This design comes from an exercise in tuning for small area and a short achievable clock period on the open sky130 flow, not from production work. Where RTL was checked, it was by simulation tests only, not by an equivalence proof against the original. The series may have gaps, and a smaller design here may also do less where the tests do not look. The RTL of runs 2 and 4 to 9 was laid out without a check of its function.

File: flow/config.mk
export PLATFORM = sky130hd
export DESIGN_NAME = CPU
export DESIGN_NICKNAME = CPU
export VERILOG_FILES = /design/flow/design.v
export SDC_FILE = /design/flow/constraint.sdc
export NUM_CORES = 4
export LEC_CHECK = 0
export CAP_MARGIN = 20
export CORE_MARGIN = 2
export CORE_UTILIZATION = 40
export SLEW_MARGIN = 20
File: flow/constraint.sdc
create_clock -name core_clock -period 32.0 [get_ports {clock}]
set_input_delay 6.4000 -clock core_clock [delete_from_list [all_inputs] [get_ports {clock}]]
set_output_delay 6.4000 -clock core_clock [all_outputs]
set_load 0.01 [all_outputs]
File: flow/design.v
module CPU(clock,reset,MemData,MemOut,rd,wr,PC,IR,MBR,AC,MAR ,SR);
input clock;                    
input reset;                    
input signed [15:0]MemData;    
output reg signed [15:0]MemOut;       
output reg [10:0] PC,MAR;
output reg signed [15:0] IR,MBR,AC;     
output reg wr,rd;                      
output reg [3:0]SR;           
reg [2:0] state ;            
parameter Load = 4'b0001 , Store = 4'b0010 , Add = 4'b0011,Sub = 4'b0100 ,Mul = 4'b0101 , Div = 4'b0110 , Branch = 4'b0111 , BRZ = 4'b1000;
wire [16:0] sum  = {1'b0,AC} + {1'b0,MBR};
wire [16:0] diff = {1'b0,AC} - {1'b0,MBR};
wire signed [15:0] prod = AC * MBR;
wire signed [15:0] quot = (MBR == 16'sd0) ? 16'sd0 : AC / MBR;    
wire add_v = (AC[15] == MBR[15]) && (sum[15]  != AC[15]);
wire sub_v = (AC[15] != MBR[15]) && (diff[15] != AC[15]);
always@(posedge clock)begin
	if (reset) begin
PC <= 0; MAR <= 0; IR <= 0; MBR <= 0; AC <= 0; MemOut <= 0; SR <= 0;
rd <= 1 ; wr <= 0 ;
state <= 0;
	end
	else
	case (state)        
	0:begin           
rd <= 1 ; wr <= 0 ;      
MAR<=PC;              
state <= 1;           
  end 
1: begin           
rd <= 1 ;           
wr <= 0 ;
IR<= MemData ;      
PC<=PC+1;          
state <= 2;          
end 
2:begin 
if(IR[11] == 1)    
begin
MAR<=IR[10:0];      
end
state <= 3;          
end
3: begin 
state <= 4;
if(IR[11] == 1)     
		 begin
   case (IR[15:12])
	   Load : MBR <=MemData ;
	   Add  : MBR <= MemData;
	   Sub  : MBR <= MemData;
	   Mul  : MBR <= MemData;
	   Div  : MBR <= MemData;
	   Store: 
	   begin MBR <= AC;    
	   rd <= 0 ;
	   wr <= 1 ;
	   end   
	   Branch :         
	   begin
		 PC <= MAR;    
	   state <= 0;    
	   end
		 BRZ:
		 begin
		 if(SR[3] == 1'b1)    
		 begin
		  PC <= MAR;        
	   state <= 0;           
		 end
		 end
	   endcase 
	   end 
		 else      
		 begin
		  case (IR[15:12])
	   Load : MBR <=IR[10:0] ;
	   Add : MBR <=IR[10:0] ;
	   Sub : MBR <=IR[10:0] ;
	   Mul : MBR <=IR[10:0] ;
	   Div : MBR <=IR[10:0] ;
	   Store : begin MBR <= AC; rd <= 0 ; wr <= 1; end   
	   Branch :
		 begin
		 PC <= MAR;
	   state <= 0;
	   end
		 BRZ:
		 begin
		 if(SR[3] == 1'b1)
		 begin
		  PC <= MAR;
	   state <= 0;
		 end
		 end
	   endcase 
	   end  
		 end
 4:begin  
state <= 0;           
  if (IR[15:12]== 4'h1)begin
AC<=MBR;
SR<={MBR == 16'sd0, MBR[15], 2'b00};
end  
else if (IR[15:12]==4'h2)begin
MemOut<=MBR;
end
else if(IR[15:12]==4'h3)begin
AC<=sum[15:0];
SR<={sum[15:0] == 16'd0, sum[15], sum[16], add_v};
end     
else if(IR[15:12]==4'h4)begin
AC<=diff[15:0];
SR<={diff[15:0] == 16'd0, diff[15], diff[16], sub_v};
 end 
 else if(IR[15:12]==4'h5)begin
AC<= prod;
SR<={prod == 16'sd0, prod[15], 2'b00};
 end 
 else if(IR[15:12]==4'h6)begin
AC<=quot;
SR<={quot == 16'sd0, quot[15], 2'b00};
 end 
	end
	default: state <= 0;
	 endcase
	 end
	 endmodule
File: flow/run.sh
#!/bin/bash
# synth_recipe.tcl (not shown) runs the flow's synth.tcl, then flattens the netlist and writes it again
# the make line also repeats each setting of config.mk as NAME=value (left out here)
make -C /OpenROAD-flow-scripts/flow DESIGN_CONFIG=/design/flow/config.mk WORK_HOME=/design/flow/orfs CLKGATE_MAP_FILE= SYNTH_SCRIPT=/design/flow/synth_recipe.tcl finish
Figure 1. Metal 1 (run 1).
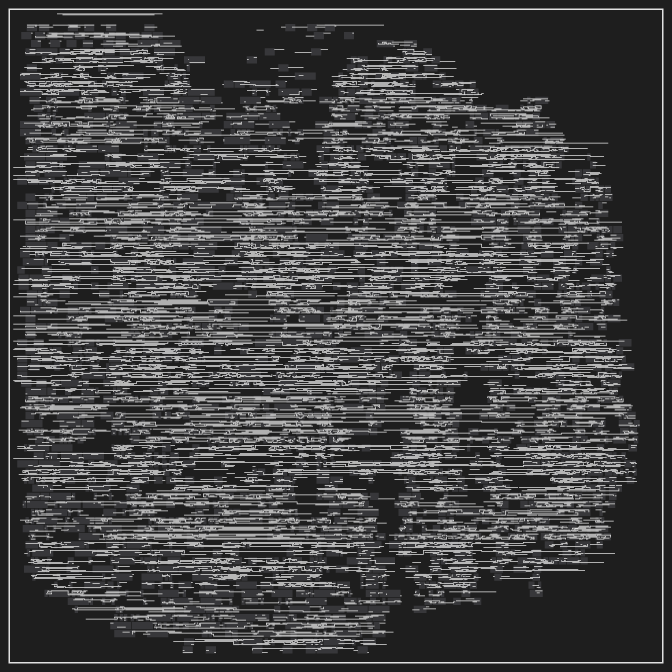
The wires run mostly horizontal. 2833 nets have wire on it. The layer carries 30.9 mm of wire. The layer holds 43% of the routed length.
GRT met1 Usage: 38.2%
total wire length: 72600 µm

Figure 2. Cell classes on the final placement (run 1).
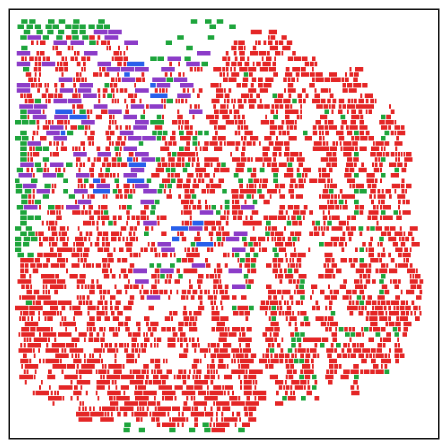
Blue is clock drivers and dummy loads, cells 16, share of their area 1.4%. Green is remaining buffers and delay cells, cells 267, share of their area 11%. Purple is registers, cells 94, share of their area 9.0%. Red is remaining logic cells, cells 2287, share of their area 79%.
Core Rows: 78
sequential cell area share: 8.68%

Figure 3. Gate-type map (run 1).
The bar under the picture is 50 µm long.
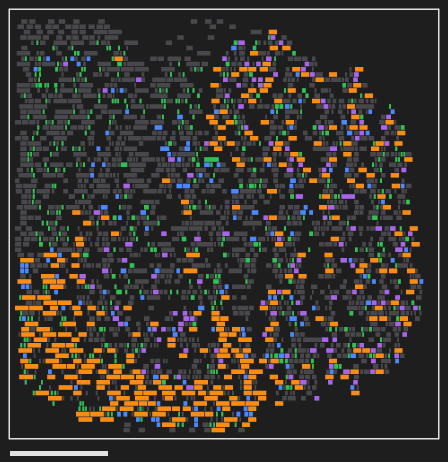
Purple is non-inverting ao/oa cells, cells 134. Orange is fa/ha/maj cells, cells 314, where spread over the die. Green is nand cells, cells 394, where spread over the die. Blue is and/or cells, cells 138, where spread over the die.

Figure 4. Routed clock nets over the placement (run 1).
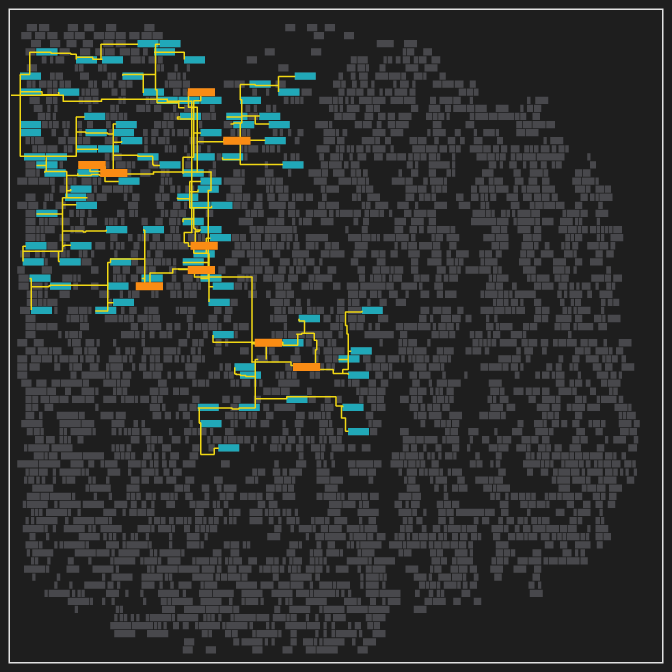
Orange is clock-net drivers, count 9. Cyan is flip-flops, count 94. Yellow is clock wires, length 1300 µm.
There are 10 routed clock nets.
clk latency of the worst-skew pair: 0.36 ns
worst clock skew: 0.0134 ns

run 1: layer usage:
layer	wire length, µm	GRT usage [%]	up-vias
met5	0	0	-
met4	3310	11.5	0
met3	4610	3.85	223
met2	33800	50.2	841
met1	30900	38.2	9446
li1	-	-	9257
run 1: worst max path at each step:
stage | cells after the start | end | slack (ns) | from
after floorplan | 136 | SR[3] | 0.57 | MBR[0]
after global placement | 132 | SR[3] | -0.34 | MBR[1]
after detailed placement | 131 | SR[3] | -0.94 | MBR[1]
after CTS | 134 | SR[3] | 0.02 | MBR[1]
after global routing | 140 | SR[3] | -0.17 | MBR[1]
final | 129 | SR[3] | 1.51 | MBR[1]
run 1: state kept, by name, indices dropped and copies added, names as in the netlist:
register and flops:
PC 11, MemOut 16, IR 16, MAR 11
rd 1, SR 4, AC 15, state 3
MBR 16, wr 1
run 1: stage by stage:
| stage | utilization, % |
|---|---|
| after floorplan | - |
| after global placement | 45.9 |
| after detailed placement | 45.9 |
| after CTS | 46.6 |
| after global routing | 47.6 |
| final | 47.6 |
run 1: critical path: cells and delay by family, from the launching register on:
family          cells  cell delay [ns]
simple gates       38             7.82
compound gates     57            13.51
flops               1             0.34
fa+ha+maj          17             5.39
xor+xnor            2             0.35
mux                 4             1.41
buf+inv            11             1.60
run 1: cells by family (layout without fill, tap and decap cells):
family,Yosys count,count (layout)
AND/OR/NAND/NOR,863,863
XOR/XNOR,171,171
buffers and inverters,335,478
AO/OA/AOI/OAI,687,687
adder cells (fa/ha/maj),314,314
flip-flops,94,94
multiplexers,57,57
run 1: cells in the final DEF (no fill, tap or decap), drive strengths merged, types with 11 or more instances in the layout:
cell | netlist | routed
fa | 81 | 81
nor2b | 22 | 22
o211ai | 27 | 27
dfxtp | 94 | 94
a21oi | 190 | 190
nand2b | 27 | 27
a221oi | 11 | 11
mux2 | 33 | 33
o21bai | 11 | 11
nor2 | 223 | 223
xor2 | 53 | 53
or2 | 16 | 16
a31oi | 32 | 32
o31ai | 23 | 23
a211oi | 55 | 55
or3 | 23 | 23
nor4 | 17 | 17
o21ai | 105 | 105
o22ai | 18 | 18
ha | 233 | 233
and2 | 56 | 56
o221ai | 18 | 18
mux2i | 24 | 24
nand2 | 292 | 292
o21a | 41 | 41
nand3 | 44 | 44
xnor2 | 117 | 117
nor3 | 57 | 57
clkdlybuf4s50 | 0 | 108
a21o | 46 | 46
buf | 12 | 159
nand4 | 20 | 20
inv | 192 | 196
and3 | 16 | 16
run 1: synthesized netlist by cell type (6+ instances only):
master	count	share of area (%)
nor4b_1	7	0.33
o21ai_0	105	2.8
o211a_1	7	0.38
o31ai_1	23	0.93
dfxtp_1	94	10
a21o_1	46	1.9
or3_1	22	0.74
a22oi_1	9	0.36
clkbuf_1	128	2.6
o21bai_1	11	0.44
nand2_1	292	5.9
o21a_1	41	1.7
a221oi_1	11	0.52
o211ai_1	26	1.1
or2_2	16	0.54
xor2_1	53	2.5
nor3_1	55	1.5
ha_1	233	16
and4_1	9	0.42
and2_1	55	1.9
o41ai_1	7	0.33
nor2_1	223	4.5
mux2_2	32	1.9
and3_1	16	0.54
o22ai_1	18	0.61
o221ai_1	18	0.85
a41oi_1	9	0.42
o31a_1	6	0.28
fa_1	81	8.7
nor4_1	17	0.57
mux2i_1	24	1.3
a211oi_1	55	2.2
a21boi_0	8	0.32
nand2b_1	27	0.91
nand3_1	44	1.2
inv_1	191	3.9
nand4_1	19	0.64
nand3b_1	8	0.32
a21oi_1	190	5.1
nor2b_1	22	0.74
a31oi_1	32	1.1
a311oi_1	7	0.33
xnor2_1	117	5.5
run 1: final cells by class:
type,instances,area (µm²)
repair buffers,267,2290
well taps,600,751
fillers,4598,23900
inverters,195,737
flip-flops and latches,94,1880
clock inverters,7,72.6
multi-input cells,2092,15700
clock buffers,9,225
run 1: repair_timing:
| item | in CTS | in global routing |
|---|---|---|
| setup endpoints to repair | 16 | 17 |
| endpoints found under the hold margin | 0 | 0 |
| setup buffers | 0 | 23 |
| resized for setup | 8 | 69 |
| pin swaps | 0 | 4 |
==> summary.txt, run 1 <==
Setup path
  • Reg2reg start: MBR[1]
  • Critical Path RT: 32.28 ns
  • R2R depth: 129
  • CP Capture Type: flop
  • Flop-to-flop setup slack: 1.51 ns
  • Max stage delay on crit path: 0.67 ns
  • CP most frequent cell: ha_1
  • Startpoint class of the critical path: flop
  • FF-to-FF End: SR[3]
  • Critical path arrival: 30.77 ns
  • Critical path's slowest cell: or4b_2
  • Max FO, Critical Path: 12
  • Crit Path Class: reg2reg

Synth
  • Synth Flop Type: dfxtp_1
  • Cell area after synthesis: 18600 µm²
  • Async set or reset register ratio after synthesis: 0%
  • Synth Area in Compound Gates: 24.8%
  • Post-synth EDFFs: 0
  • Area share of fa/ha/maj cells after synthesis: 24.4%
  • Syn Area/Cell: 7.36 µm²
  • Netlist cell types: 91
  • Largest family of logic cells by synthesized area: compound AO/OA/AOI/OAI gates
  • Net count after synthesis: 2853
  • Post-Synth Simple-Gate Area: 22.3%
  • Synthesis-stage register bit count: 94
  • Post-synthesis mux area share: 3.32%
  • Ys Warns: 1
  • Seq/Total Area, Yosys: 10.1%
  • Synth Area in XOR/XNOR: 8.14%
  • Cells after synthesis: 2521

Floorplan
  • IO Count: 110
  • Die Area: 48100 µm²
  • Die height: 219 µm
  • Core area: 45600 µm²
  • Starting Density: 40.7%
  • Chip width: 219 µm

Job
  • Max cap viols: 0

Finish
  • Post-layout instance area: 21700 µm²
  • Final std cells w/o fill: 3264
  • Layout area overhead: 16.9%
  • Total Nets Final: 2991
  • Diode count: 0
  • Share of cells above drive strength 1: 11.1%

Global route
  • Vias in the first global route: 19500
  • Tot GR Track Use: 29.7%
  • First-pass GRT wire length: 112000 µm
  • Overflow after GRT: 0
  • Largest net degree at the start of global routing: 73
  • Antenna violations before repair: 1

Routing
  • Drt drc: 0
  • Routed len/inst: 22.2 µm
  • DRT iter0 DRCs: 1795
  • DR pass1 iterations: 6
  • Antenna Violating Nets Remaining: 0
  • Vias per cell: 6.06
  • Vias post-DR: 19800

Placement
  • Dpl hpwl: 55500 µm
  • GPL Wtd Cong: 0.988
  • IO buf count: 109
  • Setup slack after placement: -0.937 ns
  • Post-Place Cell Area: 20900 µm²
  • DP Cell Count: 3225

Worst hold path
  • WHS Endpoint: MemOut[6]
  • Hold path depth: 2
  • Worst Hold Class: reg2reg
  • HP Start: MemOut[6]

Timing
  • Worst-Margin Slew: 1.07 ns
  • Slew margin rel.: 28.7%
  • Fin. Hold Viols: 0
  • Achievable frequency: 32.8 MHz
  • Final setup margin: 1.51 ns
  • Slew Limit Fails: 0
  • Final period util: 95.3%
  • Hold slack: 0.459 ns
  • Final TNS setup: 0 ns
  • Crit path time final: 30.49 ns
  • Final setup fails: 0

Clocking
  • CTS Buf Count: 9
  • CTS Root Cell: clkbuf_16
  • Clk slew on worst S/H paths: 0.08 ns
  • Post-CTS Hold Buffers: 0
  • H-tree levels: 3
  • Clock sinks: 94
  • TritonCTS clock tree: done
  • Maximum clock insertion buffer count: 2

Outcome
  • Status: complete, no violations
Figure 5. Routing congestion map (run 1).
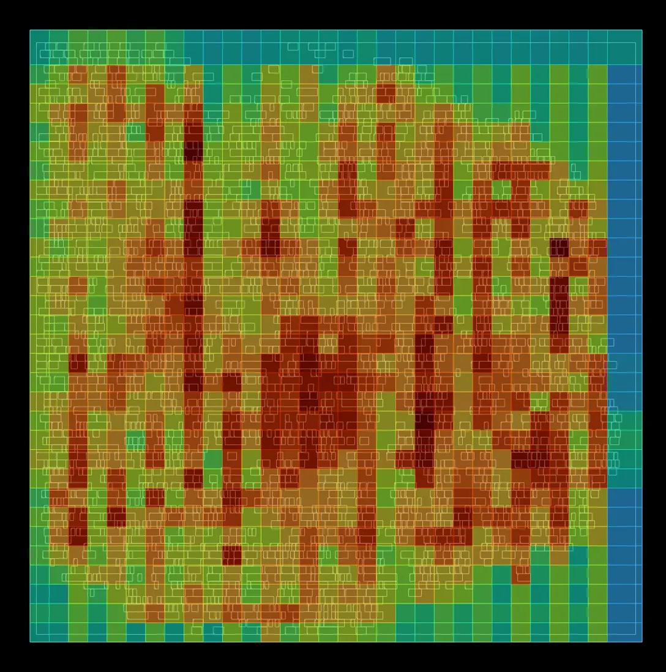

==> run 2: a larger rewrite; changed files in full <==
removed: flow/run.sh
==> flow/design.v <==
module CPU(clock,reset,MemData,MemOut,rd,wr,PC,IR,MBR,AC,MAR,SR);
input clock;
input reset;
input signed [15:0] MemData;
output reg signed [15:0] MemOut;
output reg [10:0] PC,MAR;
output reg signed [15:0] IR,MBR;
output signed [15:0] AC;
output reg wr,rd;
output [3:0] SR;    
reg [2:0] state;
reg signed [15:0] ACr;      
reg [3:0] SRr;
reg accSel;                 
wire [3:0] op = IR[15:12];
wire       m  = IR[11];
wire        dv   = (op == 4'h6);            
wire        sa   = ACr[15];
wire [15:0] absa = dv ? (sa ? -ACr : ACr) : 16'd0;
wire [15:0] d1   = m ? MemData : {5'b0, IR[10:0]};    
wire        cin1 = dv & ~d1[15];
wire [15:0] B1c  = d1 ^ {16{cin1}};
wire [17:0] d3   = {{2{d1[15]}}, d1} + {d1[15], d1, 1'b0};
wire [17:0] B3c  = d3 ^ {18{cin1}};
reg [15:0] B1r;
reg [17:0] B3r;
reg        cinr, d1s;
always @(posedge clock)
  if (state == 3'd3) begin
    B1r <= B1c; B3r <= B3c; cinr <= cin1; d1s <= d1[15];
  end
wire [0:0] x1 = absa[15];
wire [17:0] b4 = {2'b11, B1c};
wire [1:0] t2 = {1'b0, x1} + {1'b0, b4[0:0]} + {1'd0, cin1};
wire g3 = t2[1] & (&b4[17:1]);
wire c6 = dv ? g3 : ACr[15];
wire [0:0] r5 = c6 ? t2[0:0] : x1;
wire [1:0] x7 = {r5, absa[14]};
wire [17:0] b10 = {2'b11, B1c};
wire [2:0] t8 = {1'b0, x7} + {1'b0, b10[1:0]} + {2'd0, cin1};
wire g9 = t8[2] & (&b10[17:2]);
wire c12 = dv ? g9 : ACr[14];
wire [1:0] r11 = c12 ? t8[1:0] : x7;
wire [2:0] x13 = {r11, absa[13]};
wire [17:0] b16 = {2'b11, B1c};
wire [3:0] t14 = {1'b0, x13} + {1'b0, b16[2:0]} + {3'd0, cin1};
wire g15 = t14[3] & (&b16[17:3]);
wire c18 = dv ? g15 : ACr[13];
wire [2:0] r17 = c18 ? t14[2:0] : x13;
wire [3:0] x19 = {r17, absa[12]};
wire [17:0] b22 = {2'b11, B1c};
wire [4:0] t20 = {1'b0, x19} + {1'b0, b22[3:0]} + {4'd0, cin1};
wire g21 = t20[4] & (&b22[17:4]);
wire c24 = dv ? g21 : ACr[12];
wire [3:0] r23 = c24 ? t20[3:0] : x19;
wire [4:0] x25 = {r23, absa[11]};
wire [17:0] b28 = {2'b11, B1c};
wire [5:0] t26 = {1'b0, x25} + {1'b0, b28[4:0]} + {5'd0, cin1};
wire g27 = t26[5] & (&b28[17:5]);
wire c30 = dv ? g27 : ACr[11];
wire [4:0] r29 = c30 ? t26[4:0] : x25;
wire [5:0] x31 = {r29, absa[10]};
wire [17:0] b34 = {2'b11, B1c};
wire [6:0] t32 = {1'b0, x31} + {1'b0, b34[5:0]} + {6'd0, cin1};
wire g33 = t32[6] & (&b34[17:6]);
wire c36 = dv ? g33 : ACr[10];
wire [5:0] r35 = c36 ? t32[5:0] : x31;
reg [5:0] p1r, p1q;
reg [9:0] p1a;
always @(posedge clock) begin
  p1r <= r35;
  p1q <= {g3, g9, g15, g21, g27, g33};
  p1a <= absa[9:0];
end
wire [6:0] x37 = {p1r, p1a[9]};
wire [17:0] b40 = {2'b11, B1r};
wire [7:0] t38 = {1'b0, x37} + {1'b0, b40[6:0]} + {7'd0, cinr};
wire g39 = t38[7] & (&b40[17:7]);
wire c42 = dv ? g39 : ACr[9];
wire [6:0] r41 = c42 ? t38[6:0] : x37;
wire [7:0] x43 = {r41, p1a[8]};
wire [17:0] b46 = {2'b11, B1r};
wire [8:0] t44 = {1'b0, x43} + {1'b0, b46[7:0]} + {8'd0, cinr};
wire g45 = t44[8] & (&b46[17:8]);
wire c48 = dv ? g45 : ACr[8];
wire [7:0] r47 = c48 ? t44[7:0] : x43;
wire [8:0] x49 = {r47, p1a[7]};
wire [17:0] b52 = {2'b11, B1r};
wire [9:0] t50 = {1'b0, x49} + {1'b0, b52[8:0]} + {9'd0, cinr};
wire g51 = t50[9] & (&b52[17:9]);
wire c54 = dv ? g51 : ACr[7];
wire [8:0] r53 = c54 ? t50[8:0] : x49;
wire [9:0] x55 = {r53, p1a[6]};
wire [17:0] b58 = {2'b11, B1r};
wire [10:0] t56 = {1'b0, x55} + {1'b0, b58[9:0]} + {10'd0, cinr};
wire g57 = t56[10] & (&b58[17:10]);
wire c60 = dv ? g57 : ACr[6];
wire [9:0] r59 = c60 ? t56[9:0] : x55;
wire [10:0] x61 = {r59, p1a[5]};
wire [17:0] b64 = {2'b11, B1r};
wire [11:0] t62 = {1'b0, x61} + {1'b0, b64[10:0]} + {11'd0, cinr};
wire g63 = t62[11] & (&b64[17:11]);
wire c66 = dv ? g63 : ACr[5];
wire [10:0] r65 = c66 ? t62[10:0] : x61;
wire [11:0] x67 = {r65, p1a[4]};
wire [17:0] b70 = {2'b11, B1r};
wire [12:0] t68 = {1'b0, x67} + {1'b0, b70[11:0]} + {12'd0, cinr};
wire g69 = t68[12] & (&b70[17:12]);
wire c72 = dv ? g69 : ACr[4];
wire [11:0] r71 = c72 ? t68[11:0] : x67;
wire [12:0] x73 = {r71, p1a[3]};
wire [17:0] b76 = {2'b11, B1r};
wire [13:0] t74 = {1'b0, x73} + {1'b0, b76[12:0]} + {13'd0, cinr};
wire g75 = t74[13] & (&b76[17:13]);
wire c78 = dv ? g75 : ACr[3];
wire [12:0] r77 = c78 ? t74[12:0] : x73;
reg [12:0] p2r;
reg [12:0] p2q;
reg [2:0] p2a;
always @(posedge clock) begin
  p2r <= r77;
  p2q <= {p1q, g39, g45, g51, g57, g63, g69, g75};
  p2a <= p1a[2:0];
end
wire [13:0] x79 = {p2r, p2a[2]};
wire [17:0] b82 = {2'b11, B1r};
wire [14:0] t80 = {1'b0, x79} + {1'b0, b82[13:0]} + {14'd0, cinr};
wire g81 = t80[14] & (&b82[17:14]);
wire c84 = dv ? g81 : ACr[2];
wire [13:0] r83 = c84 ? t80[13:0] : x79;
wire [14:0] x85 = {r83, p2a[1]};
wire [17:0] b88 = {2'b11, B1r};
wire [15:0] t86 = {1'b0, x85} + {1'b0, b88[14:0]} + {15'd0, cinr};
wire g87 = t86[15] & (&b88[17:15]);
wire c90 = dv ? g87 : ACr[1];
wire [14:0] r89 = c90 ? t86[14:0] : x85;
wire [15:0] x91 = {r89, p2a[0]};
wire [17:0] b94 = {2'b11, B1r};
wire [16:0] t92 = {1'b0, x91} + {1'b0, b94[15:0]} + {16'd0, cinr};
wire g93 = t92[16] & (&b94[17:16]);
wire c96 = dv ? g93 : ACr[0];
wire [15:0] r95 = c96 ? t92[15:0] : x91;
wire [15:0] qu = {p2q, g81, g87, g93};
wire [15:0] prod = r95;             
wire        dz   = cinr & (&B1r);           
wire        negq = sa ^ d1s;
wire [15:0] lowor;
assign lowor[0] = 1'b0;
genvar gi;
generate
  for (gi = 1; gi < 16; gi = gi + 1) begin : lo
    assign lowor[gi] = |qu[gi-1:0];
  end
endgenerate
wire [15:0] quot  = dz ? 16'd0 : (qu ^ ({16{negq}} & lowor));
wire [15:0] res   = dv ? quot : prod;
wire        resz  = dv ? (dz | ~|qu) : ~|prod;
assign AC = accSel ? res : ACr;
assign SR = accSel ? {resz, res[15], 2'b00} : SRr;
wire        sub  = (op == 4'h4);
wire [15:0] bop  = MBR ^ {16{sub}};
wire [16:0] sum  = {1'b0,ACr} + {1'b0,bop} + {16'd0,sub};
wire        as_c = sum[16] ^ sub;                                   
wire        as_v = (ACr[15] == bop[15]) && (sum[15] != ACr[15]);    
wire        ld  = (op == 4'h1);
wire [15:0] acn = ld ? MBR : sum[15:0];
wire [1:0]  cv  = ld ? 2'b00 : {as_c, as_v};
always @(posedge clock) begin
  if (reset) begin
    PC <= 0; MAR <= 0; IR <= 0; MBR <= 0; ACr <= 0; MemOut <= 0; SRr <= 0;
    rd <= 1; wr <= 0;
    accSel <= 0;
    state <= 0;
  end else
  case (state)
  0: begin
    rd <= 1; wr <= 0;
    MAR <= PC;
    if (accSel) begin
      ACr <= res;
      SRr <= {resz, res[15], 2'b00};
    end
    accSel <= 0;
    state <= 1;
  end
  1: begin
    rd <= 1; wr <= 0;
    IR <= MemData;
    PC <= PC + 1'b1;
    state <= 2;
  end
  2: begin
    if (m) MAR <= IR[10:0];
    state <= 3;
  end
  3: begin
    state <= 4;
    case (op)
      4'h1, 4'h3, 4'h4, 4'h5, 4'h6: MBR <= d1;
      4'h2: begin MBR <= ACr; rd <= 0; wr <= 1; end
      4'h7: begin PC <= MAR; state <= 0; end
      4'h8: if (SRr[3]) begin PC <= MAR; state <= 0; end
      default: ;
    endcase
  end
  4: begin
    state <= 0;
    case (op)
      4'h1, 4'h3, 4'h4: begin ACr <= acn; SRr <= {acn == 16'd0, acn[15], cv}; end
      4'h2: MemOut <= MBR;
      4'h5, 4'h6: accSel <= 1'b1;
      default: ;
    endcase
  end
  default: state <= 0;
  endcase
end
endmodule
==> flow/flow/run.sh <==
#!/bin/bash
set -euo pipefail
MARGIN=$(python3 -c "print(round(${FLOW_PERIOD_NS} - 14, 3))")
bash standard.sh SETUP_SLACK_MARGIN=$MARGIN finish > standard_flow.log 2>&1
==> flow/standard.sh <==
#!/bin/bash
# synth_recipe.tcl (not shown) runs the flow's synth.tcl, then flattens the netlist and writes it again
# the make line also repeats each setting of config.mk as NAME=value (left out here)
make -C /OpenROAD-flow-scripts/flow DESIGN_CONFIG=/design/flow/config.mk WORK_HOME=/design/flow/orfs CLKGATE_MAP_FILE= SYNTH_SCRIPT=/design/flow/synth_recipe.tcl "${@:-finish}"
==> flow/config.mk <==
export PLATFORM = sky130hd
export DESIGN_NAME = CPU
export DESIGN_NICKNAME = CPU
export VERILOG_FILES = /design/flow/design.v
export SDC_FILE = /design/flow/constraint.sdc
export NUM_CORES = 4
export LEC_CHECK = 0
export ABC_AREA = 1
export CAP_MARGIN = 20
export CORE_MARGIN = 2
export CORE_UTILIZATION = 40
export SLEW_MARGIN = 20
Figure 6. Routing congestion map (run 2).
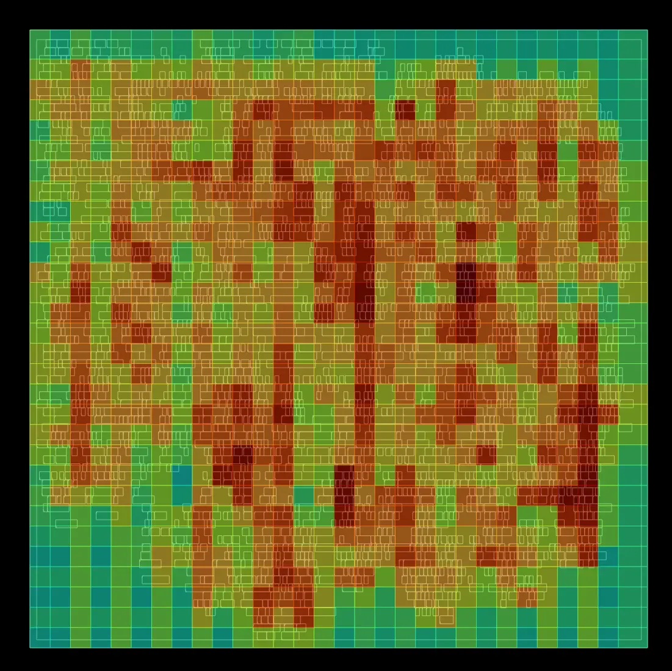
routed len/inst: 18.0 µm
Tot GR Track Use: 27.6%

Figure 7. Routed clock nets over the placement (run 2).
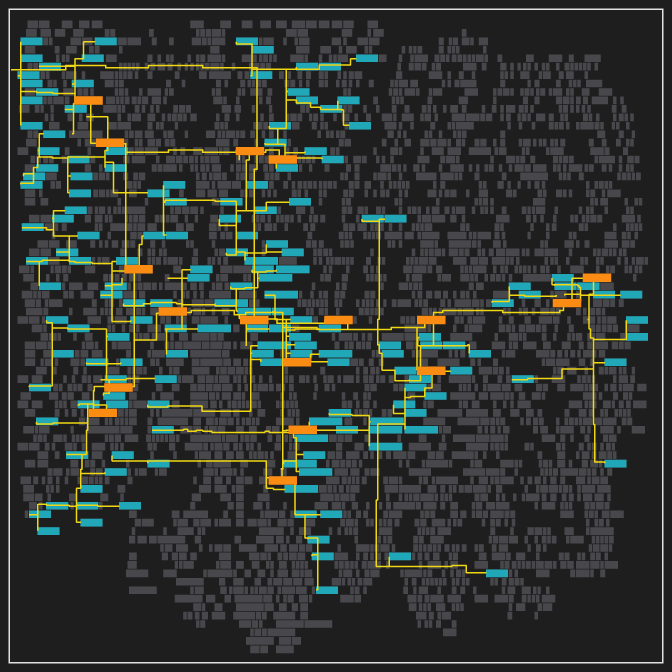
Orange is clock-net drivers, count 17. Yellow is clock wires, length 2470 µm. Cyan is flip-flops, count 165.
There are 18 routed clock nets.

==> summary.txt, run 2 <==
Clocking
  • Clock sinks: 165
  • Maximum clock insertion buffer count: 2
  • TritonCTS clock tree: done
  • CTS Root Cell: clkbuf_16
  • Clk slew on worst S/H paths: 0.07 ns
  • H-tree levels: 4
  • Clk latency of the worst-skew pair: 0.46 ns
  • CTS Buf Count: 17

Job
  • Max cap viols: 0

Synth
  • Largest family of logic cells by synthesized area: simple AND/OR/NAND/NOR gates
  • Cells taking the most area after synthesis: dfxtp_1, nand2_1, ha_1
  • Netlist cell types: 64
  • Syn Area/Cell: 6.30 µm²
  • Post-Synth Simple-Gate Area: 34.3%
  • Synthesis-stage register bit count: 165
  • Synth Area in Compound Gates: 15.5%
  • Post-synthesis mux area share: 0%
  • Seq/Total Area, Yosys: 20.5%
  • Area share of fa/ha/maj cells after synthesis: 13.4%
  • Synth Area in XOR/XNOR: 6.53%
  • Async set or reset register ratio after synthesis: 0%
  • Ys Warns: 1
  • Cell area after synthesis: 17000 µm²
  • Most numerous cell in the Yosys netlist: nand2_1
  • Net count after synthesis: 2879
  • Post-synth EDFFs: 18
  • Synth area leader: dfxtp_1
  • Synth Flop Type: dfxtp_1
  • Cells after synthesis: 2695

Setup path
  • CP Capture Type: flop
  • Critical path's slowest cell: fa_2
  • Critical path arrival: 14.32 ns
  • Max stage delay on crit path: 0.38 ns
  • Startpoint class of the critical path: input port
  • Crit Path Class: in2reg
  • CP most frequent cell: nand2_2
  • Max FO, Critical Path: 8
  • Critical Path RT: 32.40 ns

Routing
  • Vias post-DR: 18600
  • Top Layer Used: met5
  • Antenna Violating Nets Remaining: 0
  • Met2 WL post-DR: 30100 µm
  • Total wire length: 62100 µm
  • Met3 wire length: 3310 µm
  • Vias per cell: 5.38
  • DR pass1 iterations: 6
  • Drt drc: 0
  • Met1 WL: 26400 µm

Global route
  • Largest net degree at the start of global routing: 66
  • Antenna violations before repair: 7
  • Overflow after GRT: 0
  • Vias in the first global route: 17700

Timing
  • Worst clock skew: 0.0193 ns
  • Slew margin rel.: 26.2%
  • Achievable frequency: 71.8 MHz
  • Fin. Hold Viols: 0
  • Slew Limit Fails: 0
  • Final TNS setup: 0 ns
  • Worst-Margin Slew: 1.11 ns
  • Final period util: 43.5%
  • Crit path time final: 13.92 ns
  • Final setup fails: 0

Worst hold path
  • Worst Hold Class: reg2reg

Finish
  • Share of cells above drive strength 1: 14.6%
  • Most common cell after layout, fill and taps aside: nand2_1
  • Final std cells w/o fill: 3455
  • Most frequent cells in the layout: nand2_1, inv_1, nand3_1
  • Total Nets Final: 3082
  • Layout area overhead: 24.5%

Floorplan
  • Chip width: 210 µm
  • Starting Density: 40.5%
  • Core Rows: 75
  • Core area: 41900 µm²
  • Die height: 210 µm
  • IO Count: 110
  • Die Area: 44100 µm²

Outcome
  • Status: complete, no violations

Placement
  • GPL Wtd Cong: 0.910
  • DP Cell Count: 3299
Figure 8. Cell classes on the final placement (run 2).
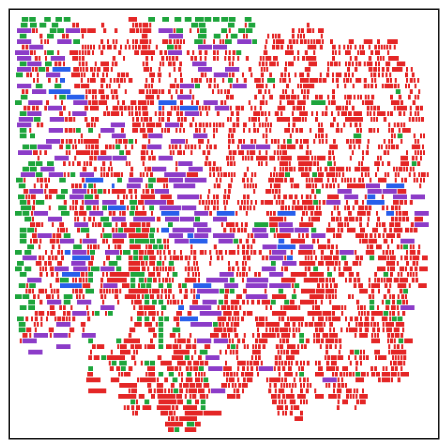
Purple is registers, cells 165, share of their area 17%. Green is remaining buffers and delay cells, cells 256, share of their area 11%. Red is remaining logic cells, cells 2458, share of their area 69%. Blue is clock drivers and dummy loads, cells 32, share of their area 2.9%.

==> run 2: cell types whose count changed after synthesis, moves of 59 or more <==
| cell | before | now |
|---|---|---|
| clkbuf_1 | 128 | 48 |
| ha_1 | 233 | 140 |
| inv_1 | 191 | 336 |
| nand2_1 | 292 | 781 |
| nand3_1 | 44 | 243 |
| o21ai_0 | 105 | 164 |
| xnor2_1 | 117 | 41 |
==> run 2: cell type report <==
class / instances / area [µm²]
multi-input combinational: 2109 / 12700
inverter: 348 / 1340
fill: 4278 / 20800
clock buffer: 17 / 425
clock inverter: 15 / 166
timing repair buffer: 256 / 2330
timing repair inverter: 1 / 5.00
sequential: 165 / 3480
tap: 539 / 674
antenna: 5 / 12.5
==> run 2: path summary, 6_finish.rpt <==
path,from,to,slack [ns],depth (start not counted)
hold reg to reg,p1q[5],p2q[12],0.33,0
setup / recovery,MemData[15],p1r[1],18.08,65
hold / removal,p1q[5],p2q[12],0.33,0
setup reg to reg,B1r[0],p2r[11],19.03,85
==> run 2: metrics by stage <==
step | worst slack (ns) | cell area (µm²) | util [%] | hold WS [ns]
2_1_floorplan | 18.19 | 17000 | - | 0.310
3_3_place_gp | 15.78 | 18600 | 44.4 | 0.314
3_5_place_dp | 15.81 | 18600 | 44.4 | 0.312
4_1_cts | 17.90 | 19900 | 47.6 | 0.329
5_1_grt | 17.59 | 21100 | 50.4 | 0.332
6_report | 18.08 | 21100 | 50.4 | 0.329
==> run 2: worst max-delay path, delay by kind of cell <==
family / cells / cell delay, ns
AOI/OAI and AO/OA: 10 / 1.31
xor gates and xnor gates: 2 / 0.44
adders and majority gates: 5 / 1.39
buffers and inverters: 11 / 1.09
and+or+nand+nor: 37 / 3.62
==> run 2: kinds of logic after synthesis <==
group | after synthesis
DFF | 165
and+or+nand+nor | 1354
AOI/OAI and AO/OA | 470
buffers and inverters | 422
xor gates and xnor gates | 118
adders and majority gates | 166
==> run 2: per-layer routing <==
metal | vias up | GRT usage, %
li1 | 9226 | -
met1 | 8614 | 34.4
met2 | 588 | 48.6
met3 | 140 | 3.96
met4 | 6 | 9.64
met5 | - | 0
==> run 2: what timing repair did <==
item                       in CTS  in global routing
setup buffers                  50                 67
hold buffers                    0                  0
setup endpoints to repair      38                 39
resized for setup              75                184
cloned                          1                  1
pin swaps                      24                 89
Figure 9. Metal 1 (run 2).
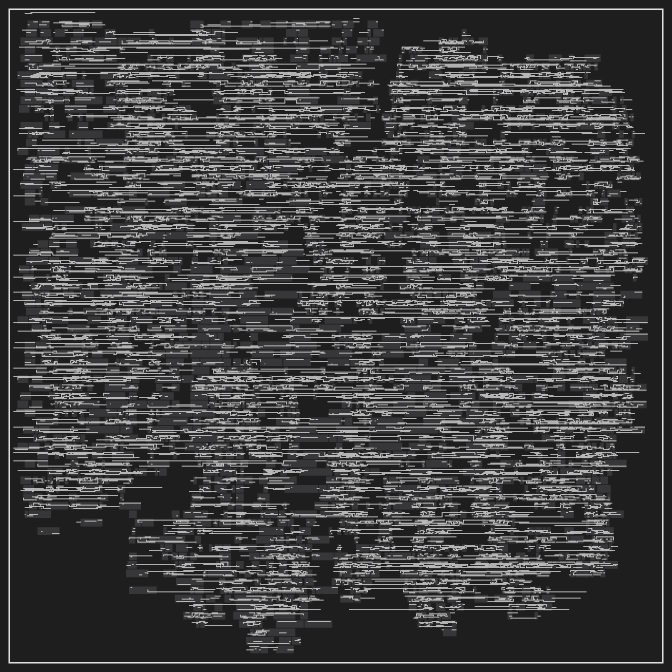

==> run 3, diff against run 2 <==
--- a/flow/design.v
+++ b/flow/design.v
@@ -60,18 +60,18 @@
 wire c30 = dv ? g27 : ACr[11];
 wire [4:0] r29 = c30 ? t26[4:0] : x25;
-wire [5:0] x31 = {r29, absa[10]};
-wire [17:0] b34 = {2'b11, B1c};
-wire [6:0] t32 = {1'b0, x31} + {1'b0, b34[5:0]} + {6'd0, cin1};
+reg [4:0] p1r, p1q;
+reg [10:0] p1a;
+always @(posedge clock) begin
+  p1r <= r29;
+  p1q <= {g3, g9, g15, g21, g27};
+  p1a <= absa[10:0];
+end
+wire [5:0] x31 = {p1r, p1a[10]};
+wire [17:0] b34 = {2'b11, B1r};
+wire [6:0] t32 = {1'b0, x31} + {1'b0, b34[5:0]} + {6'd0, cinr};
 wire g33 = t32[6] & (&b34[17:6]);
 wire c36 = dv ? g33 : ACr[10];
 wire [5:0] r35 = c36 ? t32[5:0] : x31;
-reg [5:0] p1r, p1q;
-reg [9:0] p1a;
-always @(posedge clock) begin
-  p1r <= r35;
-  p1q <= {g3, g9, g15, g21, g27, g33};
-  p1a <= absa[9:0];
-end
-wire [6:0] x37 = {p1r, p1a[9]};
+wire [6:0] x37 = {r35, p1a[9]};
 wire [17:0] b40 = {2'b11, B1r};
 wire [7:0] t38 = {1'b0, x37} + {1'b0, b40[6:0]} + {7'd0, cinr};
@@ -120,5 +120,5 @@
 always @(posedge clock) begin
   p2r <= r77;
-  p2q <= {p1q, g39, g45, g51, g57, g63, g69, g75};
+  p2q <= {p1q, g33, g39, g45, g51, g57, g63, g69, g75};
   p2a <= p1a[2:0];
 end
Figure 10. Metal 1 (run 3).
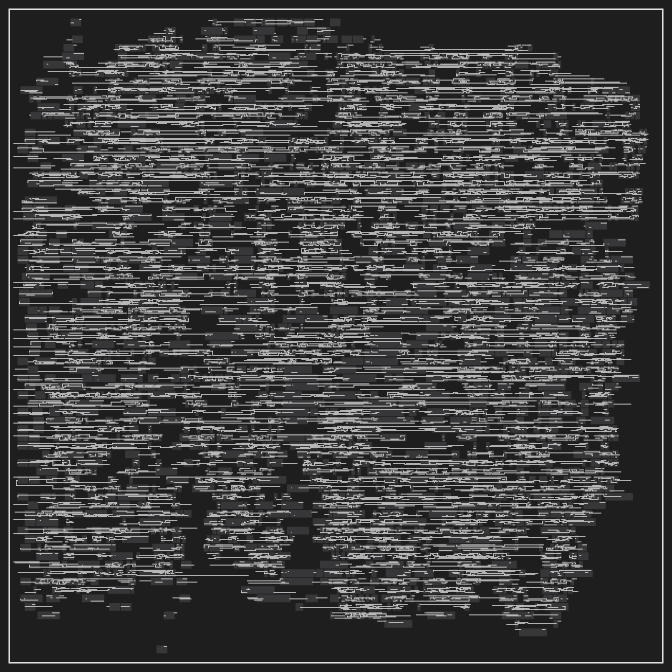
The wires run mostly horizontal. The layer carries 26.0 mm of wire.
GRT met1 Usage: 34.3%
total wire length: 60900 µm
vias post-DR: 18400

Figure 11. Routing congestion map (run 3).
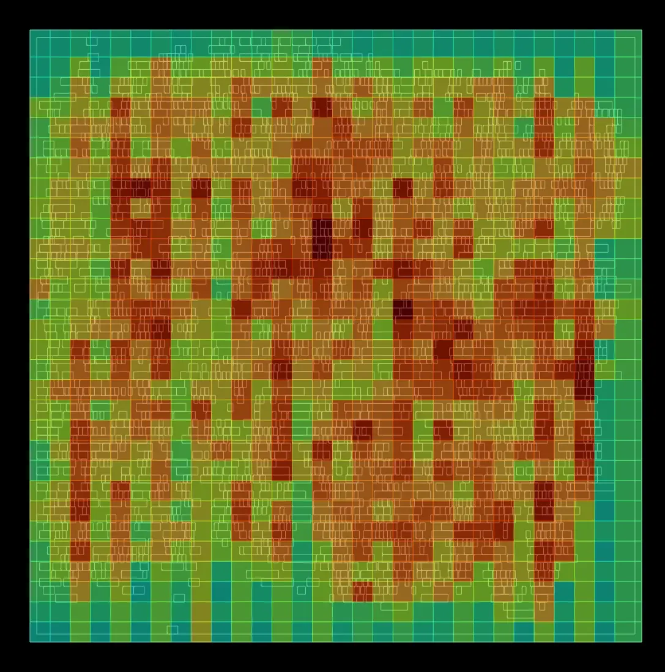
Most Used Layer, Global Route: met2
final core occ: 49.7%
GRT met3 Usage: 3.40%
Tot GR Track Use: 27.0%
routed len/inst: 17.9 µm

==> summary.txt, run 3 <==
Outcome
  • Status: complete, no violations

Floorplan
  • Die Area: 43800 µm²
  • Chip width: 209 µm
  • Die height: 209 µm
  • Core area: 41800 µm²
  • Core Rows: 75
  • Starting Density: 40.4%
  • IO Count: 110

Routing
  • Vias per cell: 5.42
  • Antenna Violating Nets Remaining: 0
  • Drt drc: 0
  • DRT iter0 DRCs: 1282
  • DR pass1 iterations: 6

Synth
  • Netlist cell types: 54
  • Synthesis-stage register bit count: 164
  • Syn Area/Cell: 6.28 µm²
  • Async set or reset register ratio after synthesis: 0%
  • Ys Warns: 1
  • Post-synthesis mux area share: 0%
  • Largest family of logic cells by synthesized area: simple AND/OR/NAND/NOR gates
  • Synth area leader: nand2_1
  • Cells after synthesis: 2684
  • Net count after synthesis: 2869
  • Post-Synth Simple-Gate Area: 34.2%
  • Synth Flop Type: dfxtp_1
  • Cell area after synthesis: 16900 µm²
  • Seq/Total Area, Yosys: 20.5%
  • Synth Area in Compound Gates: 15.7%
  • Synth Area in XOR/XNOR: 6.61%
  • Most numerous cell in the Yosys netlist: nand2_1
  • Post-synth top area share: 17.4%
  • Post-synth top cells: nand2_1, inv_1, nand3_1

Timing
  • Worst-Margin Slew: 1.09 ns
  • Fin. Hold Viols: 0
  • Slew Limit Fails: 0
  • Final setup fails: 0
  • Achievable frequency: 73.1 MHz
  • Final TNS setup: 0 ns
  • Slew margin rel.: 27.0%
  • Final period util: 42.7%
  • Hold slack: 0.329 ns
  • Crit path time final: 13.67 ns
  • Worst clock skew: 0.0130 ns

Global route
  • Largest net degree at the start of global routing: 69
  • Met2 Track Usage GR: 47.1%
  • Overflow after GRT: 0
  • Vias in the first global route: 17500
  • First-pass GRT wire length: 93800 µm
  • Antenna violations before repair: 0

Clocking
  • TritonCTS clock tree: done
  • Clock sinks: 164
  • CTS Root Cell: clkbuf_16
  • CTS Buf Count: 17
  • Post-CTS Hold Buffers: 0
  • Maximum clock insertion buffer count: 2
  • H-tree levels: 4
  • Clk slew on worst S/H paths: 0.07 ns

Placement
  • Post-Place Cell Area: 18600 µm²
  • Dpl hpwl: 45700 µm
  • IO buf count: 109
  • GPL Wtd Cong: 0.929

Setup path
  • CP most frequent cell: nand2_1
  • R2R depth: 94
  • Critical path's slowest cell: fa_1
  • Critical path arrival: 14.02 ns
  • Critical Path RT: 32.35 ns
  • Critical path's top delay family: simple AND/OR/NAND/NOR gates
  • Max FO, Critical Path: 8
  • CP Capture Type: flop
  • Crit Path Class: reg2reg
  • Max stage delay on crit path: 0.44 ns
  • WP depth: 94
  • Startpoint class of the critical path: flop
  • Worst path bufs/invs: 19

Finish
  • Diode count: 0
  • Most frequent cells in the layout: nand2_1, inv_1, nand3_1
  • Total Nets Final: 3033
  • Most common cell after layout, fill and taps aside: nand2_1
  • Share of cells above drive strength 1: 12.3%
  • Post-layout instance area: 20800 µm²
  • Fillers: 4304

Worst hold path
  • Worst Hold Class: reg2reg

Job
  • Max cap viols: 0
Figure 12. Routed clock nets over the placement (run 3).
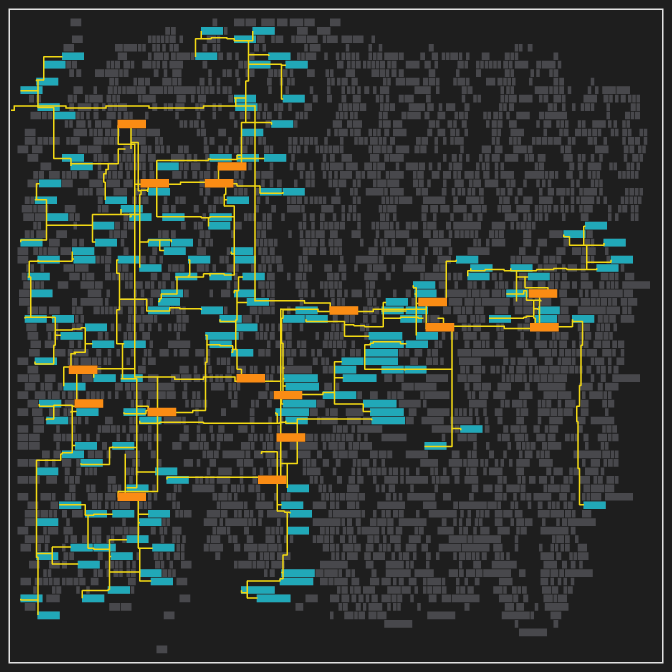
Yellow is clock wires, length 2590 µm. Cyan is flip-flops, count 164. Orange is clock-net drivers, count 17.
There are 18 routed clock nets.
clk latency of the worst-skew pair: 0.45 ns

run 3: final timing paths:
check | from | endpoint | slack, ns
min reg2reg | p1a[2] | p2a[2] | 0.33
min | p1a[2] | p2a[2] | 0.33
max | cinr | p2r[11] | 18.33
max reg2reg | cinr | p2r[11] | 18.33
run 3: cell type report:
cell class,instances,area (µm²),share of cell area (%)
Sequential cell,164,3460,16.7
Inverter,338,1300,6.28
Clock buffer,22,495,2.39
Timing Repair Buffer,210,1920,9.24
Tap cell,539,674,3.25
Clock inverter,10,86.3,0.416
Timing Repair inverter,4,28.8,0.139
Multi-Input combinational cell,2113,12800,61.6
run 3: cells by family after synthesis:
family | Yosys count
AND/OR/NAND/NOR | 1350
AO/OA/AOI/OAI | 470
buffers and inverters | 410
adder cells (fa/ha/maj) | 167
flip-flops | 164
XOR/XNOR | 123
run 3: metrics by stage:
stage	cells	setup WS (ns)	util (%)
global placement	3292	16.07	44.5
detailed placement	3292	15.59	44.5
floorplan	2684	18.69	-
CTS	3349	18.02	46.9
finish	3400	18.33	49.7
global route	3400	17.34	49.7
run 3: layer usage:
metal | vias up | wire length, µm
met5 | - | 0
met4 | 0 | 2010
met3 | 109 | 3550
met2 | 601 | 29300
met1 | 8585 | 26000
li1 | 9149 | -
run 3: what timing repair did:
item	in CTS	in global routing
hold endpoints to repair	0	0
gates cloned	3	5
resized for setup	64	170
setup buffers	22	46
setup endpoints to repair	32	32
pin swaps	3	32
Figure 13. Cell classes on the final placement (run 3).
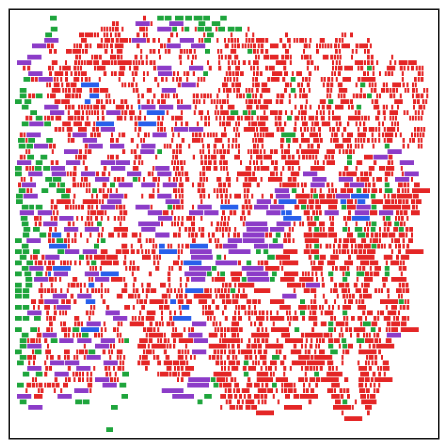

==> run 4, diff against run 3 <==
--- a/flow/design.v
+++ b/flow/design.v
@@ -17,5 +17,13 @@
 wire        dv   = (op == 4'h6);            
 wire        sa   = ACr[15];
-wire [15:0] absa = dv ? (sa ? -ACr : ACr) : 16'd0;
+wire [15:0] lorA;
+assign lorA[0] = 1'b0;
+genvar ga;
+generate
+  for (ga = 1; ga < 16; ga = ga + 1) begin : la
+    assign lorA[ga] = |ACr[ga-1:0];
+  end
+endgenerate
+wire [15:0] absa = {16{dv}} & (ACr ^ ({16{sa}} & lorA));
 wire [15:0] d1   = m ? MemData : {5'b0, IR[10:0]};    
 wire        cin1 = dv & ~d1[15];
@@ -61,11 +69,9 @@
 wire [4:0] r29 = c30 ? t26[4:0] : x25;
 reg [4:0] p1r, p1q;
-reg [10:0] p1a;
 always @(posedge clock) begin
   p1r <= r29;
   p1q <= {g3, g9, g15, g21, g27};
-  p1a <= absa[10:0];
 end
-wire [5:0] x31 = {p1r, p1a[10]};
+wire [5:0] x31 = {p1r, absa[10]};
 wire [17:0] b34 = {2'b11, B1r};
 wire [6:0] t32 = {1'b0, x31} + {1'b0, b34[5:0]} + {6'd0, cinr};
@@ -73,5 +79,5 @@
 wire c36 = dv ? g33 : ACr[10];
 wire [5:0] r35 = c36 ? t32[5:0] : x31;
-wire [6:0] x37 = {r35, p1a[9]};
+wire [6:0] x37 = {r35, absa[9]};
 wire [17:0] b40 = {2'b11, B1r};
 wire [7:0] t38 = {1'b0, x37} + {1'b0, b40[6:0]} + {7'd0, cinr};
@@ -79,5 +85,5 @@
 wire c42 = dv ? g39 : ACr[9];
 wire [6:0] r41 = c42 ? t38[6:0] : x37;
-wire [7:0] x43 = {r41, p1a[8]};
+wire [7:0] x43 = {r41, absa[8]};
 wire [17:0] b46 = {2'b11, B1r};
 wire [8:0] t44 = {1'b0, x43} + {1'b0, b46[7:0]} + {8'd0, cinr};
@@ -85,5 +91,5 @@
 wire c48 = dv ? g45 : ACr[8];
 wire [7:0] r47 = c48 ? t44[7:0] : x43;
-wire [8:0] x49 = {r47, p1a[7]};
+wire [8:0] x49 = {r47, absa[7]};
 wire [17:0] b52 = {2'b11, B1r};
 wire [9:0] t50 = {1'b0, x49} + {1'b0, b52[8:0]} + {9'd0, cinr};
@@ -91,5 +97,5 @@
 wire c54 = dv ? g51 : ACr[7];
 wire [8:0] r53 = c54 ? t50[8:0] : x49;
-wire [9:0] x55 = {r53, p1a[6]};
+wire [9:0] x55 = {r53, absa[6]};
 wire [17:0] b58 = {2'b11, B1r};
 wire [10:0] t56 = {1'b0, x55} + {1'b0, b58[9:0]} + {10'd0, cinr};
@@ -97,5 +103,5 @@
 wire c60 = dv ? g57 : ACr[6];
 wire [9:0] r59 = c60 ? t56[9:0] : x55;
-wire [10:0] x61 = {r59, p1a[5]};
+wire [10:0] x61 = {r59, absa[5]};
 wire [17:0] b64 = {2'b11, B1r};
 wire [11:0] t62 = {1'b0, x61} + {1'b0, b64[10:0]} + {11'd0, cinr};
@@ -103,5 +109,5 @@
 wire c66 = dv ? g63 : ACr[5];
 wire [10:0] r65 = c66 ? t62[10:0] : x61;
-wire [11:0] x67 = {r65, p1a[4]};
+wire [11:0] x67 = {r65, absa[4]};
 wire [17:0] b70 = {2'b11, B1r};
 wire [12:0] t68 = {1'b0, x67} + {1'b0, b70[11:0]} + {12'd0, cinr};
@@ -109,5 +115,5 @@
 wire c72 = dv ? g69 : ACr[4];
 wire [11:0] r71 = c72 ? t68[11:0] : x67;
-wire [12:0] x73 = {r71, p1a[3]};
+wire [12:0] x73 = {r71, absa[3]};
 wire [17:0] b76 = {2'b11, B1r};
 wire [13:0] t74 = {1'b0, x73} + {1'b0, b76[12:0]} + {13'd0, cinr};
@@ -117,11 +123,9 @@
 reg [12:0] p2r;
 reg [12:0] p2q;
-reg [2:0] p2a;
 always @(posedge clock) begin
   p2r <= r77;
   p2q <= {p1q, g33, g39, g45, g51, g57, g63, g69, g75};
-  p2a <= p1a[2:0];
 end
-wire [13:0] x79 = {p2r, p2a[2]};
+wire [13:0] x79 = {p2r, absa[2]};
 wire [17:0] b82 = {2'b11, B1r};
 wire [14:0] t80 = {1'b0, x79} + {1'b0, b82[13:0]} + {14'd0, cinr};
@@ -129,5 +133,5 @@
 wire c84 = dv ? g81 : ACr[2];
 wire [13:0] r83 = c84 ? t80[13:0] : x79;
-wire [14:0] x85 = {r83, p2a[1]};
+wire [14:0] x85 = {r83, absa[1]};
 wire [17:0] b88 = {2'b11, B1r};
 wire [15:0] t86 = {1'b0, x85} + {1'b0, b88[14:0]} + {15'd0, cinr};
@@ -135,5 +139,5 @@
 wire c90 = dv ? g87 : ACr[1];
 wire [14:0] r89 = c90 ? t86[14:0] : x85;
-wire [15:0] x91 = {r89, p2a[0]};
+wire [15:0] x91 = {r89, absa[0]};
 wire [17:0] b94 = {2'b11, B1r};
 wire [16:0] t92 = {1'b0, x91} + {1'b0, b94[15:0]} + {16'd0, cinr};
==> flow/flow/run.sh (replaced) <==
#!/bin/bash
set -euo pipefail
MARGIN=$(python3 -c "print(round(${FLOW_PERIOD_NS} - 14, 3))")
bash standard.sh SETUP_SLACK_MARGIN=$MARGIN "BUFFER_PORTS_ARGS=-buffer_cell sky130_fd_sc_hd__buf_1" finish > standard_flow.log 2>&1
Figure 14. Cell classes on the final placement (run 4).
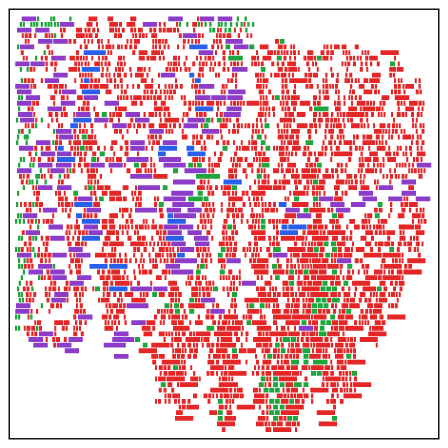
Purple is registers, cells 150, share of their area 16%. Red is remaining logic cells, cells 2464, share of their area 73%. Blue is clock drivers and dummy loads, cells 32, share of their area 3.1%. Green is remaining buffers and delay cells, cells 257, share of their area 8.0%.
core area: 40700 µm²
Core Rows: 74
sequential cell area share: 15.3%
post-layout instance area: 21000 µm²

Figure 15. Gate-type map (run 4).
The bar under the picture is 50 µm long.
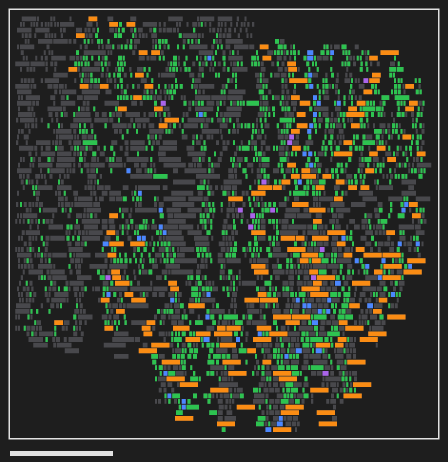
Orange is fa/ha/maj cells, cells 166, where spread over the die. Green is nand cells, cells 1095, where spread over the die. Blue is and/or cells, cells 62. Purple is non-inverting ao/oa cells, cells 13.
final std cells w/o fill: 3435
most common cell after layout, fill and taps aside: nand2_1
multi-input logic portion of the cell area: 64.2%

Figure 16. Routing congestion map (run 4).
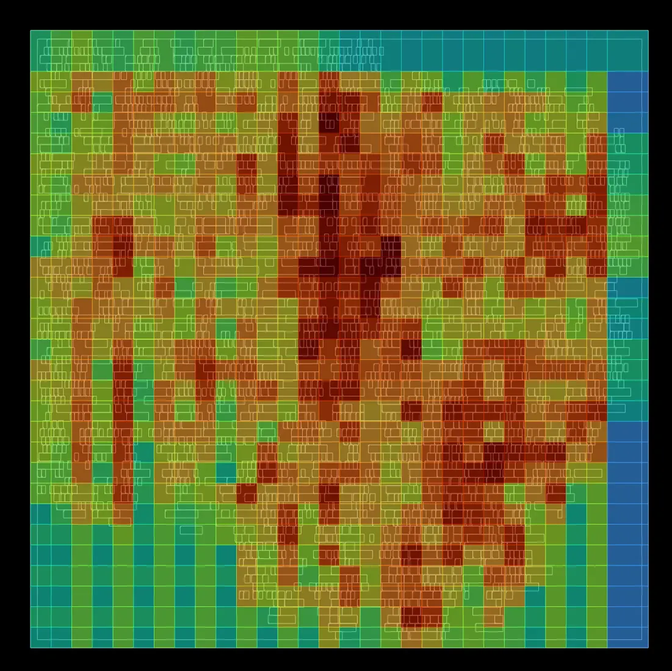
Tot GR Track Use: 28.5%
met2 Track Usage GR: 47.1%
GRT met3 Usage: 4.30%
routed len/inst: 18.3 µm

==> summary.txt, run 4 <==
Outcome
  • Status: complete, no violations

Routing
  • DR pass1 iterations: 6
  • Vias post-DR: 19000
  • DRT iter0 DRCs: 1616
  • Total wire length: 62700 µm
  • Antenna Violating Nets Remaining: 0
  • Vias per cell: 5.55
  • Drt drc: 0

Timing
  • Final period util: 43.2%
  • Worst-Margin Slew: 1.08 ns
  • RSZ-0062 raised after global routing: yes
  • Slew margin rel.: 27.9%
  • Final setup fails: 0
  • Fin. Hold Viols: 0
  • Achievable frequency: 72.3 MHz
  • Slew Limit Fails: 0
  • Crit path time final: 13.83 ns
  • Worst clock skew: 0.0192 ns
  • Final TNS setup: 0 ns

Floorplan
  • Die height: 207 µm
  • Starting Density: 40.4%
  • Die Area: 42800 µm²
  • IO Count: 110
  • Chip width: 207 µm

Clocking
  • Clk latency of the worst-skew pair: 0.45 ns
  • Clk slew on worst S/H paths: 0.07 ns
  • TritonCTS clock tree: done
  • Post-CTS Hold Buffers: 0
  • CTS Buf Count: 17
  • Maximum clock insertion buffer count: 2
  • CTS Root Cell: clkbuf_16
  • Clock sinks: 150
  • H-tree levels: 4

Finish
  • Layout area overhead: 27.5%
  • FF+latch area: 3210 µm²
  • Fillers: 4115
  • Multi-input logic area: 13500 µm²
  • Share of cells above drive strength 1: 18.3%
  • Final core occ: 51.5%
  • Total Nets Final: 3074
  • Diode count: 0
  • Most frequent cells in the layout: nand2_1, inv_1, nand3_1

Setup path
  • Crit Path Class: reg2out
  • Critical Path RT: 25.60 ns
  • CP Capture Type: output pin
  • CP most frequent cell: nand2_1
  • Startpoint class of the critical path: flop
  • Critical path's slowest cell: fa_2
  • Max stage delay on crit path: 0.36 ns
  • Max FO, Critical Path: 9
  • Flop-to-flop setup slack: 18.21 ns
  • Critical path arrival: 7.43 ns

Synth
  • Synth area leader: nand2_1
  • Syn Area/Cell: 6.17 µm²
  • Cell area after synthesis: 16500 µm²
  • Most numerous cell in the Yosys netlist: nand2_1
  • Cells after synthesis: 2670
  • Cells taking the most area after synthesis: nand2_1, dfxtp_1, ha_1
  • Async set or reset register ratio after synthesis: 0%
  • Synth Flop Type: dfxtp_1
  • Post-synth top area share: 18.2%
  • Seq/Total Area, Yosys: 19.3%
  • Post-synth top cells: nand2_1, inv_1, nand3_1
  • Net count after synthesis: 2854
  • Ys Warns: 1
  • Netlist cell types: 57
  • Post-synth EDFFs: 18
  • Synthesis-stage register bit count: 150

Placement
  • GPL Wtd Cong: 0.912
  • IO buf count: 109
  • Dpl hpwl: 44200 µm

Global route
  • Overflow after GRT: 0
  • First-pass GRT wire length: 95700 µm
  • Antenna violations before repair: 0
  • Vias in the first global route: 17800
  • Largest net degree at the start of global routing: 71

Job
  • Max cap viols: 0

Worst hold path
  • Worst Hold Class: reg2reg
[run 4: changes by cell type after synthesis, moves of 6 or more]
cell,change
o21ai_0,+23
o211ai_1,-20
nor2_1,-18
nand2_1,+16
dfxtp_1,-14
nand2_2,-8
inv_1,-7
nand3_1,+7
o21bai_1,-7
a211oi_1,+6
nor3_1,-6
o21ai_2,-6
[run 4: repair_timing]
| action | CTS | global route |
|---|---|---|
| cloned | 14 | 1 |
| endpoints found under the setup margin | 33 | 31 |
| buffers inserted | 72 | 49 |
| gates resized for setup | 152 | 266 |
| pin swaps | 33 | 125 |
[run 4: stage by stage]
| step | hold WS [ns] | cells | setup slack, ns | area, µm² |
|---|---|---|---|---|
| finish | 0.323 | 3435 | 18.17 | 21000 |
| global route | 0.332 | 3435 | 17.46 | 21000 |
| CTS | 0.326 | 3385 | 17.99 | 19400 |
| detailed placement | 0.312 | 3267 | 14.74 | 17500 |
| global placement | 0.311 | 3267 | 15.36 | 17500 |
| floorplan | 0.310 | 2670 | 18.00 | 16500 |
[run 4: worst paths after layout]
path                             start  endpoint  cells past startpoint
worst max-delay path            IR[15]     SR[3]                     49
worst min-delay path            p1q[4]   p2q[12]                      0
worst max register to register  ACr[1]    p2r[7]                     95
worst min register to register  p1q[4]   p2q[12]                      0
[run 4: worst max-delay path: cells and delay by family (launching register included)]
family	cells	cell delay [ns]
simple gates	26	2.91
compound gates	8	1.34
buf+inv	11	1.18
flops	1	0.35
fa+ha+maj	4	1.22
[run 4: cells by family after synthesis]
| family | synth area share [%] |
|---|---|
| XOR/XNOR | 6.27 |
| buffers and inverters | 9.39 |
| AND/OR/NAND/NOR | 35.0 |
| adder cells (fa/ha/maj) | 13.8 |
| multiplexers | 0.0608 |
| AO/OA/AOI/OAI | 16.1 |
| flip-flops | 19.3 |
[run 4: final cells by class]
| type | count | share of cell area (%) |
|---|---|---|
| Tap cell | 532 | 3.17 |
| Inverter | 333 | 6.35 |
| Clock inverter | 13 | 0.697 |
| Timing Repair inverter | 6 | 0.209 |
| Timing Repair Buffer | 257 | 7.79 |
| Sequential cell | 150 | 15.3 |
| Clock buffer | 19 | 2.27 |
| Multi-Input combinational cell | 2125 | 64.2 |
[run 4: layer usage]
metal  vias to the layer above  share of wire, %  track usage (%)
met2                       791                46             47.1
met5                         -                 0                0
met4                         0               4.2             12.2
met3                       162               7.1             4.30
li1                       9261                 -                -
met1                      8834                42             37.0
Figure 17. Routed clock nets over the placement (run 4).
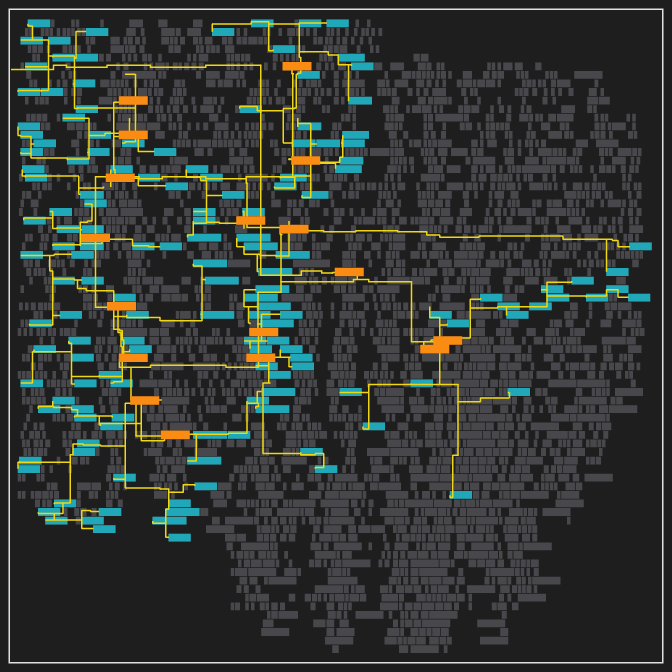

==> run 5, diff against run 4 <==
--- a/flow/config.mk
+++ b/flow/config.mk
@@ -9,4 +9,5 @@
 export CAP_MARGIN = 20
 export CORE_MARGIN = 2
-export CORE_UTILIZATION = 40
+export CORE_UTILIZATION = 65
+export PLACE_DENSITY = 0.75
 export SLEW_MARGIN = 20
Figure 18. Routed clock nets over the placement (run 5).
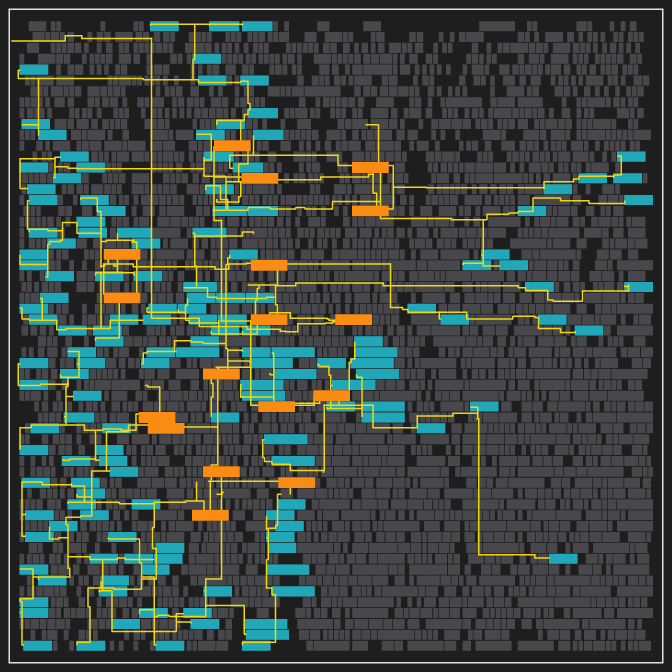
Yellow is clock wires, length 2590 µm. Orange is clock-net drivers, count 17. Cyan is flip-flops, count 150.
There are 18 routed clock nets.

Figure 19. Gate-type map (run 5).
The bar under the picture is 50 µm long.
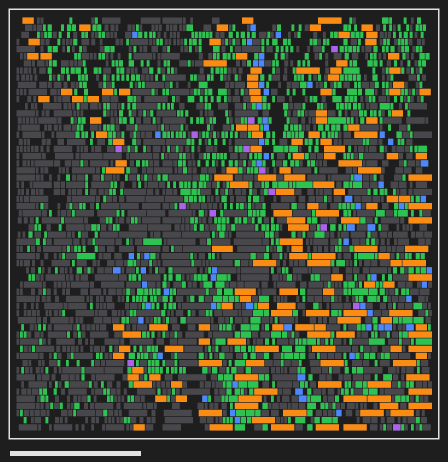
Green is nand cells, cells 1095, where spread over the die. Blue is and/or cells, cells 62. Purple is non-inverting ao/oa cells, cells 13. Orange is fa/ha/maj cells, cells 166, where spread over the die.

Figure 20. Metal 1 (run 5).
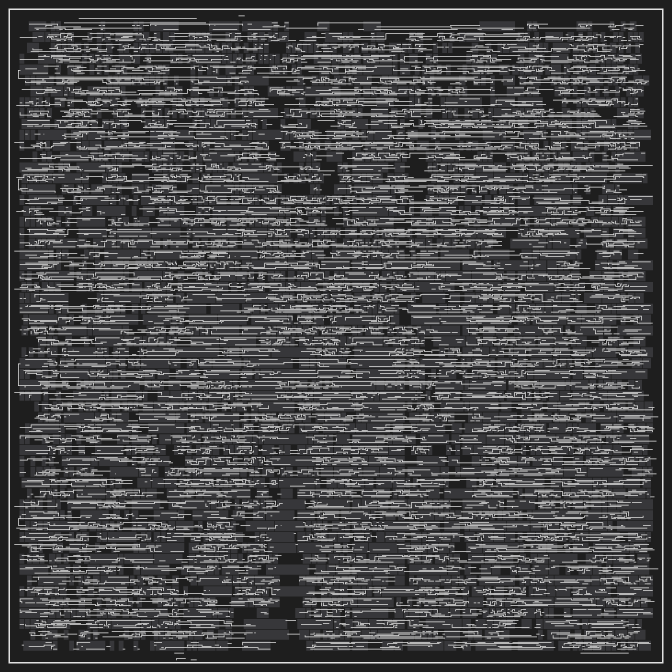
The wires run mostly horizontal. The layer carries 22.9 mm of wire. The layer holds 36% of the routed length. 2919 nets have wire on it. The longest straight run is 41.9 µm.

==> summary.txt, run 5 <==
Finish
  • Final core occ: 82.5%
  • Most frequent cells in the layout: nand2_1, inv_1, nand3_1
  • Final std cells w/o fill: 3228
  • Post-layout instance area: 20600 µm²
  • Most common cell after layout, fill and taps aside: nand2_1
  • Total Nets Final: 3068
  • Layout area overhead: 25.4%

Routing
  • Routed len/inst: 19.5 µm
  • Drt drc: 0
  • Total wire length: 63000 µm
  • Vias per cell: 6.31
  • DRT iter0 DRCs: 2510
  • DR pass1 iterations: 10
  • Antenna Violating Nets Remaining: 0

Global route
  • Most Used Layer, Global Route: met2
  • First-pass GRT wire length: 90100 µm
  • Met2 Track Usage GR: 69.3%
  • Vias in the first global route: 18000
  • Largest net degree at the start of global routing: 71
  • Tot GR Track Use: 42.5%
  • Antenna violations before repair: 1
  • GRT met3 Usage: 7.75%
  • GRT met1 Usage: 52.1%

Placement
  • IO buf count: 109
  • GPL Wtd Cong: 0.984
  • Dpl hpwl: 40100 µm
  • DP Cell Count: 3065
  • Setup slack after placement: 14.98 ns
  • Post-Place Cell Area: 17300 µm²

Floorplan
  • Chip width: 163 µm
  • Core area: 25000 µm²
  • Die height: 163 µm
  • Die Area: 26600 µm²
  • Starting Density: 65.8%
  • IO Count: 110

Clocking
  • TritonCTS clock tree: done
  • Clk latency of the worst-skew pair: 0.45 ns
  • CTS Buf Count: 17
  • H-tree levels: 4
  • CTS Root Cell: clkbuf_16
  • Clk slew on worst S/H paths: 0.08 ns
  • Maximum clock insertion buffer count: 2
  • Post-CTS Hold Buffers: 0
  • Clock sinks: 150

Timing
  • Final setup fails: 0
  • Crit path time final: 14.36 ns
  • RSZ-0062 raised after global routing: yes
  • Final setup margin: 17.64 ns
  • Fin. Hold Viols: 0
  • Hold slack: 0.313 ns
  • Final period util: 44.9%
  • Worst-Margin Slew: 0.908 ns
  • Slew Limit Fails: 0
  • Final TNS setup: 0 ns

Setup path
  • Max stage delay on crit path: 0.38 ns
  • Startpoint class of the critical path: flop
  • CP Capture Type: flop
  • Critical Path RT: 32.35 ns
  • Crit Path Class: reg2reg
  • Max FO, Critical Path: 8

Outcome
  • Status: complete, no violations

Synth
  • Cells taking the most area after synthesis: nand2_1, dfxtp_1, ha_1
  • Net count after synthesis: 2854
  • Post-synth top cells: nand2_1, inv_1, nand3_1
  • Ys Warns: 1
  • Synth Flop Type: dfxtp_1
  • Netlist cell types: 57
  • Post-synth EDFFs: 18
  • Cells after synthesis: 2670
  • Syn Area/Cell: 6.17 µm²
  • Cell area after synthesis: 16500 µm²
  • Synth area leader: nand2_1
  • Synthesis-stage register bit count: 150
  • Post-synth top area share: 18.2%
  • Async set or reset register ratio after synthesis: 0%

Worst hold path
  • Worst Hold Class: reg2reg
==> run 5: per-layer routing <==
layer	up-vias	routed length, µm
met5	-	0
met4	0	5560
met3	484	6960
met2	1406	27600
met1	9256	22900
li1	9230	-
==> run 5: logic make-up (layout without fill, tap and decap cells) <==
family	count (synthesis)	count (layout)	synth area share (%)
flip-flops	150	150	19.3
buffers and inverters	403	623	9.39
adder cells (fa/ha/maj)	166	166	13.8
AO/OA/AOI/OAI	479	479	16.1
multiplexers	1	1	0.0608
AND/OR/NAND/NOR	1354	1361	35.0
XOR/XNOR	117	117	6.27
other	0	1	0
==> run 5: cell type report <==
cell class	instances	area, µm²
Fill cell	1643	4390
Tap cell	330	413
Antenna cell	1	2.50
Multi-Input combinational cell	2124	13500
Sequential cell	150	3210
Timing Repair Buffer	254	1600
Clock buffer	17	425
Inverter	333	1330
Timing Repair inverter	4	30.0
Clock inverter	15	131
==> run 5: final timing paths <==
check / startpoint / endpoint / slack (ns) / cells after the start
max reg2reg: ACr[1] / p2r[4] / 17.64 / 98
max: ACr[1] / p2r[4] / 17.64 / 98
min: p1q[1] / p2q[9] / 0.31 / 0
min reg2reg: p1q[1] / p2q[9] / 0.31 / 0
==> run 5: repair_timing <==
action / CTS / global route
buffers inserted: 58 / 60
pin swaps: 27 / 132
endpoints found under the hold margin: 0 / 0
setup endpoints to repair: 32 / 35
gates resized for setup: 122 / 307
cloned: 8 / 4
==> run 5: worst max-delay path: cells and delay by family, from the launching register on <==
kind,cells,cell delay [ns]
AOI/OAI and AO/OA,28,4.14
xor gates and xnor gates,2,0.54
adders and majority gates,9,2.66
buffers and inverters,17,2.09
DFF,1,0.37
and+or+nand+nor,42,4.39
Figure 21. Routing congestion map (run 5).
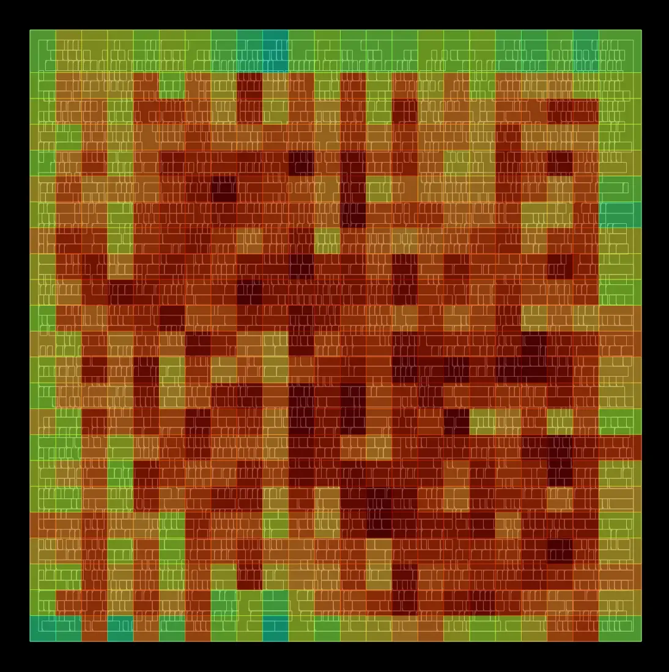

==> run 6, diff against run 5 <==
==> flow/flow/run.sh (replaced) <==
#!/bin/bash
set -euo pipefail
MARGIN=$(python3 -c "print(round(${FLOW_PERIOD_NS} - 15, 3))")
bash standard.sh SETUP_SLACK_MARGIN=$MARGIN "BUFFER_PORTS_ARGS=-buffer_cell sky130_fd_sc_hd__buf_1" finish > standard_flow.log 2>&1
--- a/flow/config.mk
+++ b/flow/config.mk
@@ -9,5 +9,4 @@
 export CAP_MARGIN = 20
 export CORE_MARGIN = 2
-export CORE_UTILIZATION = 65
-export PLACE_DENSITY = 0.75
+export CORE_UTILIZATION = 40
 export SLEW_MARGIN = 20
Figure 22. Routing congestion map (run 6).
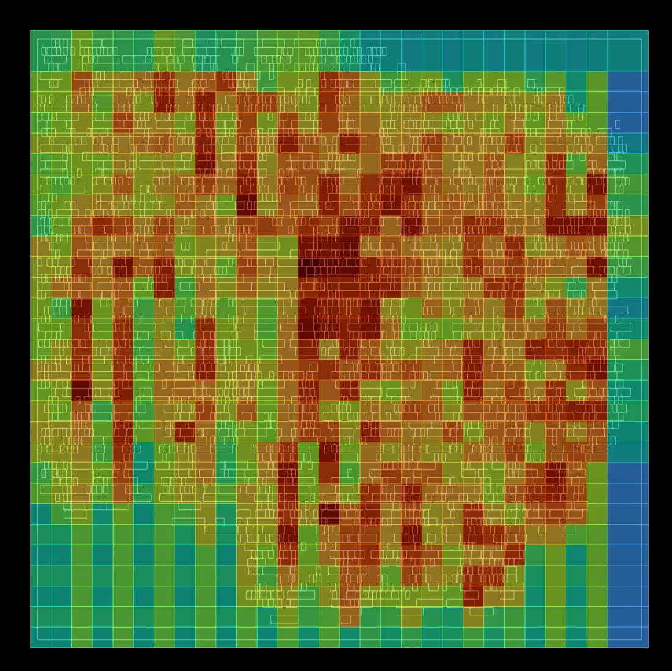
routed len/inst: 17.7 µm
Tot GR Track Use: 27.3%
met2 Track Usage GR: 44.5%
GRT met3 Usage: 4.07%
GRT met1 Usage: 36.0%

Figure 23. Routed clock nets over the placement (run 6).
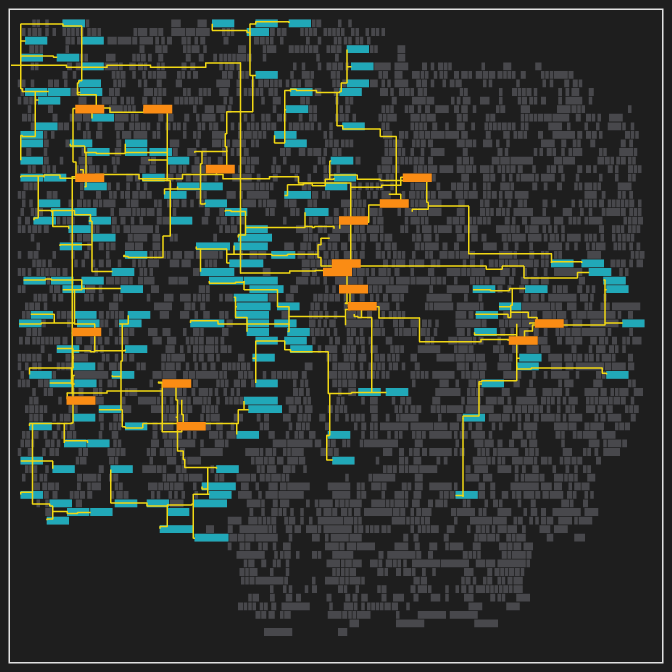
Yellow is clock wires, length 2580 µm. Orange is clock-net drivers, count 17. Cyan is flip-flops, count 150.
There are 18 routed clock nets.
worst clock skew: 0.0139 ns

Figure 24. Cell classes on the final placement (run 6).
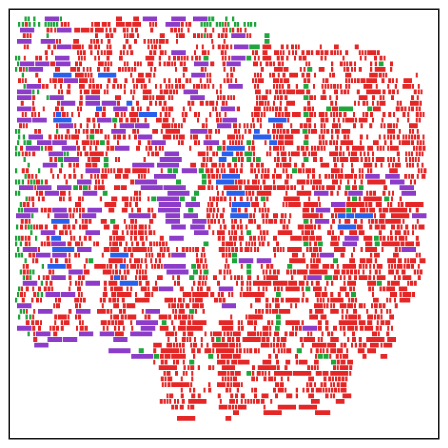
Purple is registers, cells 150, share of their area 17%. Blue is clock drivers and dummy loads, cells 32, share of their area 3.3%. Green is remaining buffers and delay cells, cells 198, share of their area 5.8%. Red is remaining logic cells, cells 2459, share of their area 74%.

==> summary.txt, run 6 <==
Outcome
  • Status: complete, no violations

Routing
  • Drt drc: 0
  • Vias post-DR: 18400
  • DR pass1 iterations: 8
  • Total wire length: 59700 µm
  • Vias per cell: 5.46
  • Antenna Violating Nets Remaining: 0
  • DRT iter0 DRCs: 1503

Clocking
  • H-tree levels: 4
  • Maximum clock insertion buffer count: 2
  • Clock sinks: 150
  • CTS Root Cell: clkbuf_16
  • Clk slew on worst S/H paths: 0.07 ns
  • Clk latency of the worst-skew pair: 0.45 ns
  • TritonCTS clock tree: done
  • Post-CTS Hold Buffers: 0
  • CTS Buf Count: 17

Setup path
  • Crit Path Class: reg2out
  • R2R depth: 105
  • Max stage delay on crit path: 0.42 ns
  • Flop-to-flop setup slack: 17.88 ns
  • Reg2reg start: ACr[0]
  • Max FO, Critical Path: 20
  • Crit. Startpoint: IR[13]
  • Critical path's slowest cell: fa_1
  • Startpoint class of the critical path: flop
  • CP Capture Type: output pin
  • CP most frequent cell: nand2_1
  • Critical Path RT: 25.60 ns
  • Critical path arrival: 8.07 ns

Synth
  • Synth Flop Type: dfxtp_1
  • Cells after synthesis: 2670
  • Syn Area/Cell: 6.17 µm²
  • Most numerous cell in the Yosys netlist: nand2_1
  • Net count after synthesis: 2854
  • Ys Warns: 1
  • Seq/Total Area, Yosys: 19.3%
  • Post-synth top area share: 18.2%
  • Post-synth EDFFs: 18
  • Post-synth top cells: nand2_1, inv_1, nand3_1
  • Synth area leader: nand2_1
  • Cells taking the most area after synthesis: nand2_1, dfxtp_1, ha_1
  • Netlist cell types: 57
  • Synthesis-stage register bit count: 150
  • Async set or reset register ratio after synthesis: 0%
  • Cell area after synthesis: 16500 µm²

Finish
  • Final std cells w/o fill: 3371
  • Total Nets Final: 3010
  • Share of cells above drive strength 1: 11.3%
  • Most common cell after layout, fill and taps aside: nand2_1
  • Most frequent cells in the layout: nand2_1, inv_1, nand3_1
  • Diode count: 0
  • Layout area overhead: 19.0%

Timing
  • Fin. Hold Viols: 0
  • Achievable frequency: 69.1 MHz
  • Crit path time final: 14.47 ns
  • Worst-Margin Slew: 0.835 ns
  • Slew margin rel.: 44.2%
  • Final TNS setup: 0 ns
  • Slew Limit Fails: 0
  • Final setup fails: 0
  • Final period util: 45.2%
  • RSZ-0062 raised after global routing: yes
  • Final setup margin: 17.53 ns

Placement
  • GPL Wtd Cong: 0.937
  • Setup slack after placement: 14.17 ns
  • IO buf count: 109
  • DP Cell Count: 3271
  • Dpl hpwl: 43700 µm

Global route
  • Overflow after GRT: 0
  • Vias in the first global route: 17400
  • Largest net degree at the start of global routing: 71
  • Antenna violations before repair: 0
  • First-pass GRT wire length: 92100 µm

Floorplan
  • Chip width: 207 µm
  • Die height: 207 µm
  • Starting Density: 40.4%
  • Core Rows: 74
  • Die Area: 42800 µm²
  • Core area: 40700 µm²
  • IO Count: 110

Job
  • Max cap viols: 0

Worst hold path
  • Worst Hold Class: reg2reg
  • Hold path depth: 0
  • HP Start: p1q[3]
==> run 6: cell counts after synthesis <==
No cell type changed its count.
==> run 6: metrics by stage <==
step           utilization (%)  hold slack (ns)  instance area (µm²)
2_1_floorplan                -            0.310                16500
3_3_place_gp              43.0            0.316                17500
3_5_place_dp              43.0            0.314                17500
4_1_cts                   45.4            0.331                18500
5_1_grt                   48.1            0.344                19600
6_report                  48.1            0.332                19600
==> run 6: per-layer routing <==
layer | wire (µm) | share of wire (%) | track usage (%) | up-vias
li1 | - | - | - | 9116
met1 | 26500 | 44 | 36.0 | 8494
met5 | 0 | 0 | 0 | -
met3 | 3680 | 6.2 | 4.07 | 140
met4 | 2530 | 4.2 | 11.7 | 0
met2 | 27100 | 45 | 44.5 | 660
==> run 6: what timing repair did <==
action / CTS / global route
cloned: 3 / 6
resized for setup: 57 / 161
pin swaps: 6 / 38
setup buffers: 21 / 38
setup endpoints to repair: 32 / 31
==> run 6: kinds of logic (layout without fill, tap and decap cells) <==
group,count (synthesis),count (layout),synth area share (%)
AOI/OAI and AO/OA,479,479,16.1
xor gates and xnor gates,117,117,6.27
adders and majority gates,166,166,13.8
and+or+nand+nor,1354,1360,35.0
DFF,150,150,19.3
muxes,1,1,0.0608
buffers and inverters,403,566,9.39
==> run 6: path summary, 6_finish.rpt <==
kind | to
min | p2q[11]
max reg2reg | p2r[3]
min reg2reg | p2q[11]
max | SR[3]
==> run 6: critical path, delay by kind of cell (launching register included) <==
family                     cells  cell delay (ns)
AOI/OAI and AO/OA              7             1.31
adders and majority gates      4             1.29
buffers and inverters         11             1.29
DFF                            1             0.40
and+or+nand+nor               27             3.29
==> run 6: final cells by class <==
| cell class | instances | area (µm²) |
|---|---|---|
| sequential | 150 | 3190 |
| inverter | 333 | 1310 |
| tap | 532 | 666 |
| clock buffer | 19 | 464 |
| fill | 4206 | 21100 |
| timing repair inverter | 3 | 22.5 |
| timing repair buffer | 198 | 1110 |
| clock inverter | 13 | 151 |
| multi-input combinational | 2123 | 12700 |
Figure 25. Gate-type map (run 6).
The bar under the picture is 50 µm long.
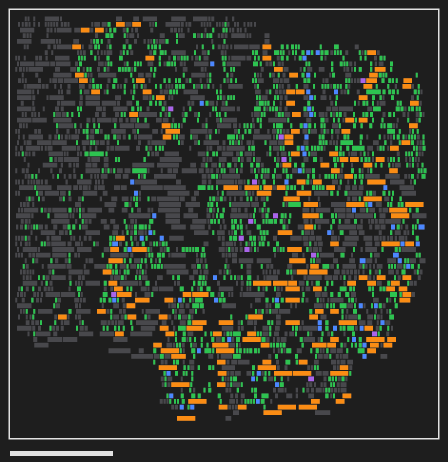

==> run 7, diff against run 6 <==
==> flow/flow/run.sh (replaced) <==
#!/bin/bash
set -euo pipefail
MARGIN=$(python3 -c "print(round(${FLOW_PERIOD_NS} - 16, 3))")
bash standard.sh SETUP_SLACK_MARGIN=$MARGIN "BUFFER_PORTS_ARGS=-buffer_cell sky130_fd_sc_hd__buf_1" finish > standard_flow.log 2>&1
Figure 26. Gate-type map (run 7).
The bar under the picture is 50 µm long.
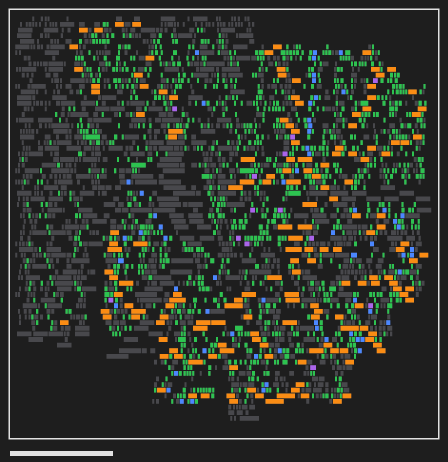
Orange is fa/ha/maj cells, cells 166, where spread over the die. Blue is and/or cells, cells 62. Green is nand cells, cells 1089, where spread over the die. Purple is non-inverting ao/oa cells, cells 13.
multi-input logic portion of the cell area: 64.5%
final std cells w/o fill: 3339

Figure 27. Cell classes on the final placement (run 7).
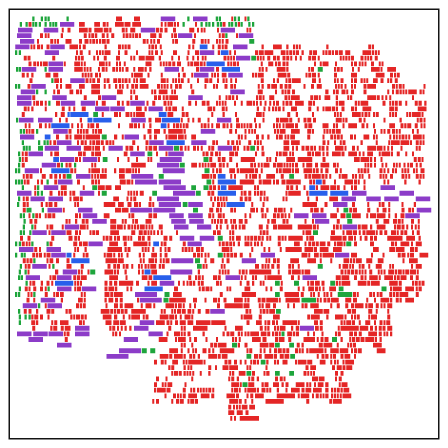
Green is remaining buffers and delay cells, cells 171, share of their area 5.0%. Red is remaining logic cells, cells 2454, share of their area 74%. Blue is clock drivers and dummy loads, cells 32, share of their area 3.1%. Purple is registers, cells 150, share of their area 18%.
post-layout instance area: 18700 µm²
final core occ: 45.9%
sequential cell area share: 17.0%

Figure 28. Metal 1 (run 7).
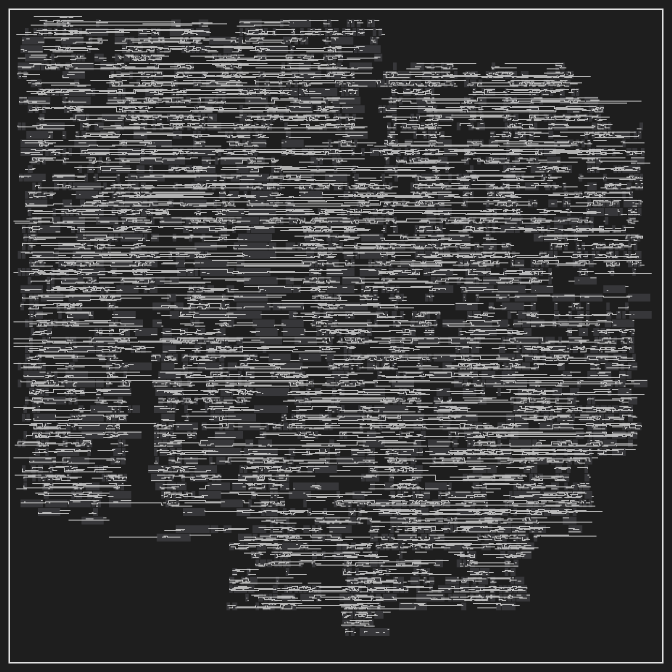
The wires run mostly horizontal. The layer holds 44% of the routed length.

==> summary.txt, run 7 <==
Outcome
  • Status: complete, no violations

Placement
  • Dpl hpwl: 44000 µm
  • IO buf count: 109
  • Post-Place Cell Area: 17500 µm²
  • GPL Wtd Cong: 0.925

Clocking
  • Maximum clock insertion buffer count: 2
  • TritonCTS clock tree: done
  • CTS Root Cell: clkbuf_16
  • H-tree levels: 4
  • Clock sinks: 150
  • Clk slew on worst S/H paths: 0.08 ns
  • Clk latency of the worst-skew pair: 0.45 ns
  • CTS Buf Count: 17

Synth
  • Synth area leader: nand2_1
  • Async set or reset register ratio after synthesis: 0%
  • Seq/Total Area, Yosys: 19.3%
  • Synthesis-stage register bit count: 150
  • Cell area after synthesis: 16500 µm²
  • Net count after synthesis: 2854
  • Synth Flop Type: dfxtp_1
  • Post-synth EDFFs: 18
  • Cells taking the most area after synthesis: nand2_1, dfxtp_1, ha_1
  • Netlist cell types: 57
  • Most numerous cell in the Yosys netlist: nand2_1
  • Post-synth top cells: nand2_1, inv_1, nand3_1
  • Syn Area/Cell: 6.17 µm²
  • Post-synth top area share: 18.2%
  • Ys Warns: 1
  • Cells after synthesis: 2670

Timing
  • RSZ-0062 raised after global routing: yes
  • Slew margin rel.: 40.6%
  • Worst clock skew: 0.0201 ns
  • Achievable frequency: 65.7 MHz
  • Slew Limit Fails: 0
  • Final TNS setup: 0 ns
  • Final period util: 47.5%
  • Crit path time final: 15.21 ns
  • Worst-Margin Slew: 0.882 ns
  • Final setup fails: 0
  • Hold slack: 0.327 ns
  • Fin. Hold Viols: 0

Routing
  • Vias post-DR: 18200
  • DRT iter0 DRCs: 1546
  • Antenna Violating Nets Remaining: 0
  • Routed len/inst: 17.3 µm
  • DR pass1 iterations: 6
  • Drt drc: 0
  • Vias per cell: 5.45
  • Total wire length: 57900 µm

Floorplan
  • Chip width: 207 µm
  • Core Rows: 74
  • Core area: 40700 µm²
  • Starting Density: 40.4%
  • IO Count: 110
  • Die Area: 42800 µm²
  • Die height: 207 µm

Finish
  • Layout area overhead: 13.5%
  • Multi-input logic area: 12000 µm²
  • Fillers: 4314
  • Most frequent cells in the layout: nand2_1, inv_1, nand3_1
  • Share of cells above drive strength 1: 6.84%
  • Total Nets Final: 2978
  • Diode count: 0
  • FF+latch area: 3190 µm²
  • Most common cell after layout, fill and taps aside: nand2_1

Setup path
  • Max FO, Critical Path: 36
  • Max stage delay on crit path: 0.44 ns
  • Critical path arrival: 8.81 ns
  • Startpoint class of the critical path: flop
  • CP Capture Type: output pin
  • Crit Path Class: reg2out
  • CP most frequent cell: nand2_1
  • Worst path bufs/invs: 8
  • Critical path's slowest cell: nor2_1
  • Critical path's top delay family: simple AND/OR/NAND/NOR gates
  • Critical Path RT: 25.60 ns

Global route
  • Overflow after GRT: 0
  • First-pass GRT wire length: 91200 µm
  • Vias in the first global route: 17100
  • Tot GR Track Use: 27.1%
  • Largest net degree at the start of global routing: 71
  • Antenna violations before repair: 0

Job
  • Max cap viols: 0

Worst hold path
  • Worst Hold Class: reg2reg
-- run 7: changes by cell type in the layout (fill, tap and decap cells not counted), moves of 5 or more --
cell / before / now
a21oi_1: 168 / 179
a21oi_2: 14 / 6
buf_4: 85 / 59
ha_1: 110 / 135
ha_4: 25 / 4
inv_1: 307 / 314
inv_2: 12 / 7
nand2_1: 773 / 792
nand2_2: 21 / 3
nand3_1: 236 / 246
nand3_2: 11 / 1
o21ai_0: 160 / 170
o21ai_1: 19 / 13
-- run 7: worst register-to-register path, delay by kind of cell (launching register included) --
| kind | cells | cell delay, ns |
|---|---|---|
| AND/OR/NAND/NOR | 51 | 6.00 |
| AO/OA/AOI/OAI | 19 | 2.87 |
| buffers and inverters | 26 | 2.84 |
| adder cells (fa/ha/maj) | 9 | 2.74 |
| flip-flops | 1 | 0.36 |
-- run 7: cell type report --
class	count	area share (%)
Clock inverter	14	0.696
Timing Repair inverter	3	0.100
Timing Repair Buffer	171	4.80
Clock buffer	18	2.30
Multi-Input combinational cell	2118	64.5
Tap cell	532	3.56
Sequential cell	150	17.0
Inverter	333	7.00
-- run 7: cell families after synthesis --
group           share of synthesized area (%)
buf+inv                                  9.39
simple gates                             35.0
fa+ha+maj                                13.8
mux                                    0.0608
xor+xnor                                 6.27
compound gates                           16.1
flops                                    19.3
-- run 7: routing by layer --
| metal | share of wire [%] | GRT usage (%) |
|---|---|---|
| met5 | 0 | 0 |
| met4 | 3.3 | 9.63 |
| met3 | 6.4 | 3.75 |
| met2 | 46 | 45.0 |
| met1 | 44 | 35.8 |
-- run 7: final timing paths --
kind,slack [ns],startpoint,depth (start not counted),endpoint
setup / recovery,16.79,IR[13],48,AC[12]
setup reg to reg,17.07,ACr[0],105,p2r[2]
hold reg to reg,0.33,p1q[3],0,p2q[11]
hold / removal,0.33,p1q[3],0,p2q[11]
-- run 7: through the flow --
stage / instances / worst slack [ns]
floorplan: 2670 / 16.90
global placement: 3271 / 14.89
detailed placement: 3271 / 14.15
CTS: 3309 / 16.04
global route: 3339 / 15.77
finish: 3339 / 16.79
-- run 7: what timing repair did --
item | in CTS | in global routing
cloned | 0 | 4
endpoints found under the hold margin | 0 | 0
pin swaps | 0 | 7
setup buffers | 6 | 26
endpoints found under the setup margin | 31 | 31
resized for setup | 23 | 68
hold buffers | 0 | 0
Figure 29. Routed clock nets over the placement (run 7).
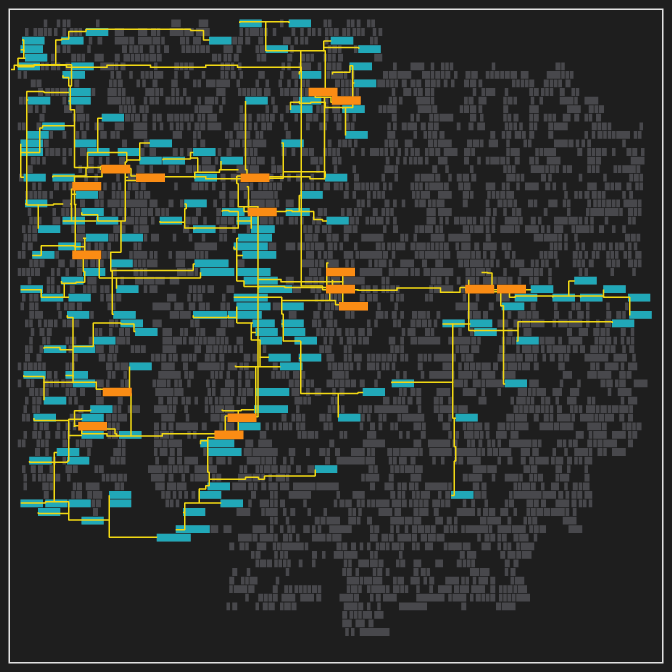

==> run 8, diff against run 7 <==
--- a/flow/design.v
+++ b/flow/design.v
@@ -31,11 +31,8 @@
 wire [17:0] d3   = {{2{d1[15]}}, d1} + {d1[15], d1, 1'b0};
 wire [17:0] B3c  = d3 ^ {18{cin1}};
-reg [15:0] B1r;
-reg [17:0] B3r;
-reg        cinr, d1s;
-always @(posedge clock)
-  if (state == 3'd3) begin
-    B1r <= B1c; B3r <= B3c; cinr <= cin1; d1s <= d1[15];
-  end
+wire        d1s  = MBR[15];
+wire        cinr = dv & ~d1s;
+wire [15:0] B1r  = MBR ^ {16{cinr}};
+wire [17:0] B3r  = 18'd0;    
 wire [0:0] x1 = absa[15];
 wire [17:0] b4 = {2'b11, B1c};
==> flow/flow/run.sh (replaced) <==
#!/bin/bash
set -euo pipefail
MARGIN=$(python3 -c "print(round(${FLOW_PERIOD_NS} - 14, 3))")
bash standard.sh SETUP_SLACK_MARGIN=$MARGIN "BUFFER_PORTS_ARGS=-buffer_cell sky130_fd_sc_hd__buf_1" finish > standard_flow.log 2>&1
Figure 30. Routed clock nets over the placement (run 8).
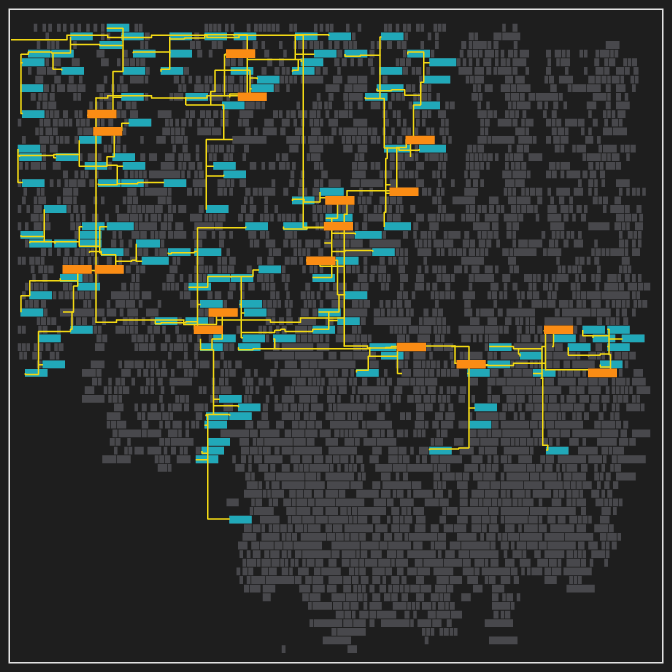
Orange is clock-net drivers, count 17. Cyan is flip-flops, count 132. Yellow is clock wires, length 2060 µm.
There are 18 routed clock nets.
worst clock skew: 0.0109 ns

Figure 31. Cell classes on the final placement (run 8).
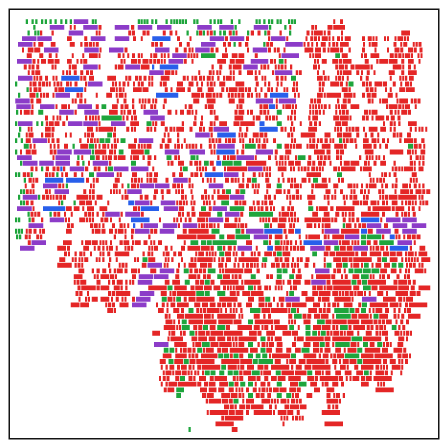
Green is remaining buffers and delay cells, cells 283, share of their area 9.9%. Purple is registers, cells 132, share of their area 13%. Red is remaining logic cells, cells 2392, share of their area 74%. Blue is clock drivers and dummy loads, cells 30, share of their area 2.8%.

Figure 32. Gate-type map (run 8).
The bar under the picture is 50 µm long.
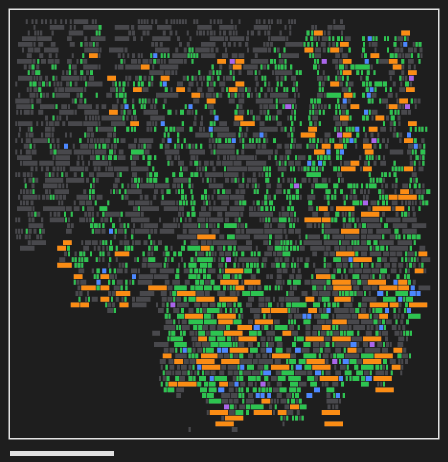
Blue is and/or cells, cells 67. Green is nand cells, cells 1041, where spread over the die. Orange is fa/ha/maj cells, cells 151, where spread over the die. Purple is non-inverting ao/oa cells, cells 15.

==> summary.txt, run 8 <==
Routing
  • DR pass1 iterations: 5
  • Routed len/inst: 18.7 µm
  • Vias post-DR: 18500
  • Drt drc: 0
  • DRT iter0 DRCs: 1210
  • Total wire length: 63000 µm
  • Antenna Violating Nets Remaining: 0

Synth
  • Seq/Total Area, Yosys: 16.3%
  • Netlist cell types: 65
  • Synth area leader: nand2_1
  • Syn Area/Cell: 6.25 µm²
  • Post-synth EDFFs: 0
  • Post-synth top area share: 16.7%
  • Post-synth top cells: nand2_1, inv_1, nand3_1
  • Net count after synthesis: 2770
  • Async set or reset register ratio after synthesis: 0%
  • Ys Warns: 1
  • Cells after synthesis: 2601
  • Synthesis-stage register bit count: 132
  • Cell area after synthesis: 16200 µm²

Timing
  • Final setup margin: 17.76 ns
  • Fin. Hold Viols: 0
  • Crit path time final: 14.24 ns
  • Worst-Margin Slew: 1.10 ns
  • Achievable frequency: 70.2 MHz
  • Final period util: 44.5%
  • Final setup fails: 0

Global route
  • First-pass GRT wire length: 94000 µm
  • Overflow after GRT: 0
  • Largest net degree at the start of global routing: 67
  • Antenna violations before repair: 0
  • Vias in the first global route: 17400

Clocking
  • Clock sinks: 132
  • TritonCTS clock tree: done
  • H-tree levels: 4
  • Post-CTS Hold Buffers: 0
  • Clk latency of the worst-skew pair: 0.45 ns
  • Clk slew on worst S/H paths: 0.06 ns

Floorplan
  • Chip width: 206 µm
  • Die Area: 42200 µm²
  • Core area: 39900 µm²
  • IO Count: 110
  • Starting Density: 40.7%
  • Die height: 206 µm
  • Core Rows: 73

Setup path
  • Max FO, Critical Path: 7
  • Critical Path RT: 32.34 ns
  • FF-to-FF End: p2r[0]
  • Crit Path Class: reg2reg
  • Critical path's slowest cell: fa_2
  • CP most frequent cell: nand2_2
  • Max stage delay on crit path: 0.44 ns
  • Crit. Startpoint: ACr[1]
  • CP Capture Type: flop
  • Startpoint class of the critical path: flop

Finish
  • Most common cell after layout, fill and taps aside: nand2_1
  • Layout area overhead: 29.5%
  • Post-layout instance area: 21000 µm²
  • Final core occ: 52.7%
  • Diode count: 0
  • Final std cells w/o fill: 3362
  • Total Nets Final: 2995

Outcome
  • Status: complete, no violations

Placement
  • DP Cell Count: 3174
  • Setup slack after placement: 14.49 ns
  • GPL Wtd Cong: 0.940
  • Post-Place Cell Area: 17100 µm²

Worst hold path
  • Worst Hold Class: reg2reg
  • WHS Endpoint: p2q[8]

Job
  • Max cap viols: 0
[run 8: changes by cell type in the layout (fill, tap and decap cells not counted), moves of 39 or more]
cell,delta
nand2_1,-153
inv_1,-47
ha_1,-51
nand3_1,-62
buf_4,+74
nand3_2,+40
nor2_1,-39
nand2_2,+89
ha_4,+44
[run 8: routing by layer]
metal  part of all wire [%]  GRT usage, %
met4                    5.4          13.3
met5                      0             0
met2                     48          48.7
met1                     41          34.9
met3                    6.0          4.62
[run 8: what timing repair did]
item / CTS / global route
cloned: 7 / 0
gates resized for setup: 184 / 270
endpoints found under the setup margin: 33 / 32
setup buffers: 77 / 74
pin swaps: 45 / 114
[run 8: area by class of cell]
class / instances / area, µm²
fillers: 3890 / 18900
multi-input cells: 2065 / 13800
flip-flops and latches: 132 / 2700
repair buffers: 283 / 2030
inverters: 324 / 1300
well taps: 525 / 657
clock buffers: 20 / 437
clock inverters: 10 / 126
repair inverters: 3 / 26.3
[run 8: through the flow]
stage          hold slack (ns)
3_3_place_gp             0.316
5_1_grt                  0.341
6_report                 0.329
3_5_place_dp             0.318
2_1_floorplan            0.310
4_1_cts                  0.332
[run 8: how the worst max path moves through the flow]
stage	end	depth (start not counted)
after detailed placement	p2r[0]	109
final	p2r[0]	115
after global routing	p2r[12]	116
after floorplan	p2r[12]	110
after CTS	p2r[11]	112
after global placement	p2r[0]	108
[run 8: cell families (layout without fill, tap and decap cells)]
logic type                 count (synthesis)  count (layout)  share of synthesized area (%)
and+or+nand+nor                         1275            1276                           36.0
AOI/OAI and AO/OA                        501             501                           17.8
buffers and inverters                    405             640                           10.2
adders and majority gates                151             151                           12.4
xor gates and xnor gates                 137             137                           7.43
DFF                                      132             132                           16.3
Figure 33. Routing congestion map (run 8).
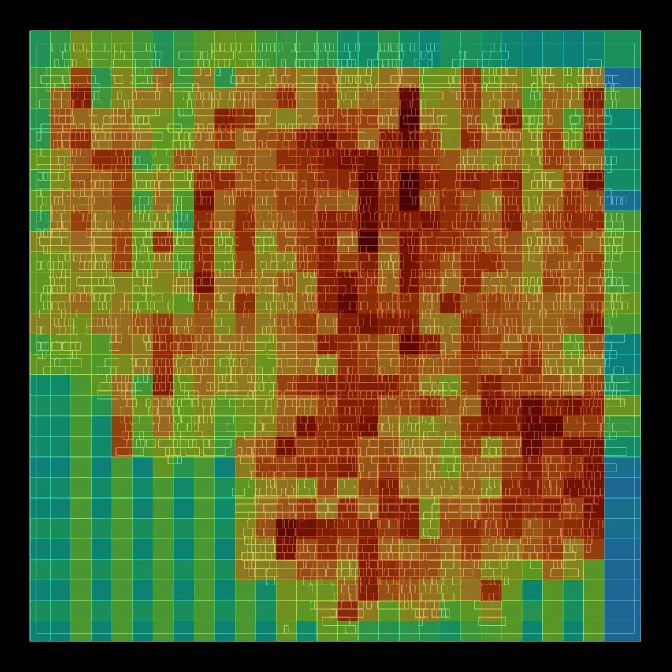

--- run 9 (changed files replaced; the others as in run 8) ---
==> flow/design.v <==
module CPU(clock,reset,MemData,MemOut,rd,wr,PC,IR,MBR,AC,MAR,SR);
input clock;
input reset;
input signed [15:0] MemData;
output reg signed [15:0] MemOut;
output reg [10:0] PC,MAR;
output reg signed [15:0] IR,MBR;
output signed [15:0] AC;
output reg wr,rd;
output [3:0] SR;    
reg [2:0] state;
reg signed [15:0] ACr;      
reg [3:0] SRr;
reg accSel;                 
wire [3:0] op = IR[15:12];
wire       m  = IR[11];
wire        dv   = (op == 4'h6);            
wire        sa   = ACr[15];
wire [15:0] lorA;
assign lorA[0] = 1'b0;
genvar ga;
generate
  for (ga = 1; ga < 16; ga = ga + 1) begin : la
    assign lorA[ga] = |ACr[ga-1:0];
  end
endgenerate
wire [15:0] absa = {16{dv}} & (ACr ^ ({16{sa}} & lorA));
wire [15:0] d1   = m ? MemData : {5'b0, IR[10:0]};    
wire        cin1 = dv & ~d1[15];
wire [15:0] B1c  = d1 ^ {16{cin1}};
wire [17:0] d3   = {{2{d1[15]}}, d1} + {d1[15], d1, 1'b0};
wire [17:0] B3c  = d3 ^ {18{cin1}};
reg [15:0] B1r;
reg [17:0] B3r;
reg        cinr, d1s;
always @(posedge clock)
  if (state == 3'd3) begin
    B1r <= B1c; B3r <= B3c; cinr <= cin1; d1s <= d1[15];
  end
wire [0:0] x1 = absa[15];
wire [17:0] b4 = {2'b11, B1c};
wire [1:0] t2 = {1'b0, x1} + {1'b0, b4[0:0]} + {1'd0, cin1};
wire g3 = t2[1] & (&b4[17:1]);
wire c6 = dv ? g3 : ACr[15];
wire [0:0] r5 = c6 ? t2[0:0] : x1;
wire [1:0] x7 = {r5, absa[14]};
wire [17:0] b10 = {2'b11, B1c};
wire [2:0] t8 = {1'b0, x7} + {1'b0, b10[1:0]} + {2'd0, cin1};
wire g9 = t8[2] & (&b10[17:2]);
wire c12 = dv ? g9 : ACr[14];
wire [1:0] r11 = c12 ? t8[1:0] : x7;
wire [2:0] x13 = {r11, absa[13]};
wire [17:0] b16 = {2'b11, B1c};
wire [3:0] t14 = {1'b0, x13} + {1'b0, b16[2:0]} + {3'd0, cin1};
wire g15 = t14[3] & (&b16[17:3]);
wire c18 = dv ? g15 : ACr[13];
wire [2:0] r17 = c18 ? t14[2:0] : x13;
reg [2:0] p1r, p1q;
always @(posedge clock) begin
  p1r <= r17;
  p1q <= {g3, g9, g15};
end
wire [3:0] x19 = {p1r, absa[12]};
wire [17:0] b22 = {2'b11, B1r};
wire [4:0] t20 = {1'b0, x19} + {1'b0, b22[3:0]} + {4'd0, cinr};
wire g21 = t20[4] & (&b22[17:4]);
wire c24 = dv ? g21 : ACr[12];
wire [3:0] r23 = c24 ? t20[3:0] : x19;
wire [5:0] x25 = {r23, absa[11], absa[10]};
wire [17:0] b28 = {2'b11, B1r};
wire [6:0] t26 = {1'b0, x25} + {1'b0, b28[5:0]} + {6'd0, cinr};
wire g27 = t26[6] & (&b28[17:6]);
wire [17:0] b31 = {1'b1, B1r, cinr};
wire [6:0] t29 = {1'b0, x25} + {1'b0, b31[5:0]} + {6'd0, cinr};
wire g30 = t29[6] & (&b31[17:6]);
wire [17:0] b34 = B3r;
wire [6:0] t32 = {1'b0, x25} + {1'b0, b34[5:0]} + {6'd0, cinr};
wire g33 = t32[6] & (&b34[17:6]);
wire q36 = g33 | (g27 & ~g30);
wire c39 = dv ? g33 : (ACr[11] & ACr[10]);
wire c38 = dv ? g30 : ACr[11];
wire c37 = dv ? g27 : ACr[10];
wire [5:0] r35 = c39 ? t32[5:0] : c38 ? t29[5:0] : c37 ? t26[5:0] : x25;
wire [7:0] x40 = {r35, absa[9], absa[8]};
wire [17:0] b43 = {2'b11, B1r};
wire [8:0] t41 = {1'b0, x40} + {1'b0, b43[7:0]} + {8'd0, cinr};
wire g42 = t41[8] & (&b43[17:8]);
wire [17:0] b46 = {1'b1, B1r, cinr};
wire [8:0] t44 = {1'b0, x40} + {1'b0, b46[7:0]} + {8'd0, cinr};
wire g45 = t44[8] & (&b46[17:8]);
wire [17:0] b49 = B3r;
wire [8:0] t47 = {1'b0, x40} + {1'b0, b49[7:0]} + {8'd0, cinr};
wire g48 = t47[8] & (&b49[17:8]);
wire q51 = g48 | (g42 & ~g45);
wire c54 = dv ? g48 : (ACr[9] & ACr[8]);
wire c53 = dv ? g45 : ACr[9];
wire c52 = dv ? g42 : ACr[8];
wire [7:0] r50 = c54 ? t47[7:0] : c53 ? t44[7:0] : c52 ? t41[7:0] : x40;
wire [9:0] x55 = {r50, absa[7], absa[6]};
wire [17:0] b58 = {2'b11, B1r};
wire [10:0] t56 = {1'b0, x55} + {1'b0, b58[9:0]} + {10'd0, cinr};
wire g57 = t56[10] & (&b58[17:10]);
wire [17:0] b61 = {1'b1, B1r, cinr};
wire [10:0] t59 = {1'b0, x55} + {1'b0, b61[9:0]} + {10'd0, cinr};
wire g60 = t59[10] & (&b61[17:10]);
wire [17:0] b64 = B3r;
wire [10:0] t62 = {1'b0, x55} + {1'b0, b64[9:0]} + {10'd0, cinr};
wire g63 = t62[10] & (&b64[17:10]);
wire q66 = g63 | (g57 & ~g60);
wire c69 = dv ? g63 : (ACr[7] & ACr[6]);
wire c68 = dv ? g60 : ACr[7];
wire c67 = dv ? g57 : ACr[6];
wire [9:0] r65 = c69 ? t62[9:0] : c68 ? t59[9:0] : c67 ? t56[9:0] : x55;
wire [11:0] x70 = {r65, absa[5], absa[4]};
wire [17:0] b73 = {2'b11, B1r};
wire [12:0] t71 = {1'b0, x70} + {1'b0, b73[11:0]} + {12'd0, cinr};
wire g72 = t71[12] & (&b73[17:12]);
wire [17:0] b76 = {1'b1, B1r, cinr};
wire [12:0] t74 = {1'b0, x70} + {1'b0, b76[11:0]} + {12'd0, cinr};
wire g75 = t74[12] & (&b76[17:12]);
wire [17:0] b79 = B3r;
wire [12:0] t77 = {1'b0, x70} + {1'b0, b79[11:0]} + {12'd0, cinr};
wire g78 = t77[12] & (&b79[17:12]);
wire q81 = g78 | (g72 & ~g75);
wire c84 = dv ? g78 : (ACr[5] & ACr[4]);
wire c83 = dv ? g75 : ACr[5];
wire c82 = dv ? g72 : ACr[4];
wire [11:0] r80 = c84 ? t77[11:0] : c83 ? t74[11:0] : c82 ? t71[11:0] : x70;
wire [13:0] x85 = {r80, absa[3], absa[2]};
wire [17:0] b88 = {2'b11, B1r};
wire [14:0] t86 = {1'b0, x85} + {1'b0, b88[13:0]} + {14'd0, cinr};
wire g87 = t86[14] & (&b88[17:14]);
wire [17:0] b91 = {1'b1, B1r, cinr};
wire [14:0] t89 = {1'b0, x85} + {1'b0, b91[13:0]} + {14'd0, cinr};
wire g90 = t89[14] & (&b91[17:14]);
wire [17:0] b94 = B3r;
wire [14:0] t92 = {1'b0, x85} + {1'b0, b94[13:0]} + {14'd0, cinr};
wire g93 = t92[14] & (&b94[17:14]);
wire q96 = g93 | (g87 & ~g90);
wire c99 = dv ? g93 : (ACr[3] & ACr[2]);
wire c98 = dv ? g90 : ACr[3];
wire c97 = dv ? g87 : ACr[2];
wire [13:0] r95 = c99 ? t92[13:0] : c98 ? t89[13:0] : c97 ? t86[13:0] : x85;
reg [13:0] p2r;
reg [13:0] p2q;
always @(posedge clock) begin
  p2r <= r95;
  p2q <= {p1q, g21, g30, q36, g45, q51, g60, q66, g75, q81, g90, q96};
end
wire [15:0] x100 = {p2r, absa[1], absa[0]};
wire [17:0] b103 = {2'b11, B1r};
wire [16:0] t101 = {1'b0, x100} + {1'b0, b103[15:0]} + {16'd0, cinr};
wire g102 = t101[16] & (&b103[17:16]);
wire [17:0] b106 = {1'b1, B1r, cinr};
wire [16:0] t104 = {1'b0, x100} + {1'b0, b106[15:0]} + {16'd0, cinr};
wire g105 = t104[16] & (&b106[17:16]);
wire [17:0] b109 = B3r;
wire [16:0] t107 = {1'b0, x100} + {1'b0, b109[15:0]} + {16'd0, cinr};
wire g108 = t107[16] & (&b109[17:16]);
wire q111 = g108 | (g102 & ~g105);
wire c114 = dv ? g108 : (ACr[1] & ACr[0]);
wire c113 = dv ? g105 : ACr[1];
wire c112 = dv ? g102 : ACr[0];
wire [15:0] r110 = c114 ? t107[15:0] : c113 ? t104[15:0] : c112 ? t101[15:0] : x100;
wire [15:0] qu = {p2q, g105, q111};
wire [15:0] prod = r110;             
wire        dz   = cinr & (&B1r);           
wire        negq = sa ^ d1s;
wire [15:0] lowor;
assign lowor[0] = 1'b0;
genvar gi;
generate
  for (gi = 1; gi < 16; gi = gi + 1) begin : lo
    assign lowor[gi] = |qu[gi-1:0];
  end
endgenerate
wire [15:0] quot  = dz ? 16'd0 : (qu ^ ({16{negq}} & lowor));
wire [15:0] res   = dv ? quot : prod;
wire        resz  = dv ? (dz | ~|qu) : ~|prod;
assign AC = accSel ? res : ACr;
assign SR = accSel ? {resz, res[15], 2'b00} : SRr;
wire        sub  = (op == 4'h4);
wire [15:0] bop  = MBR ^ {16{sub}};
wire [16:0] sum  = {1'b0,ACr} + {1'b0,bop} + {16'd0,sub};
wire        as_c = sum[16] ^ sub;                                   
wire        as_v = (ACr[15] == bop[15]) && (sum[15] != ACr[15]);    
wire        ld  = (op == 4'h1);
wire [15:0] acn = ld ? MBR : sum[15:0];
wire [1:0]  cv  = ld ? 2'b00 : {as_c, as_v};
always @(posedge clock) begin
  if (reset) begin
    PC <= 0; MAR <= 0; IR <= 0; MBR <= 0; ACr <= 0; MemOut <= 0; SRr <= 0;
    rd <= 1; wr <= 0;
    accSel <= 0;
    state <= 0;
  end else
  case (state)
  0: begin
    rd <= 1; wr <= 0;
    MAR <= PC;
    if (accSel) begin
      ACr <= res;
      SRr <= {resz, res[15], 2'b00};
    end
    accSel <= 0;
    state <= 1;
  end
  1: begin
    rd <= 1; wr <= 0;
    IR <= MemData;
    PC <= PC + 1'b1;
    state <= 2;
  end
  2: begin
    if (m) MAR <= IR[10:0];
    state <= 3;
  end
  3: begin
    state <= 4;
    case (op)
      4'h1, 4'h3, 4'h4, 4'h5, 4'h6: MBR <= d1;
      4'h2: begin MBR <= ACr; rd <= 0; wr <= 1; end
      4'h7: begin PC <= MAR; state <= 0; end
      4'h8: if (SRr[3]) begin PC <= MAR; state <= 0; end
      default: ;
    endcase
  end
  4: begin
    state <= 0;
    case (op)
      4'h1, 4'h3, 4'h4: begin ACr <= acn; SRr <= {acn == 16'd0, acn[15], cv}; end
      4'h2: MemOut <= MBR;
      4'h5, 4'h6: accSel <= 1'b1;
      default: ;
    endcase
  end
  default: state <= 0;
  endcase
end
endmodule
==> flow/flow/run.sh <==
#!/bin/bash
set -euo pipefail
MARGIN=$(python3 -c "print(round(${FLOW_PERIOD_NS} - 11, 3))")
bash standard.sh SETUP_SLACK_MARGIN=$MARGIN "BUFFER_PORTS_ARGS=-buffer_cell sky130_fd_sc_hd__buf_1" finish > standard_flow.log 2>&1
Figure 34. Routing congestion map (run 9).
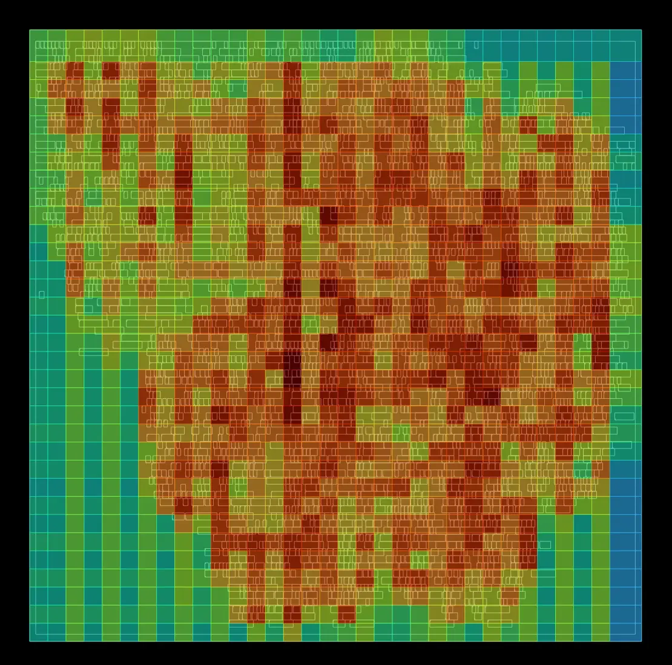
met2 Track Usage GR: 47.5%
GRT met1 Usage: 40.8%
Tot GR Track Use: 30.1%
final core occ: 52.8%
GRT met3 Usage: 5.48%

Figure 35. Routed clock nets over the placement (run 9).
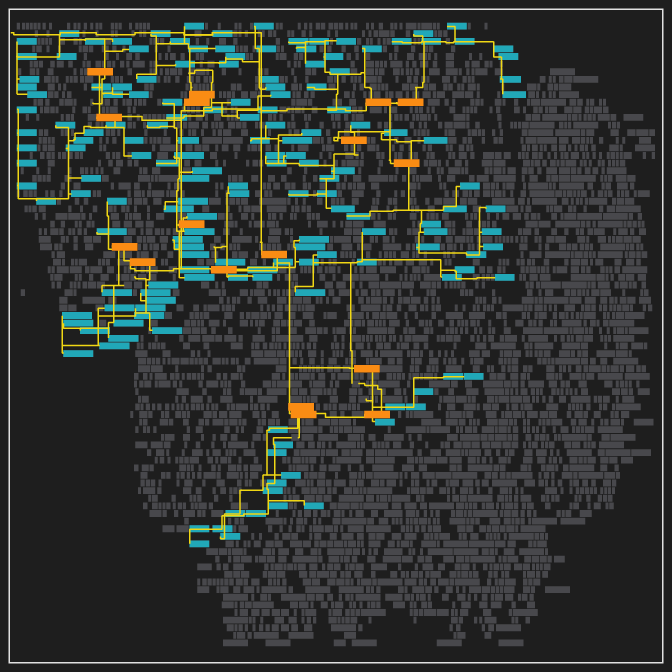
Cyan is flip-flops, count 164. Yellow is clock wires, length 2440 µm. Orange is clock-net drivers, count 17.
There are 18 routed clock nets.
clk latency of the worst-skew pair: 0.46 ns
worst clock skew: 0.0169 ns

==> summary.txt, run 9 <==
Outcome
  • Status: complete, no violations

Setup path
  • Max FO, Critical Path: 11
  • CP Capture Type: flop
  • Startpoint class of the critical path: flop
  • Crit Path Class: reg2reg
  • CP most frequent cell: nand2_1
  • Critical path arrival: 11.70 ns
  • Critical path's slowest cell: dfxtp_4
  • Max stage delay on crit path: 0.36 ns
  • Flop-to-flop setup slack: 20.68 ns
  • Critical Path RT: 32.38 ns

Clocking
  • CTS Root Cell: clkbuf_16
  • H-tree levels: 4
  • TritonCTS clock tree: done
  • Clk slew on worst S/H paths: 0.08 ns
  • Maximum clock insertion buffer count: 2
  • Clock sinks: 164
  • Post-CTS Hold Buffers: 0
  • CTS Buf Count: 17

Synth
  • Async set or reset register ratio after synthesis: 0%
  • Post-synth top cells: nand2_1, inv_1, a21oi_1
  • Synth Flop Type: dfxtp_1
  • Cell area after synthesis: 21000 µm²
  • Cells after synthesis: 3279
  • Seq/Total Area, Yosys: 17.3%
  • Post-synth EDFFs: 34
  • Cells taking the most area after synthesis: nand2_1, ha_1, dfxtp_1
  • Synthesis-stage register bit count: 164
  • Net count after synthesis: 3558
  • Post-synth top area share: 14.8%
  • Synth area leader: nand2_1
  • Ys Warns: 1
  • Syn Area/Cell: 6.39 µm²
  • Netlist cell types: 57
  • Most numerous cell in the Yosys netlist: nand2_1

Floorplan
  • Die Area: 54200 µm²
  • Core Rows: 83
  • IO Count: 110
  • Chip width: 233 µm
  • Die height: 233 µm
  • Starting Density: 40.7%
  • Core area: 51500 µm²

Timing
  • Crit path time final: 11.32 ns
  • Worst-Margin Slew: 0.892 ns
  • RSZ-0062 raised after global routing: yes
  • Final period util: 35.4%
  • Slew margin rel.: 40.5%
  • Fin. Hold Viols: 0
  • Final setup fails: 0
  • Achievable frequency: 88.3 MHz
  • Final TNS setup: 0 ns
  • Slew Limit Fails: 0

Placement
  • IO buf count: 109
  • GPL Wtd Cong: 0.966
  • Dpl hpwl: 60000 µm

Finish
  • Layout area overhead: 29.9%
  • Register with the most flip-flops: B3r
  • Most common cell after layout, fill and taps aside: nand2_1
  • Share of cells above drive strength 1: 21.7%
  • Max FFs per register: 18
  • Most frequent cells in the layout: nand2_1, inv_1, a21oi_1
  • Total Nets Final: 3830

Routing
  • DR pass1 iterations: 6
  • Drt drc: 0
  • Antenna Violating Nets Remaining: 0
  • Routed len/inst: 20.2 µm
  • DRT iter0 DRCs: 2315
  • Vias post-DR: 23900
  • Vias per cell: 5.62
  • Total wire length: 85700 µm

Global route
  • First-pass GRT wire length: 126000 µm
  • Largest net degree at the start of global routing: 60
  • Antenna violations before repair: 0
  • Vias in the first global route: 21700
  • Overflow after GRT: 0

Job
  • Max cap viols: 0

Worst hold path
  • Worst Hold Class: reg2reg
Figure 36. Cell classes on the final placement (run 9).
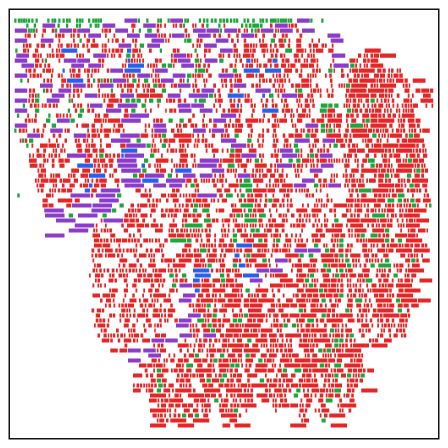
Purple is registers, cells 164, share of their area 14%. Blue is clock drivers and dummy loads, cells 32, share of their area 2.0%. Green is remaining buffers and delay cells, cells 327, share of their area 8.8%. Red is remaining logic cells, cells 3041, share of their area 75%.

-- run 9: repair_timing --
item / 4_1_cts / 5_1_grt
gates resized for setup: 370 / 343
cloned: 10 / 3
setup endpoints to repair: 34 / 35
pin swaps: 77 / 181
buffers inserted: 85 / 86
-- run 9: area by class of cell --
class                           instances  area, µm²
Inverter                              420       1660
Sequential cell                       164       3670
Fill cell                            5079      24300
Tap cell                              680        851
Timing Repair Buffer                  327       2320
Antenna cell                            1       2.50
Multi-Input combinational cell       2620      18200
Timing Repair inverter                  1       8.76
Clock inverter                         12       95.1
Clock buffer                           20        437
-- run 9: metrics by stage --
stage                     cell area (µm²)  cells  setup slack (ns)  hold slack (ns)
after floorplan                     21000   3279             21.03            0.310
after global placement              22200   4028             17.36            0.311
after detailed placement            22200   4028             17.34            0.314
after CTS                           25200   4155             21.00            0.329
after global routing                27200   4244             20.07            0.338
final                               27200   4245             20.68            0.328
-- run 9: final timing paths --
check,end,from,cells past startpoint
min reg2reg,p2q[13],p1q[2],0
min,p2q[13],p1q[2],0
max,p2r[9],ACr[0],82
max reg2reg,p2r[9],ACr[0],82
-- run 9: cell families (layout without fill, tap and decap cells) --
family	Yosys count	in the layout	synth area share, %
AOI/OAI and AO/OA	746	747	19.7
xor gates and xnor gates	220	220	9.35
adders and majority gates	261	261	16.7
buffers and inverters	504	780	9.27
DFF	164	164	17.3
other	0	1	0
and+or+nand+nor	1384	1392	27.7
-- run 9: worst max-delay path, delay by kind of cell, from the launching register on --
family          cells  cell delay [ns]
flops               1             0.36
compound gates     19             3.30
simple gates       40             3.96
fa+ha+maj           7             1.94
buf+inv            16             1.66
-- run 9: per-layer routing --
layer | track usage (%) | up-vias | share of wire [%]
met5 | 0 | - | 0
met4 | 11.4 | 0 | 4.0
met3 | 5.48 | 196 | 8.3
met2 | 47.5 | 999 | 45
met1 | 40.8 | 11100 | 43
li1 | - | 11500 | -

==> port drivers added, routing unchanged <==
Ports are ideal in the flow. The routed layouts listed here were re-timed in OpenROAD. Step 1, drivers: a clkbuf_16 drives clock and a buf_2 each remaining input, both assumed. Step 2 moves the port delays by t, midway between the first and last clock arrival at a register: inputs arrive t later, outputs are due t later. That takes back most of the time a late clock gives input paths. Slacks: ideal ports / drivers / drivers and shift; pairs: ideal ports / drivers.
run | t (ns) | setup slack, ns | worst register clock-pin slew, ns
run 1 | 0.396 | 1.507 / 1.507 / 1.507 | 0.08 / 0.08
run 2 | 0.507 | 18.076 / 18.094 / 17.587 | 0.08 / 0.08
run 3 | 0.498 | 18.328 / 18.286 / 18.215 | 0.08 / 0.08
run 4 | 0.494 | 18.171 / 18.117 / 18.214 | 0.08 / 0.08
run 5 | 0.494 | 17.638 / 17.638 / 17.638 | 0.08 / 0.08
run 6 | 0.498 | 17.527 / 17.473 / 17.876 | 0.08 / 0.08
run 7 | 0.497 | 16.788 / 16.732 / 17.075 | 0.08 / 0.08
run 8 | 0.496 | 17.762 / 17.762 / 17.762 | 0.06 / 0.06
run 9 | 0.504 | 20.675 / 20.675 / 20.675 | 0.08 / 0.08
After both steps every run listed still meets setup and hold. For run 2, which loses most, drivers alone change the setup slack by +0.018 ns; drivers and shift together by -0.489 ns.
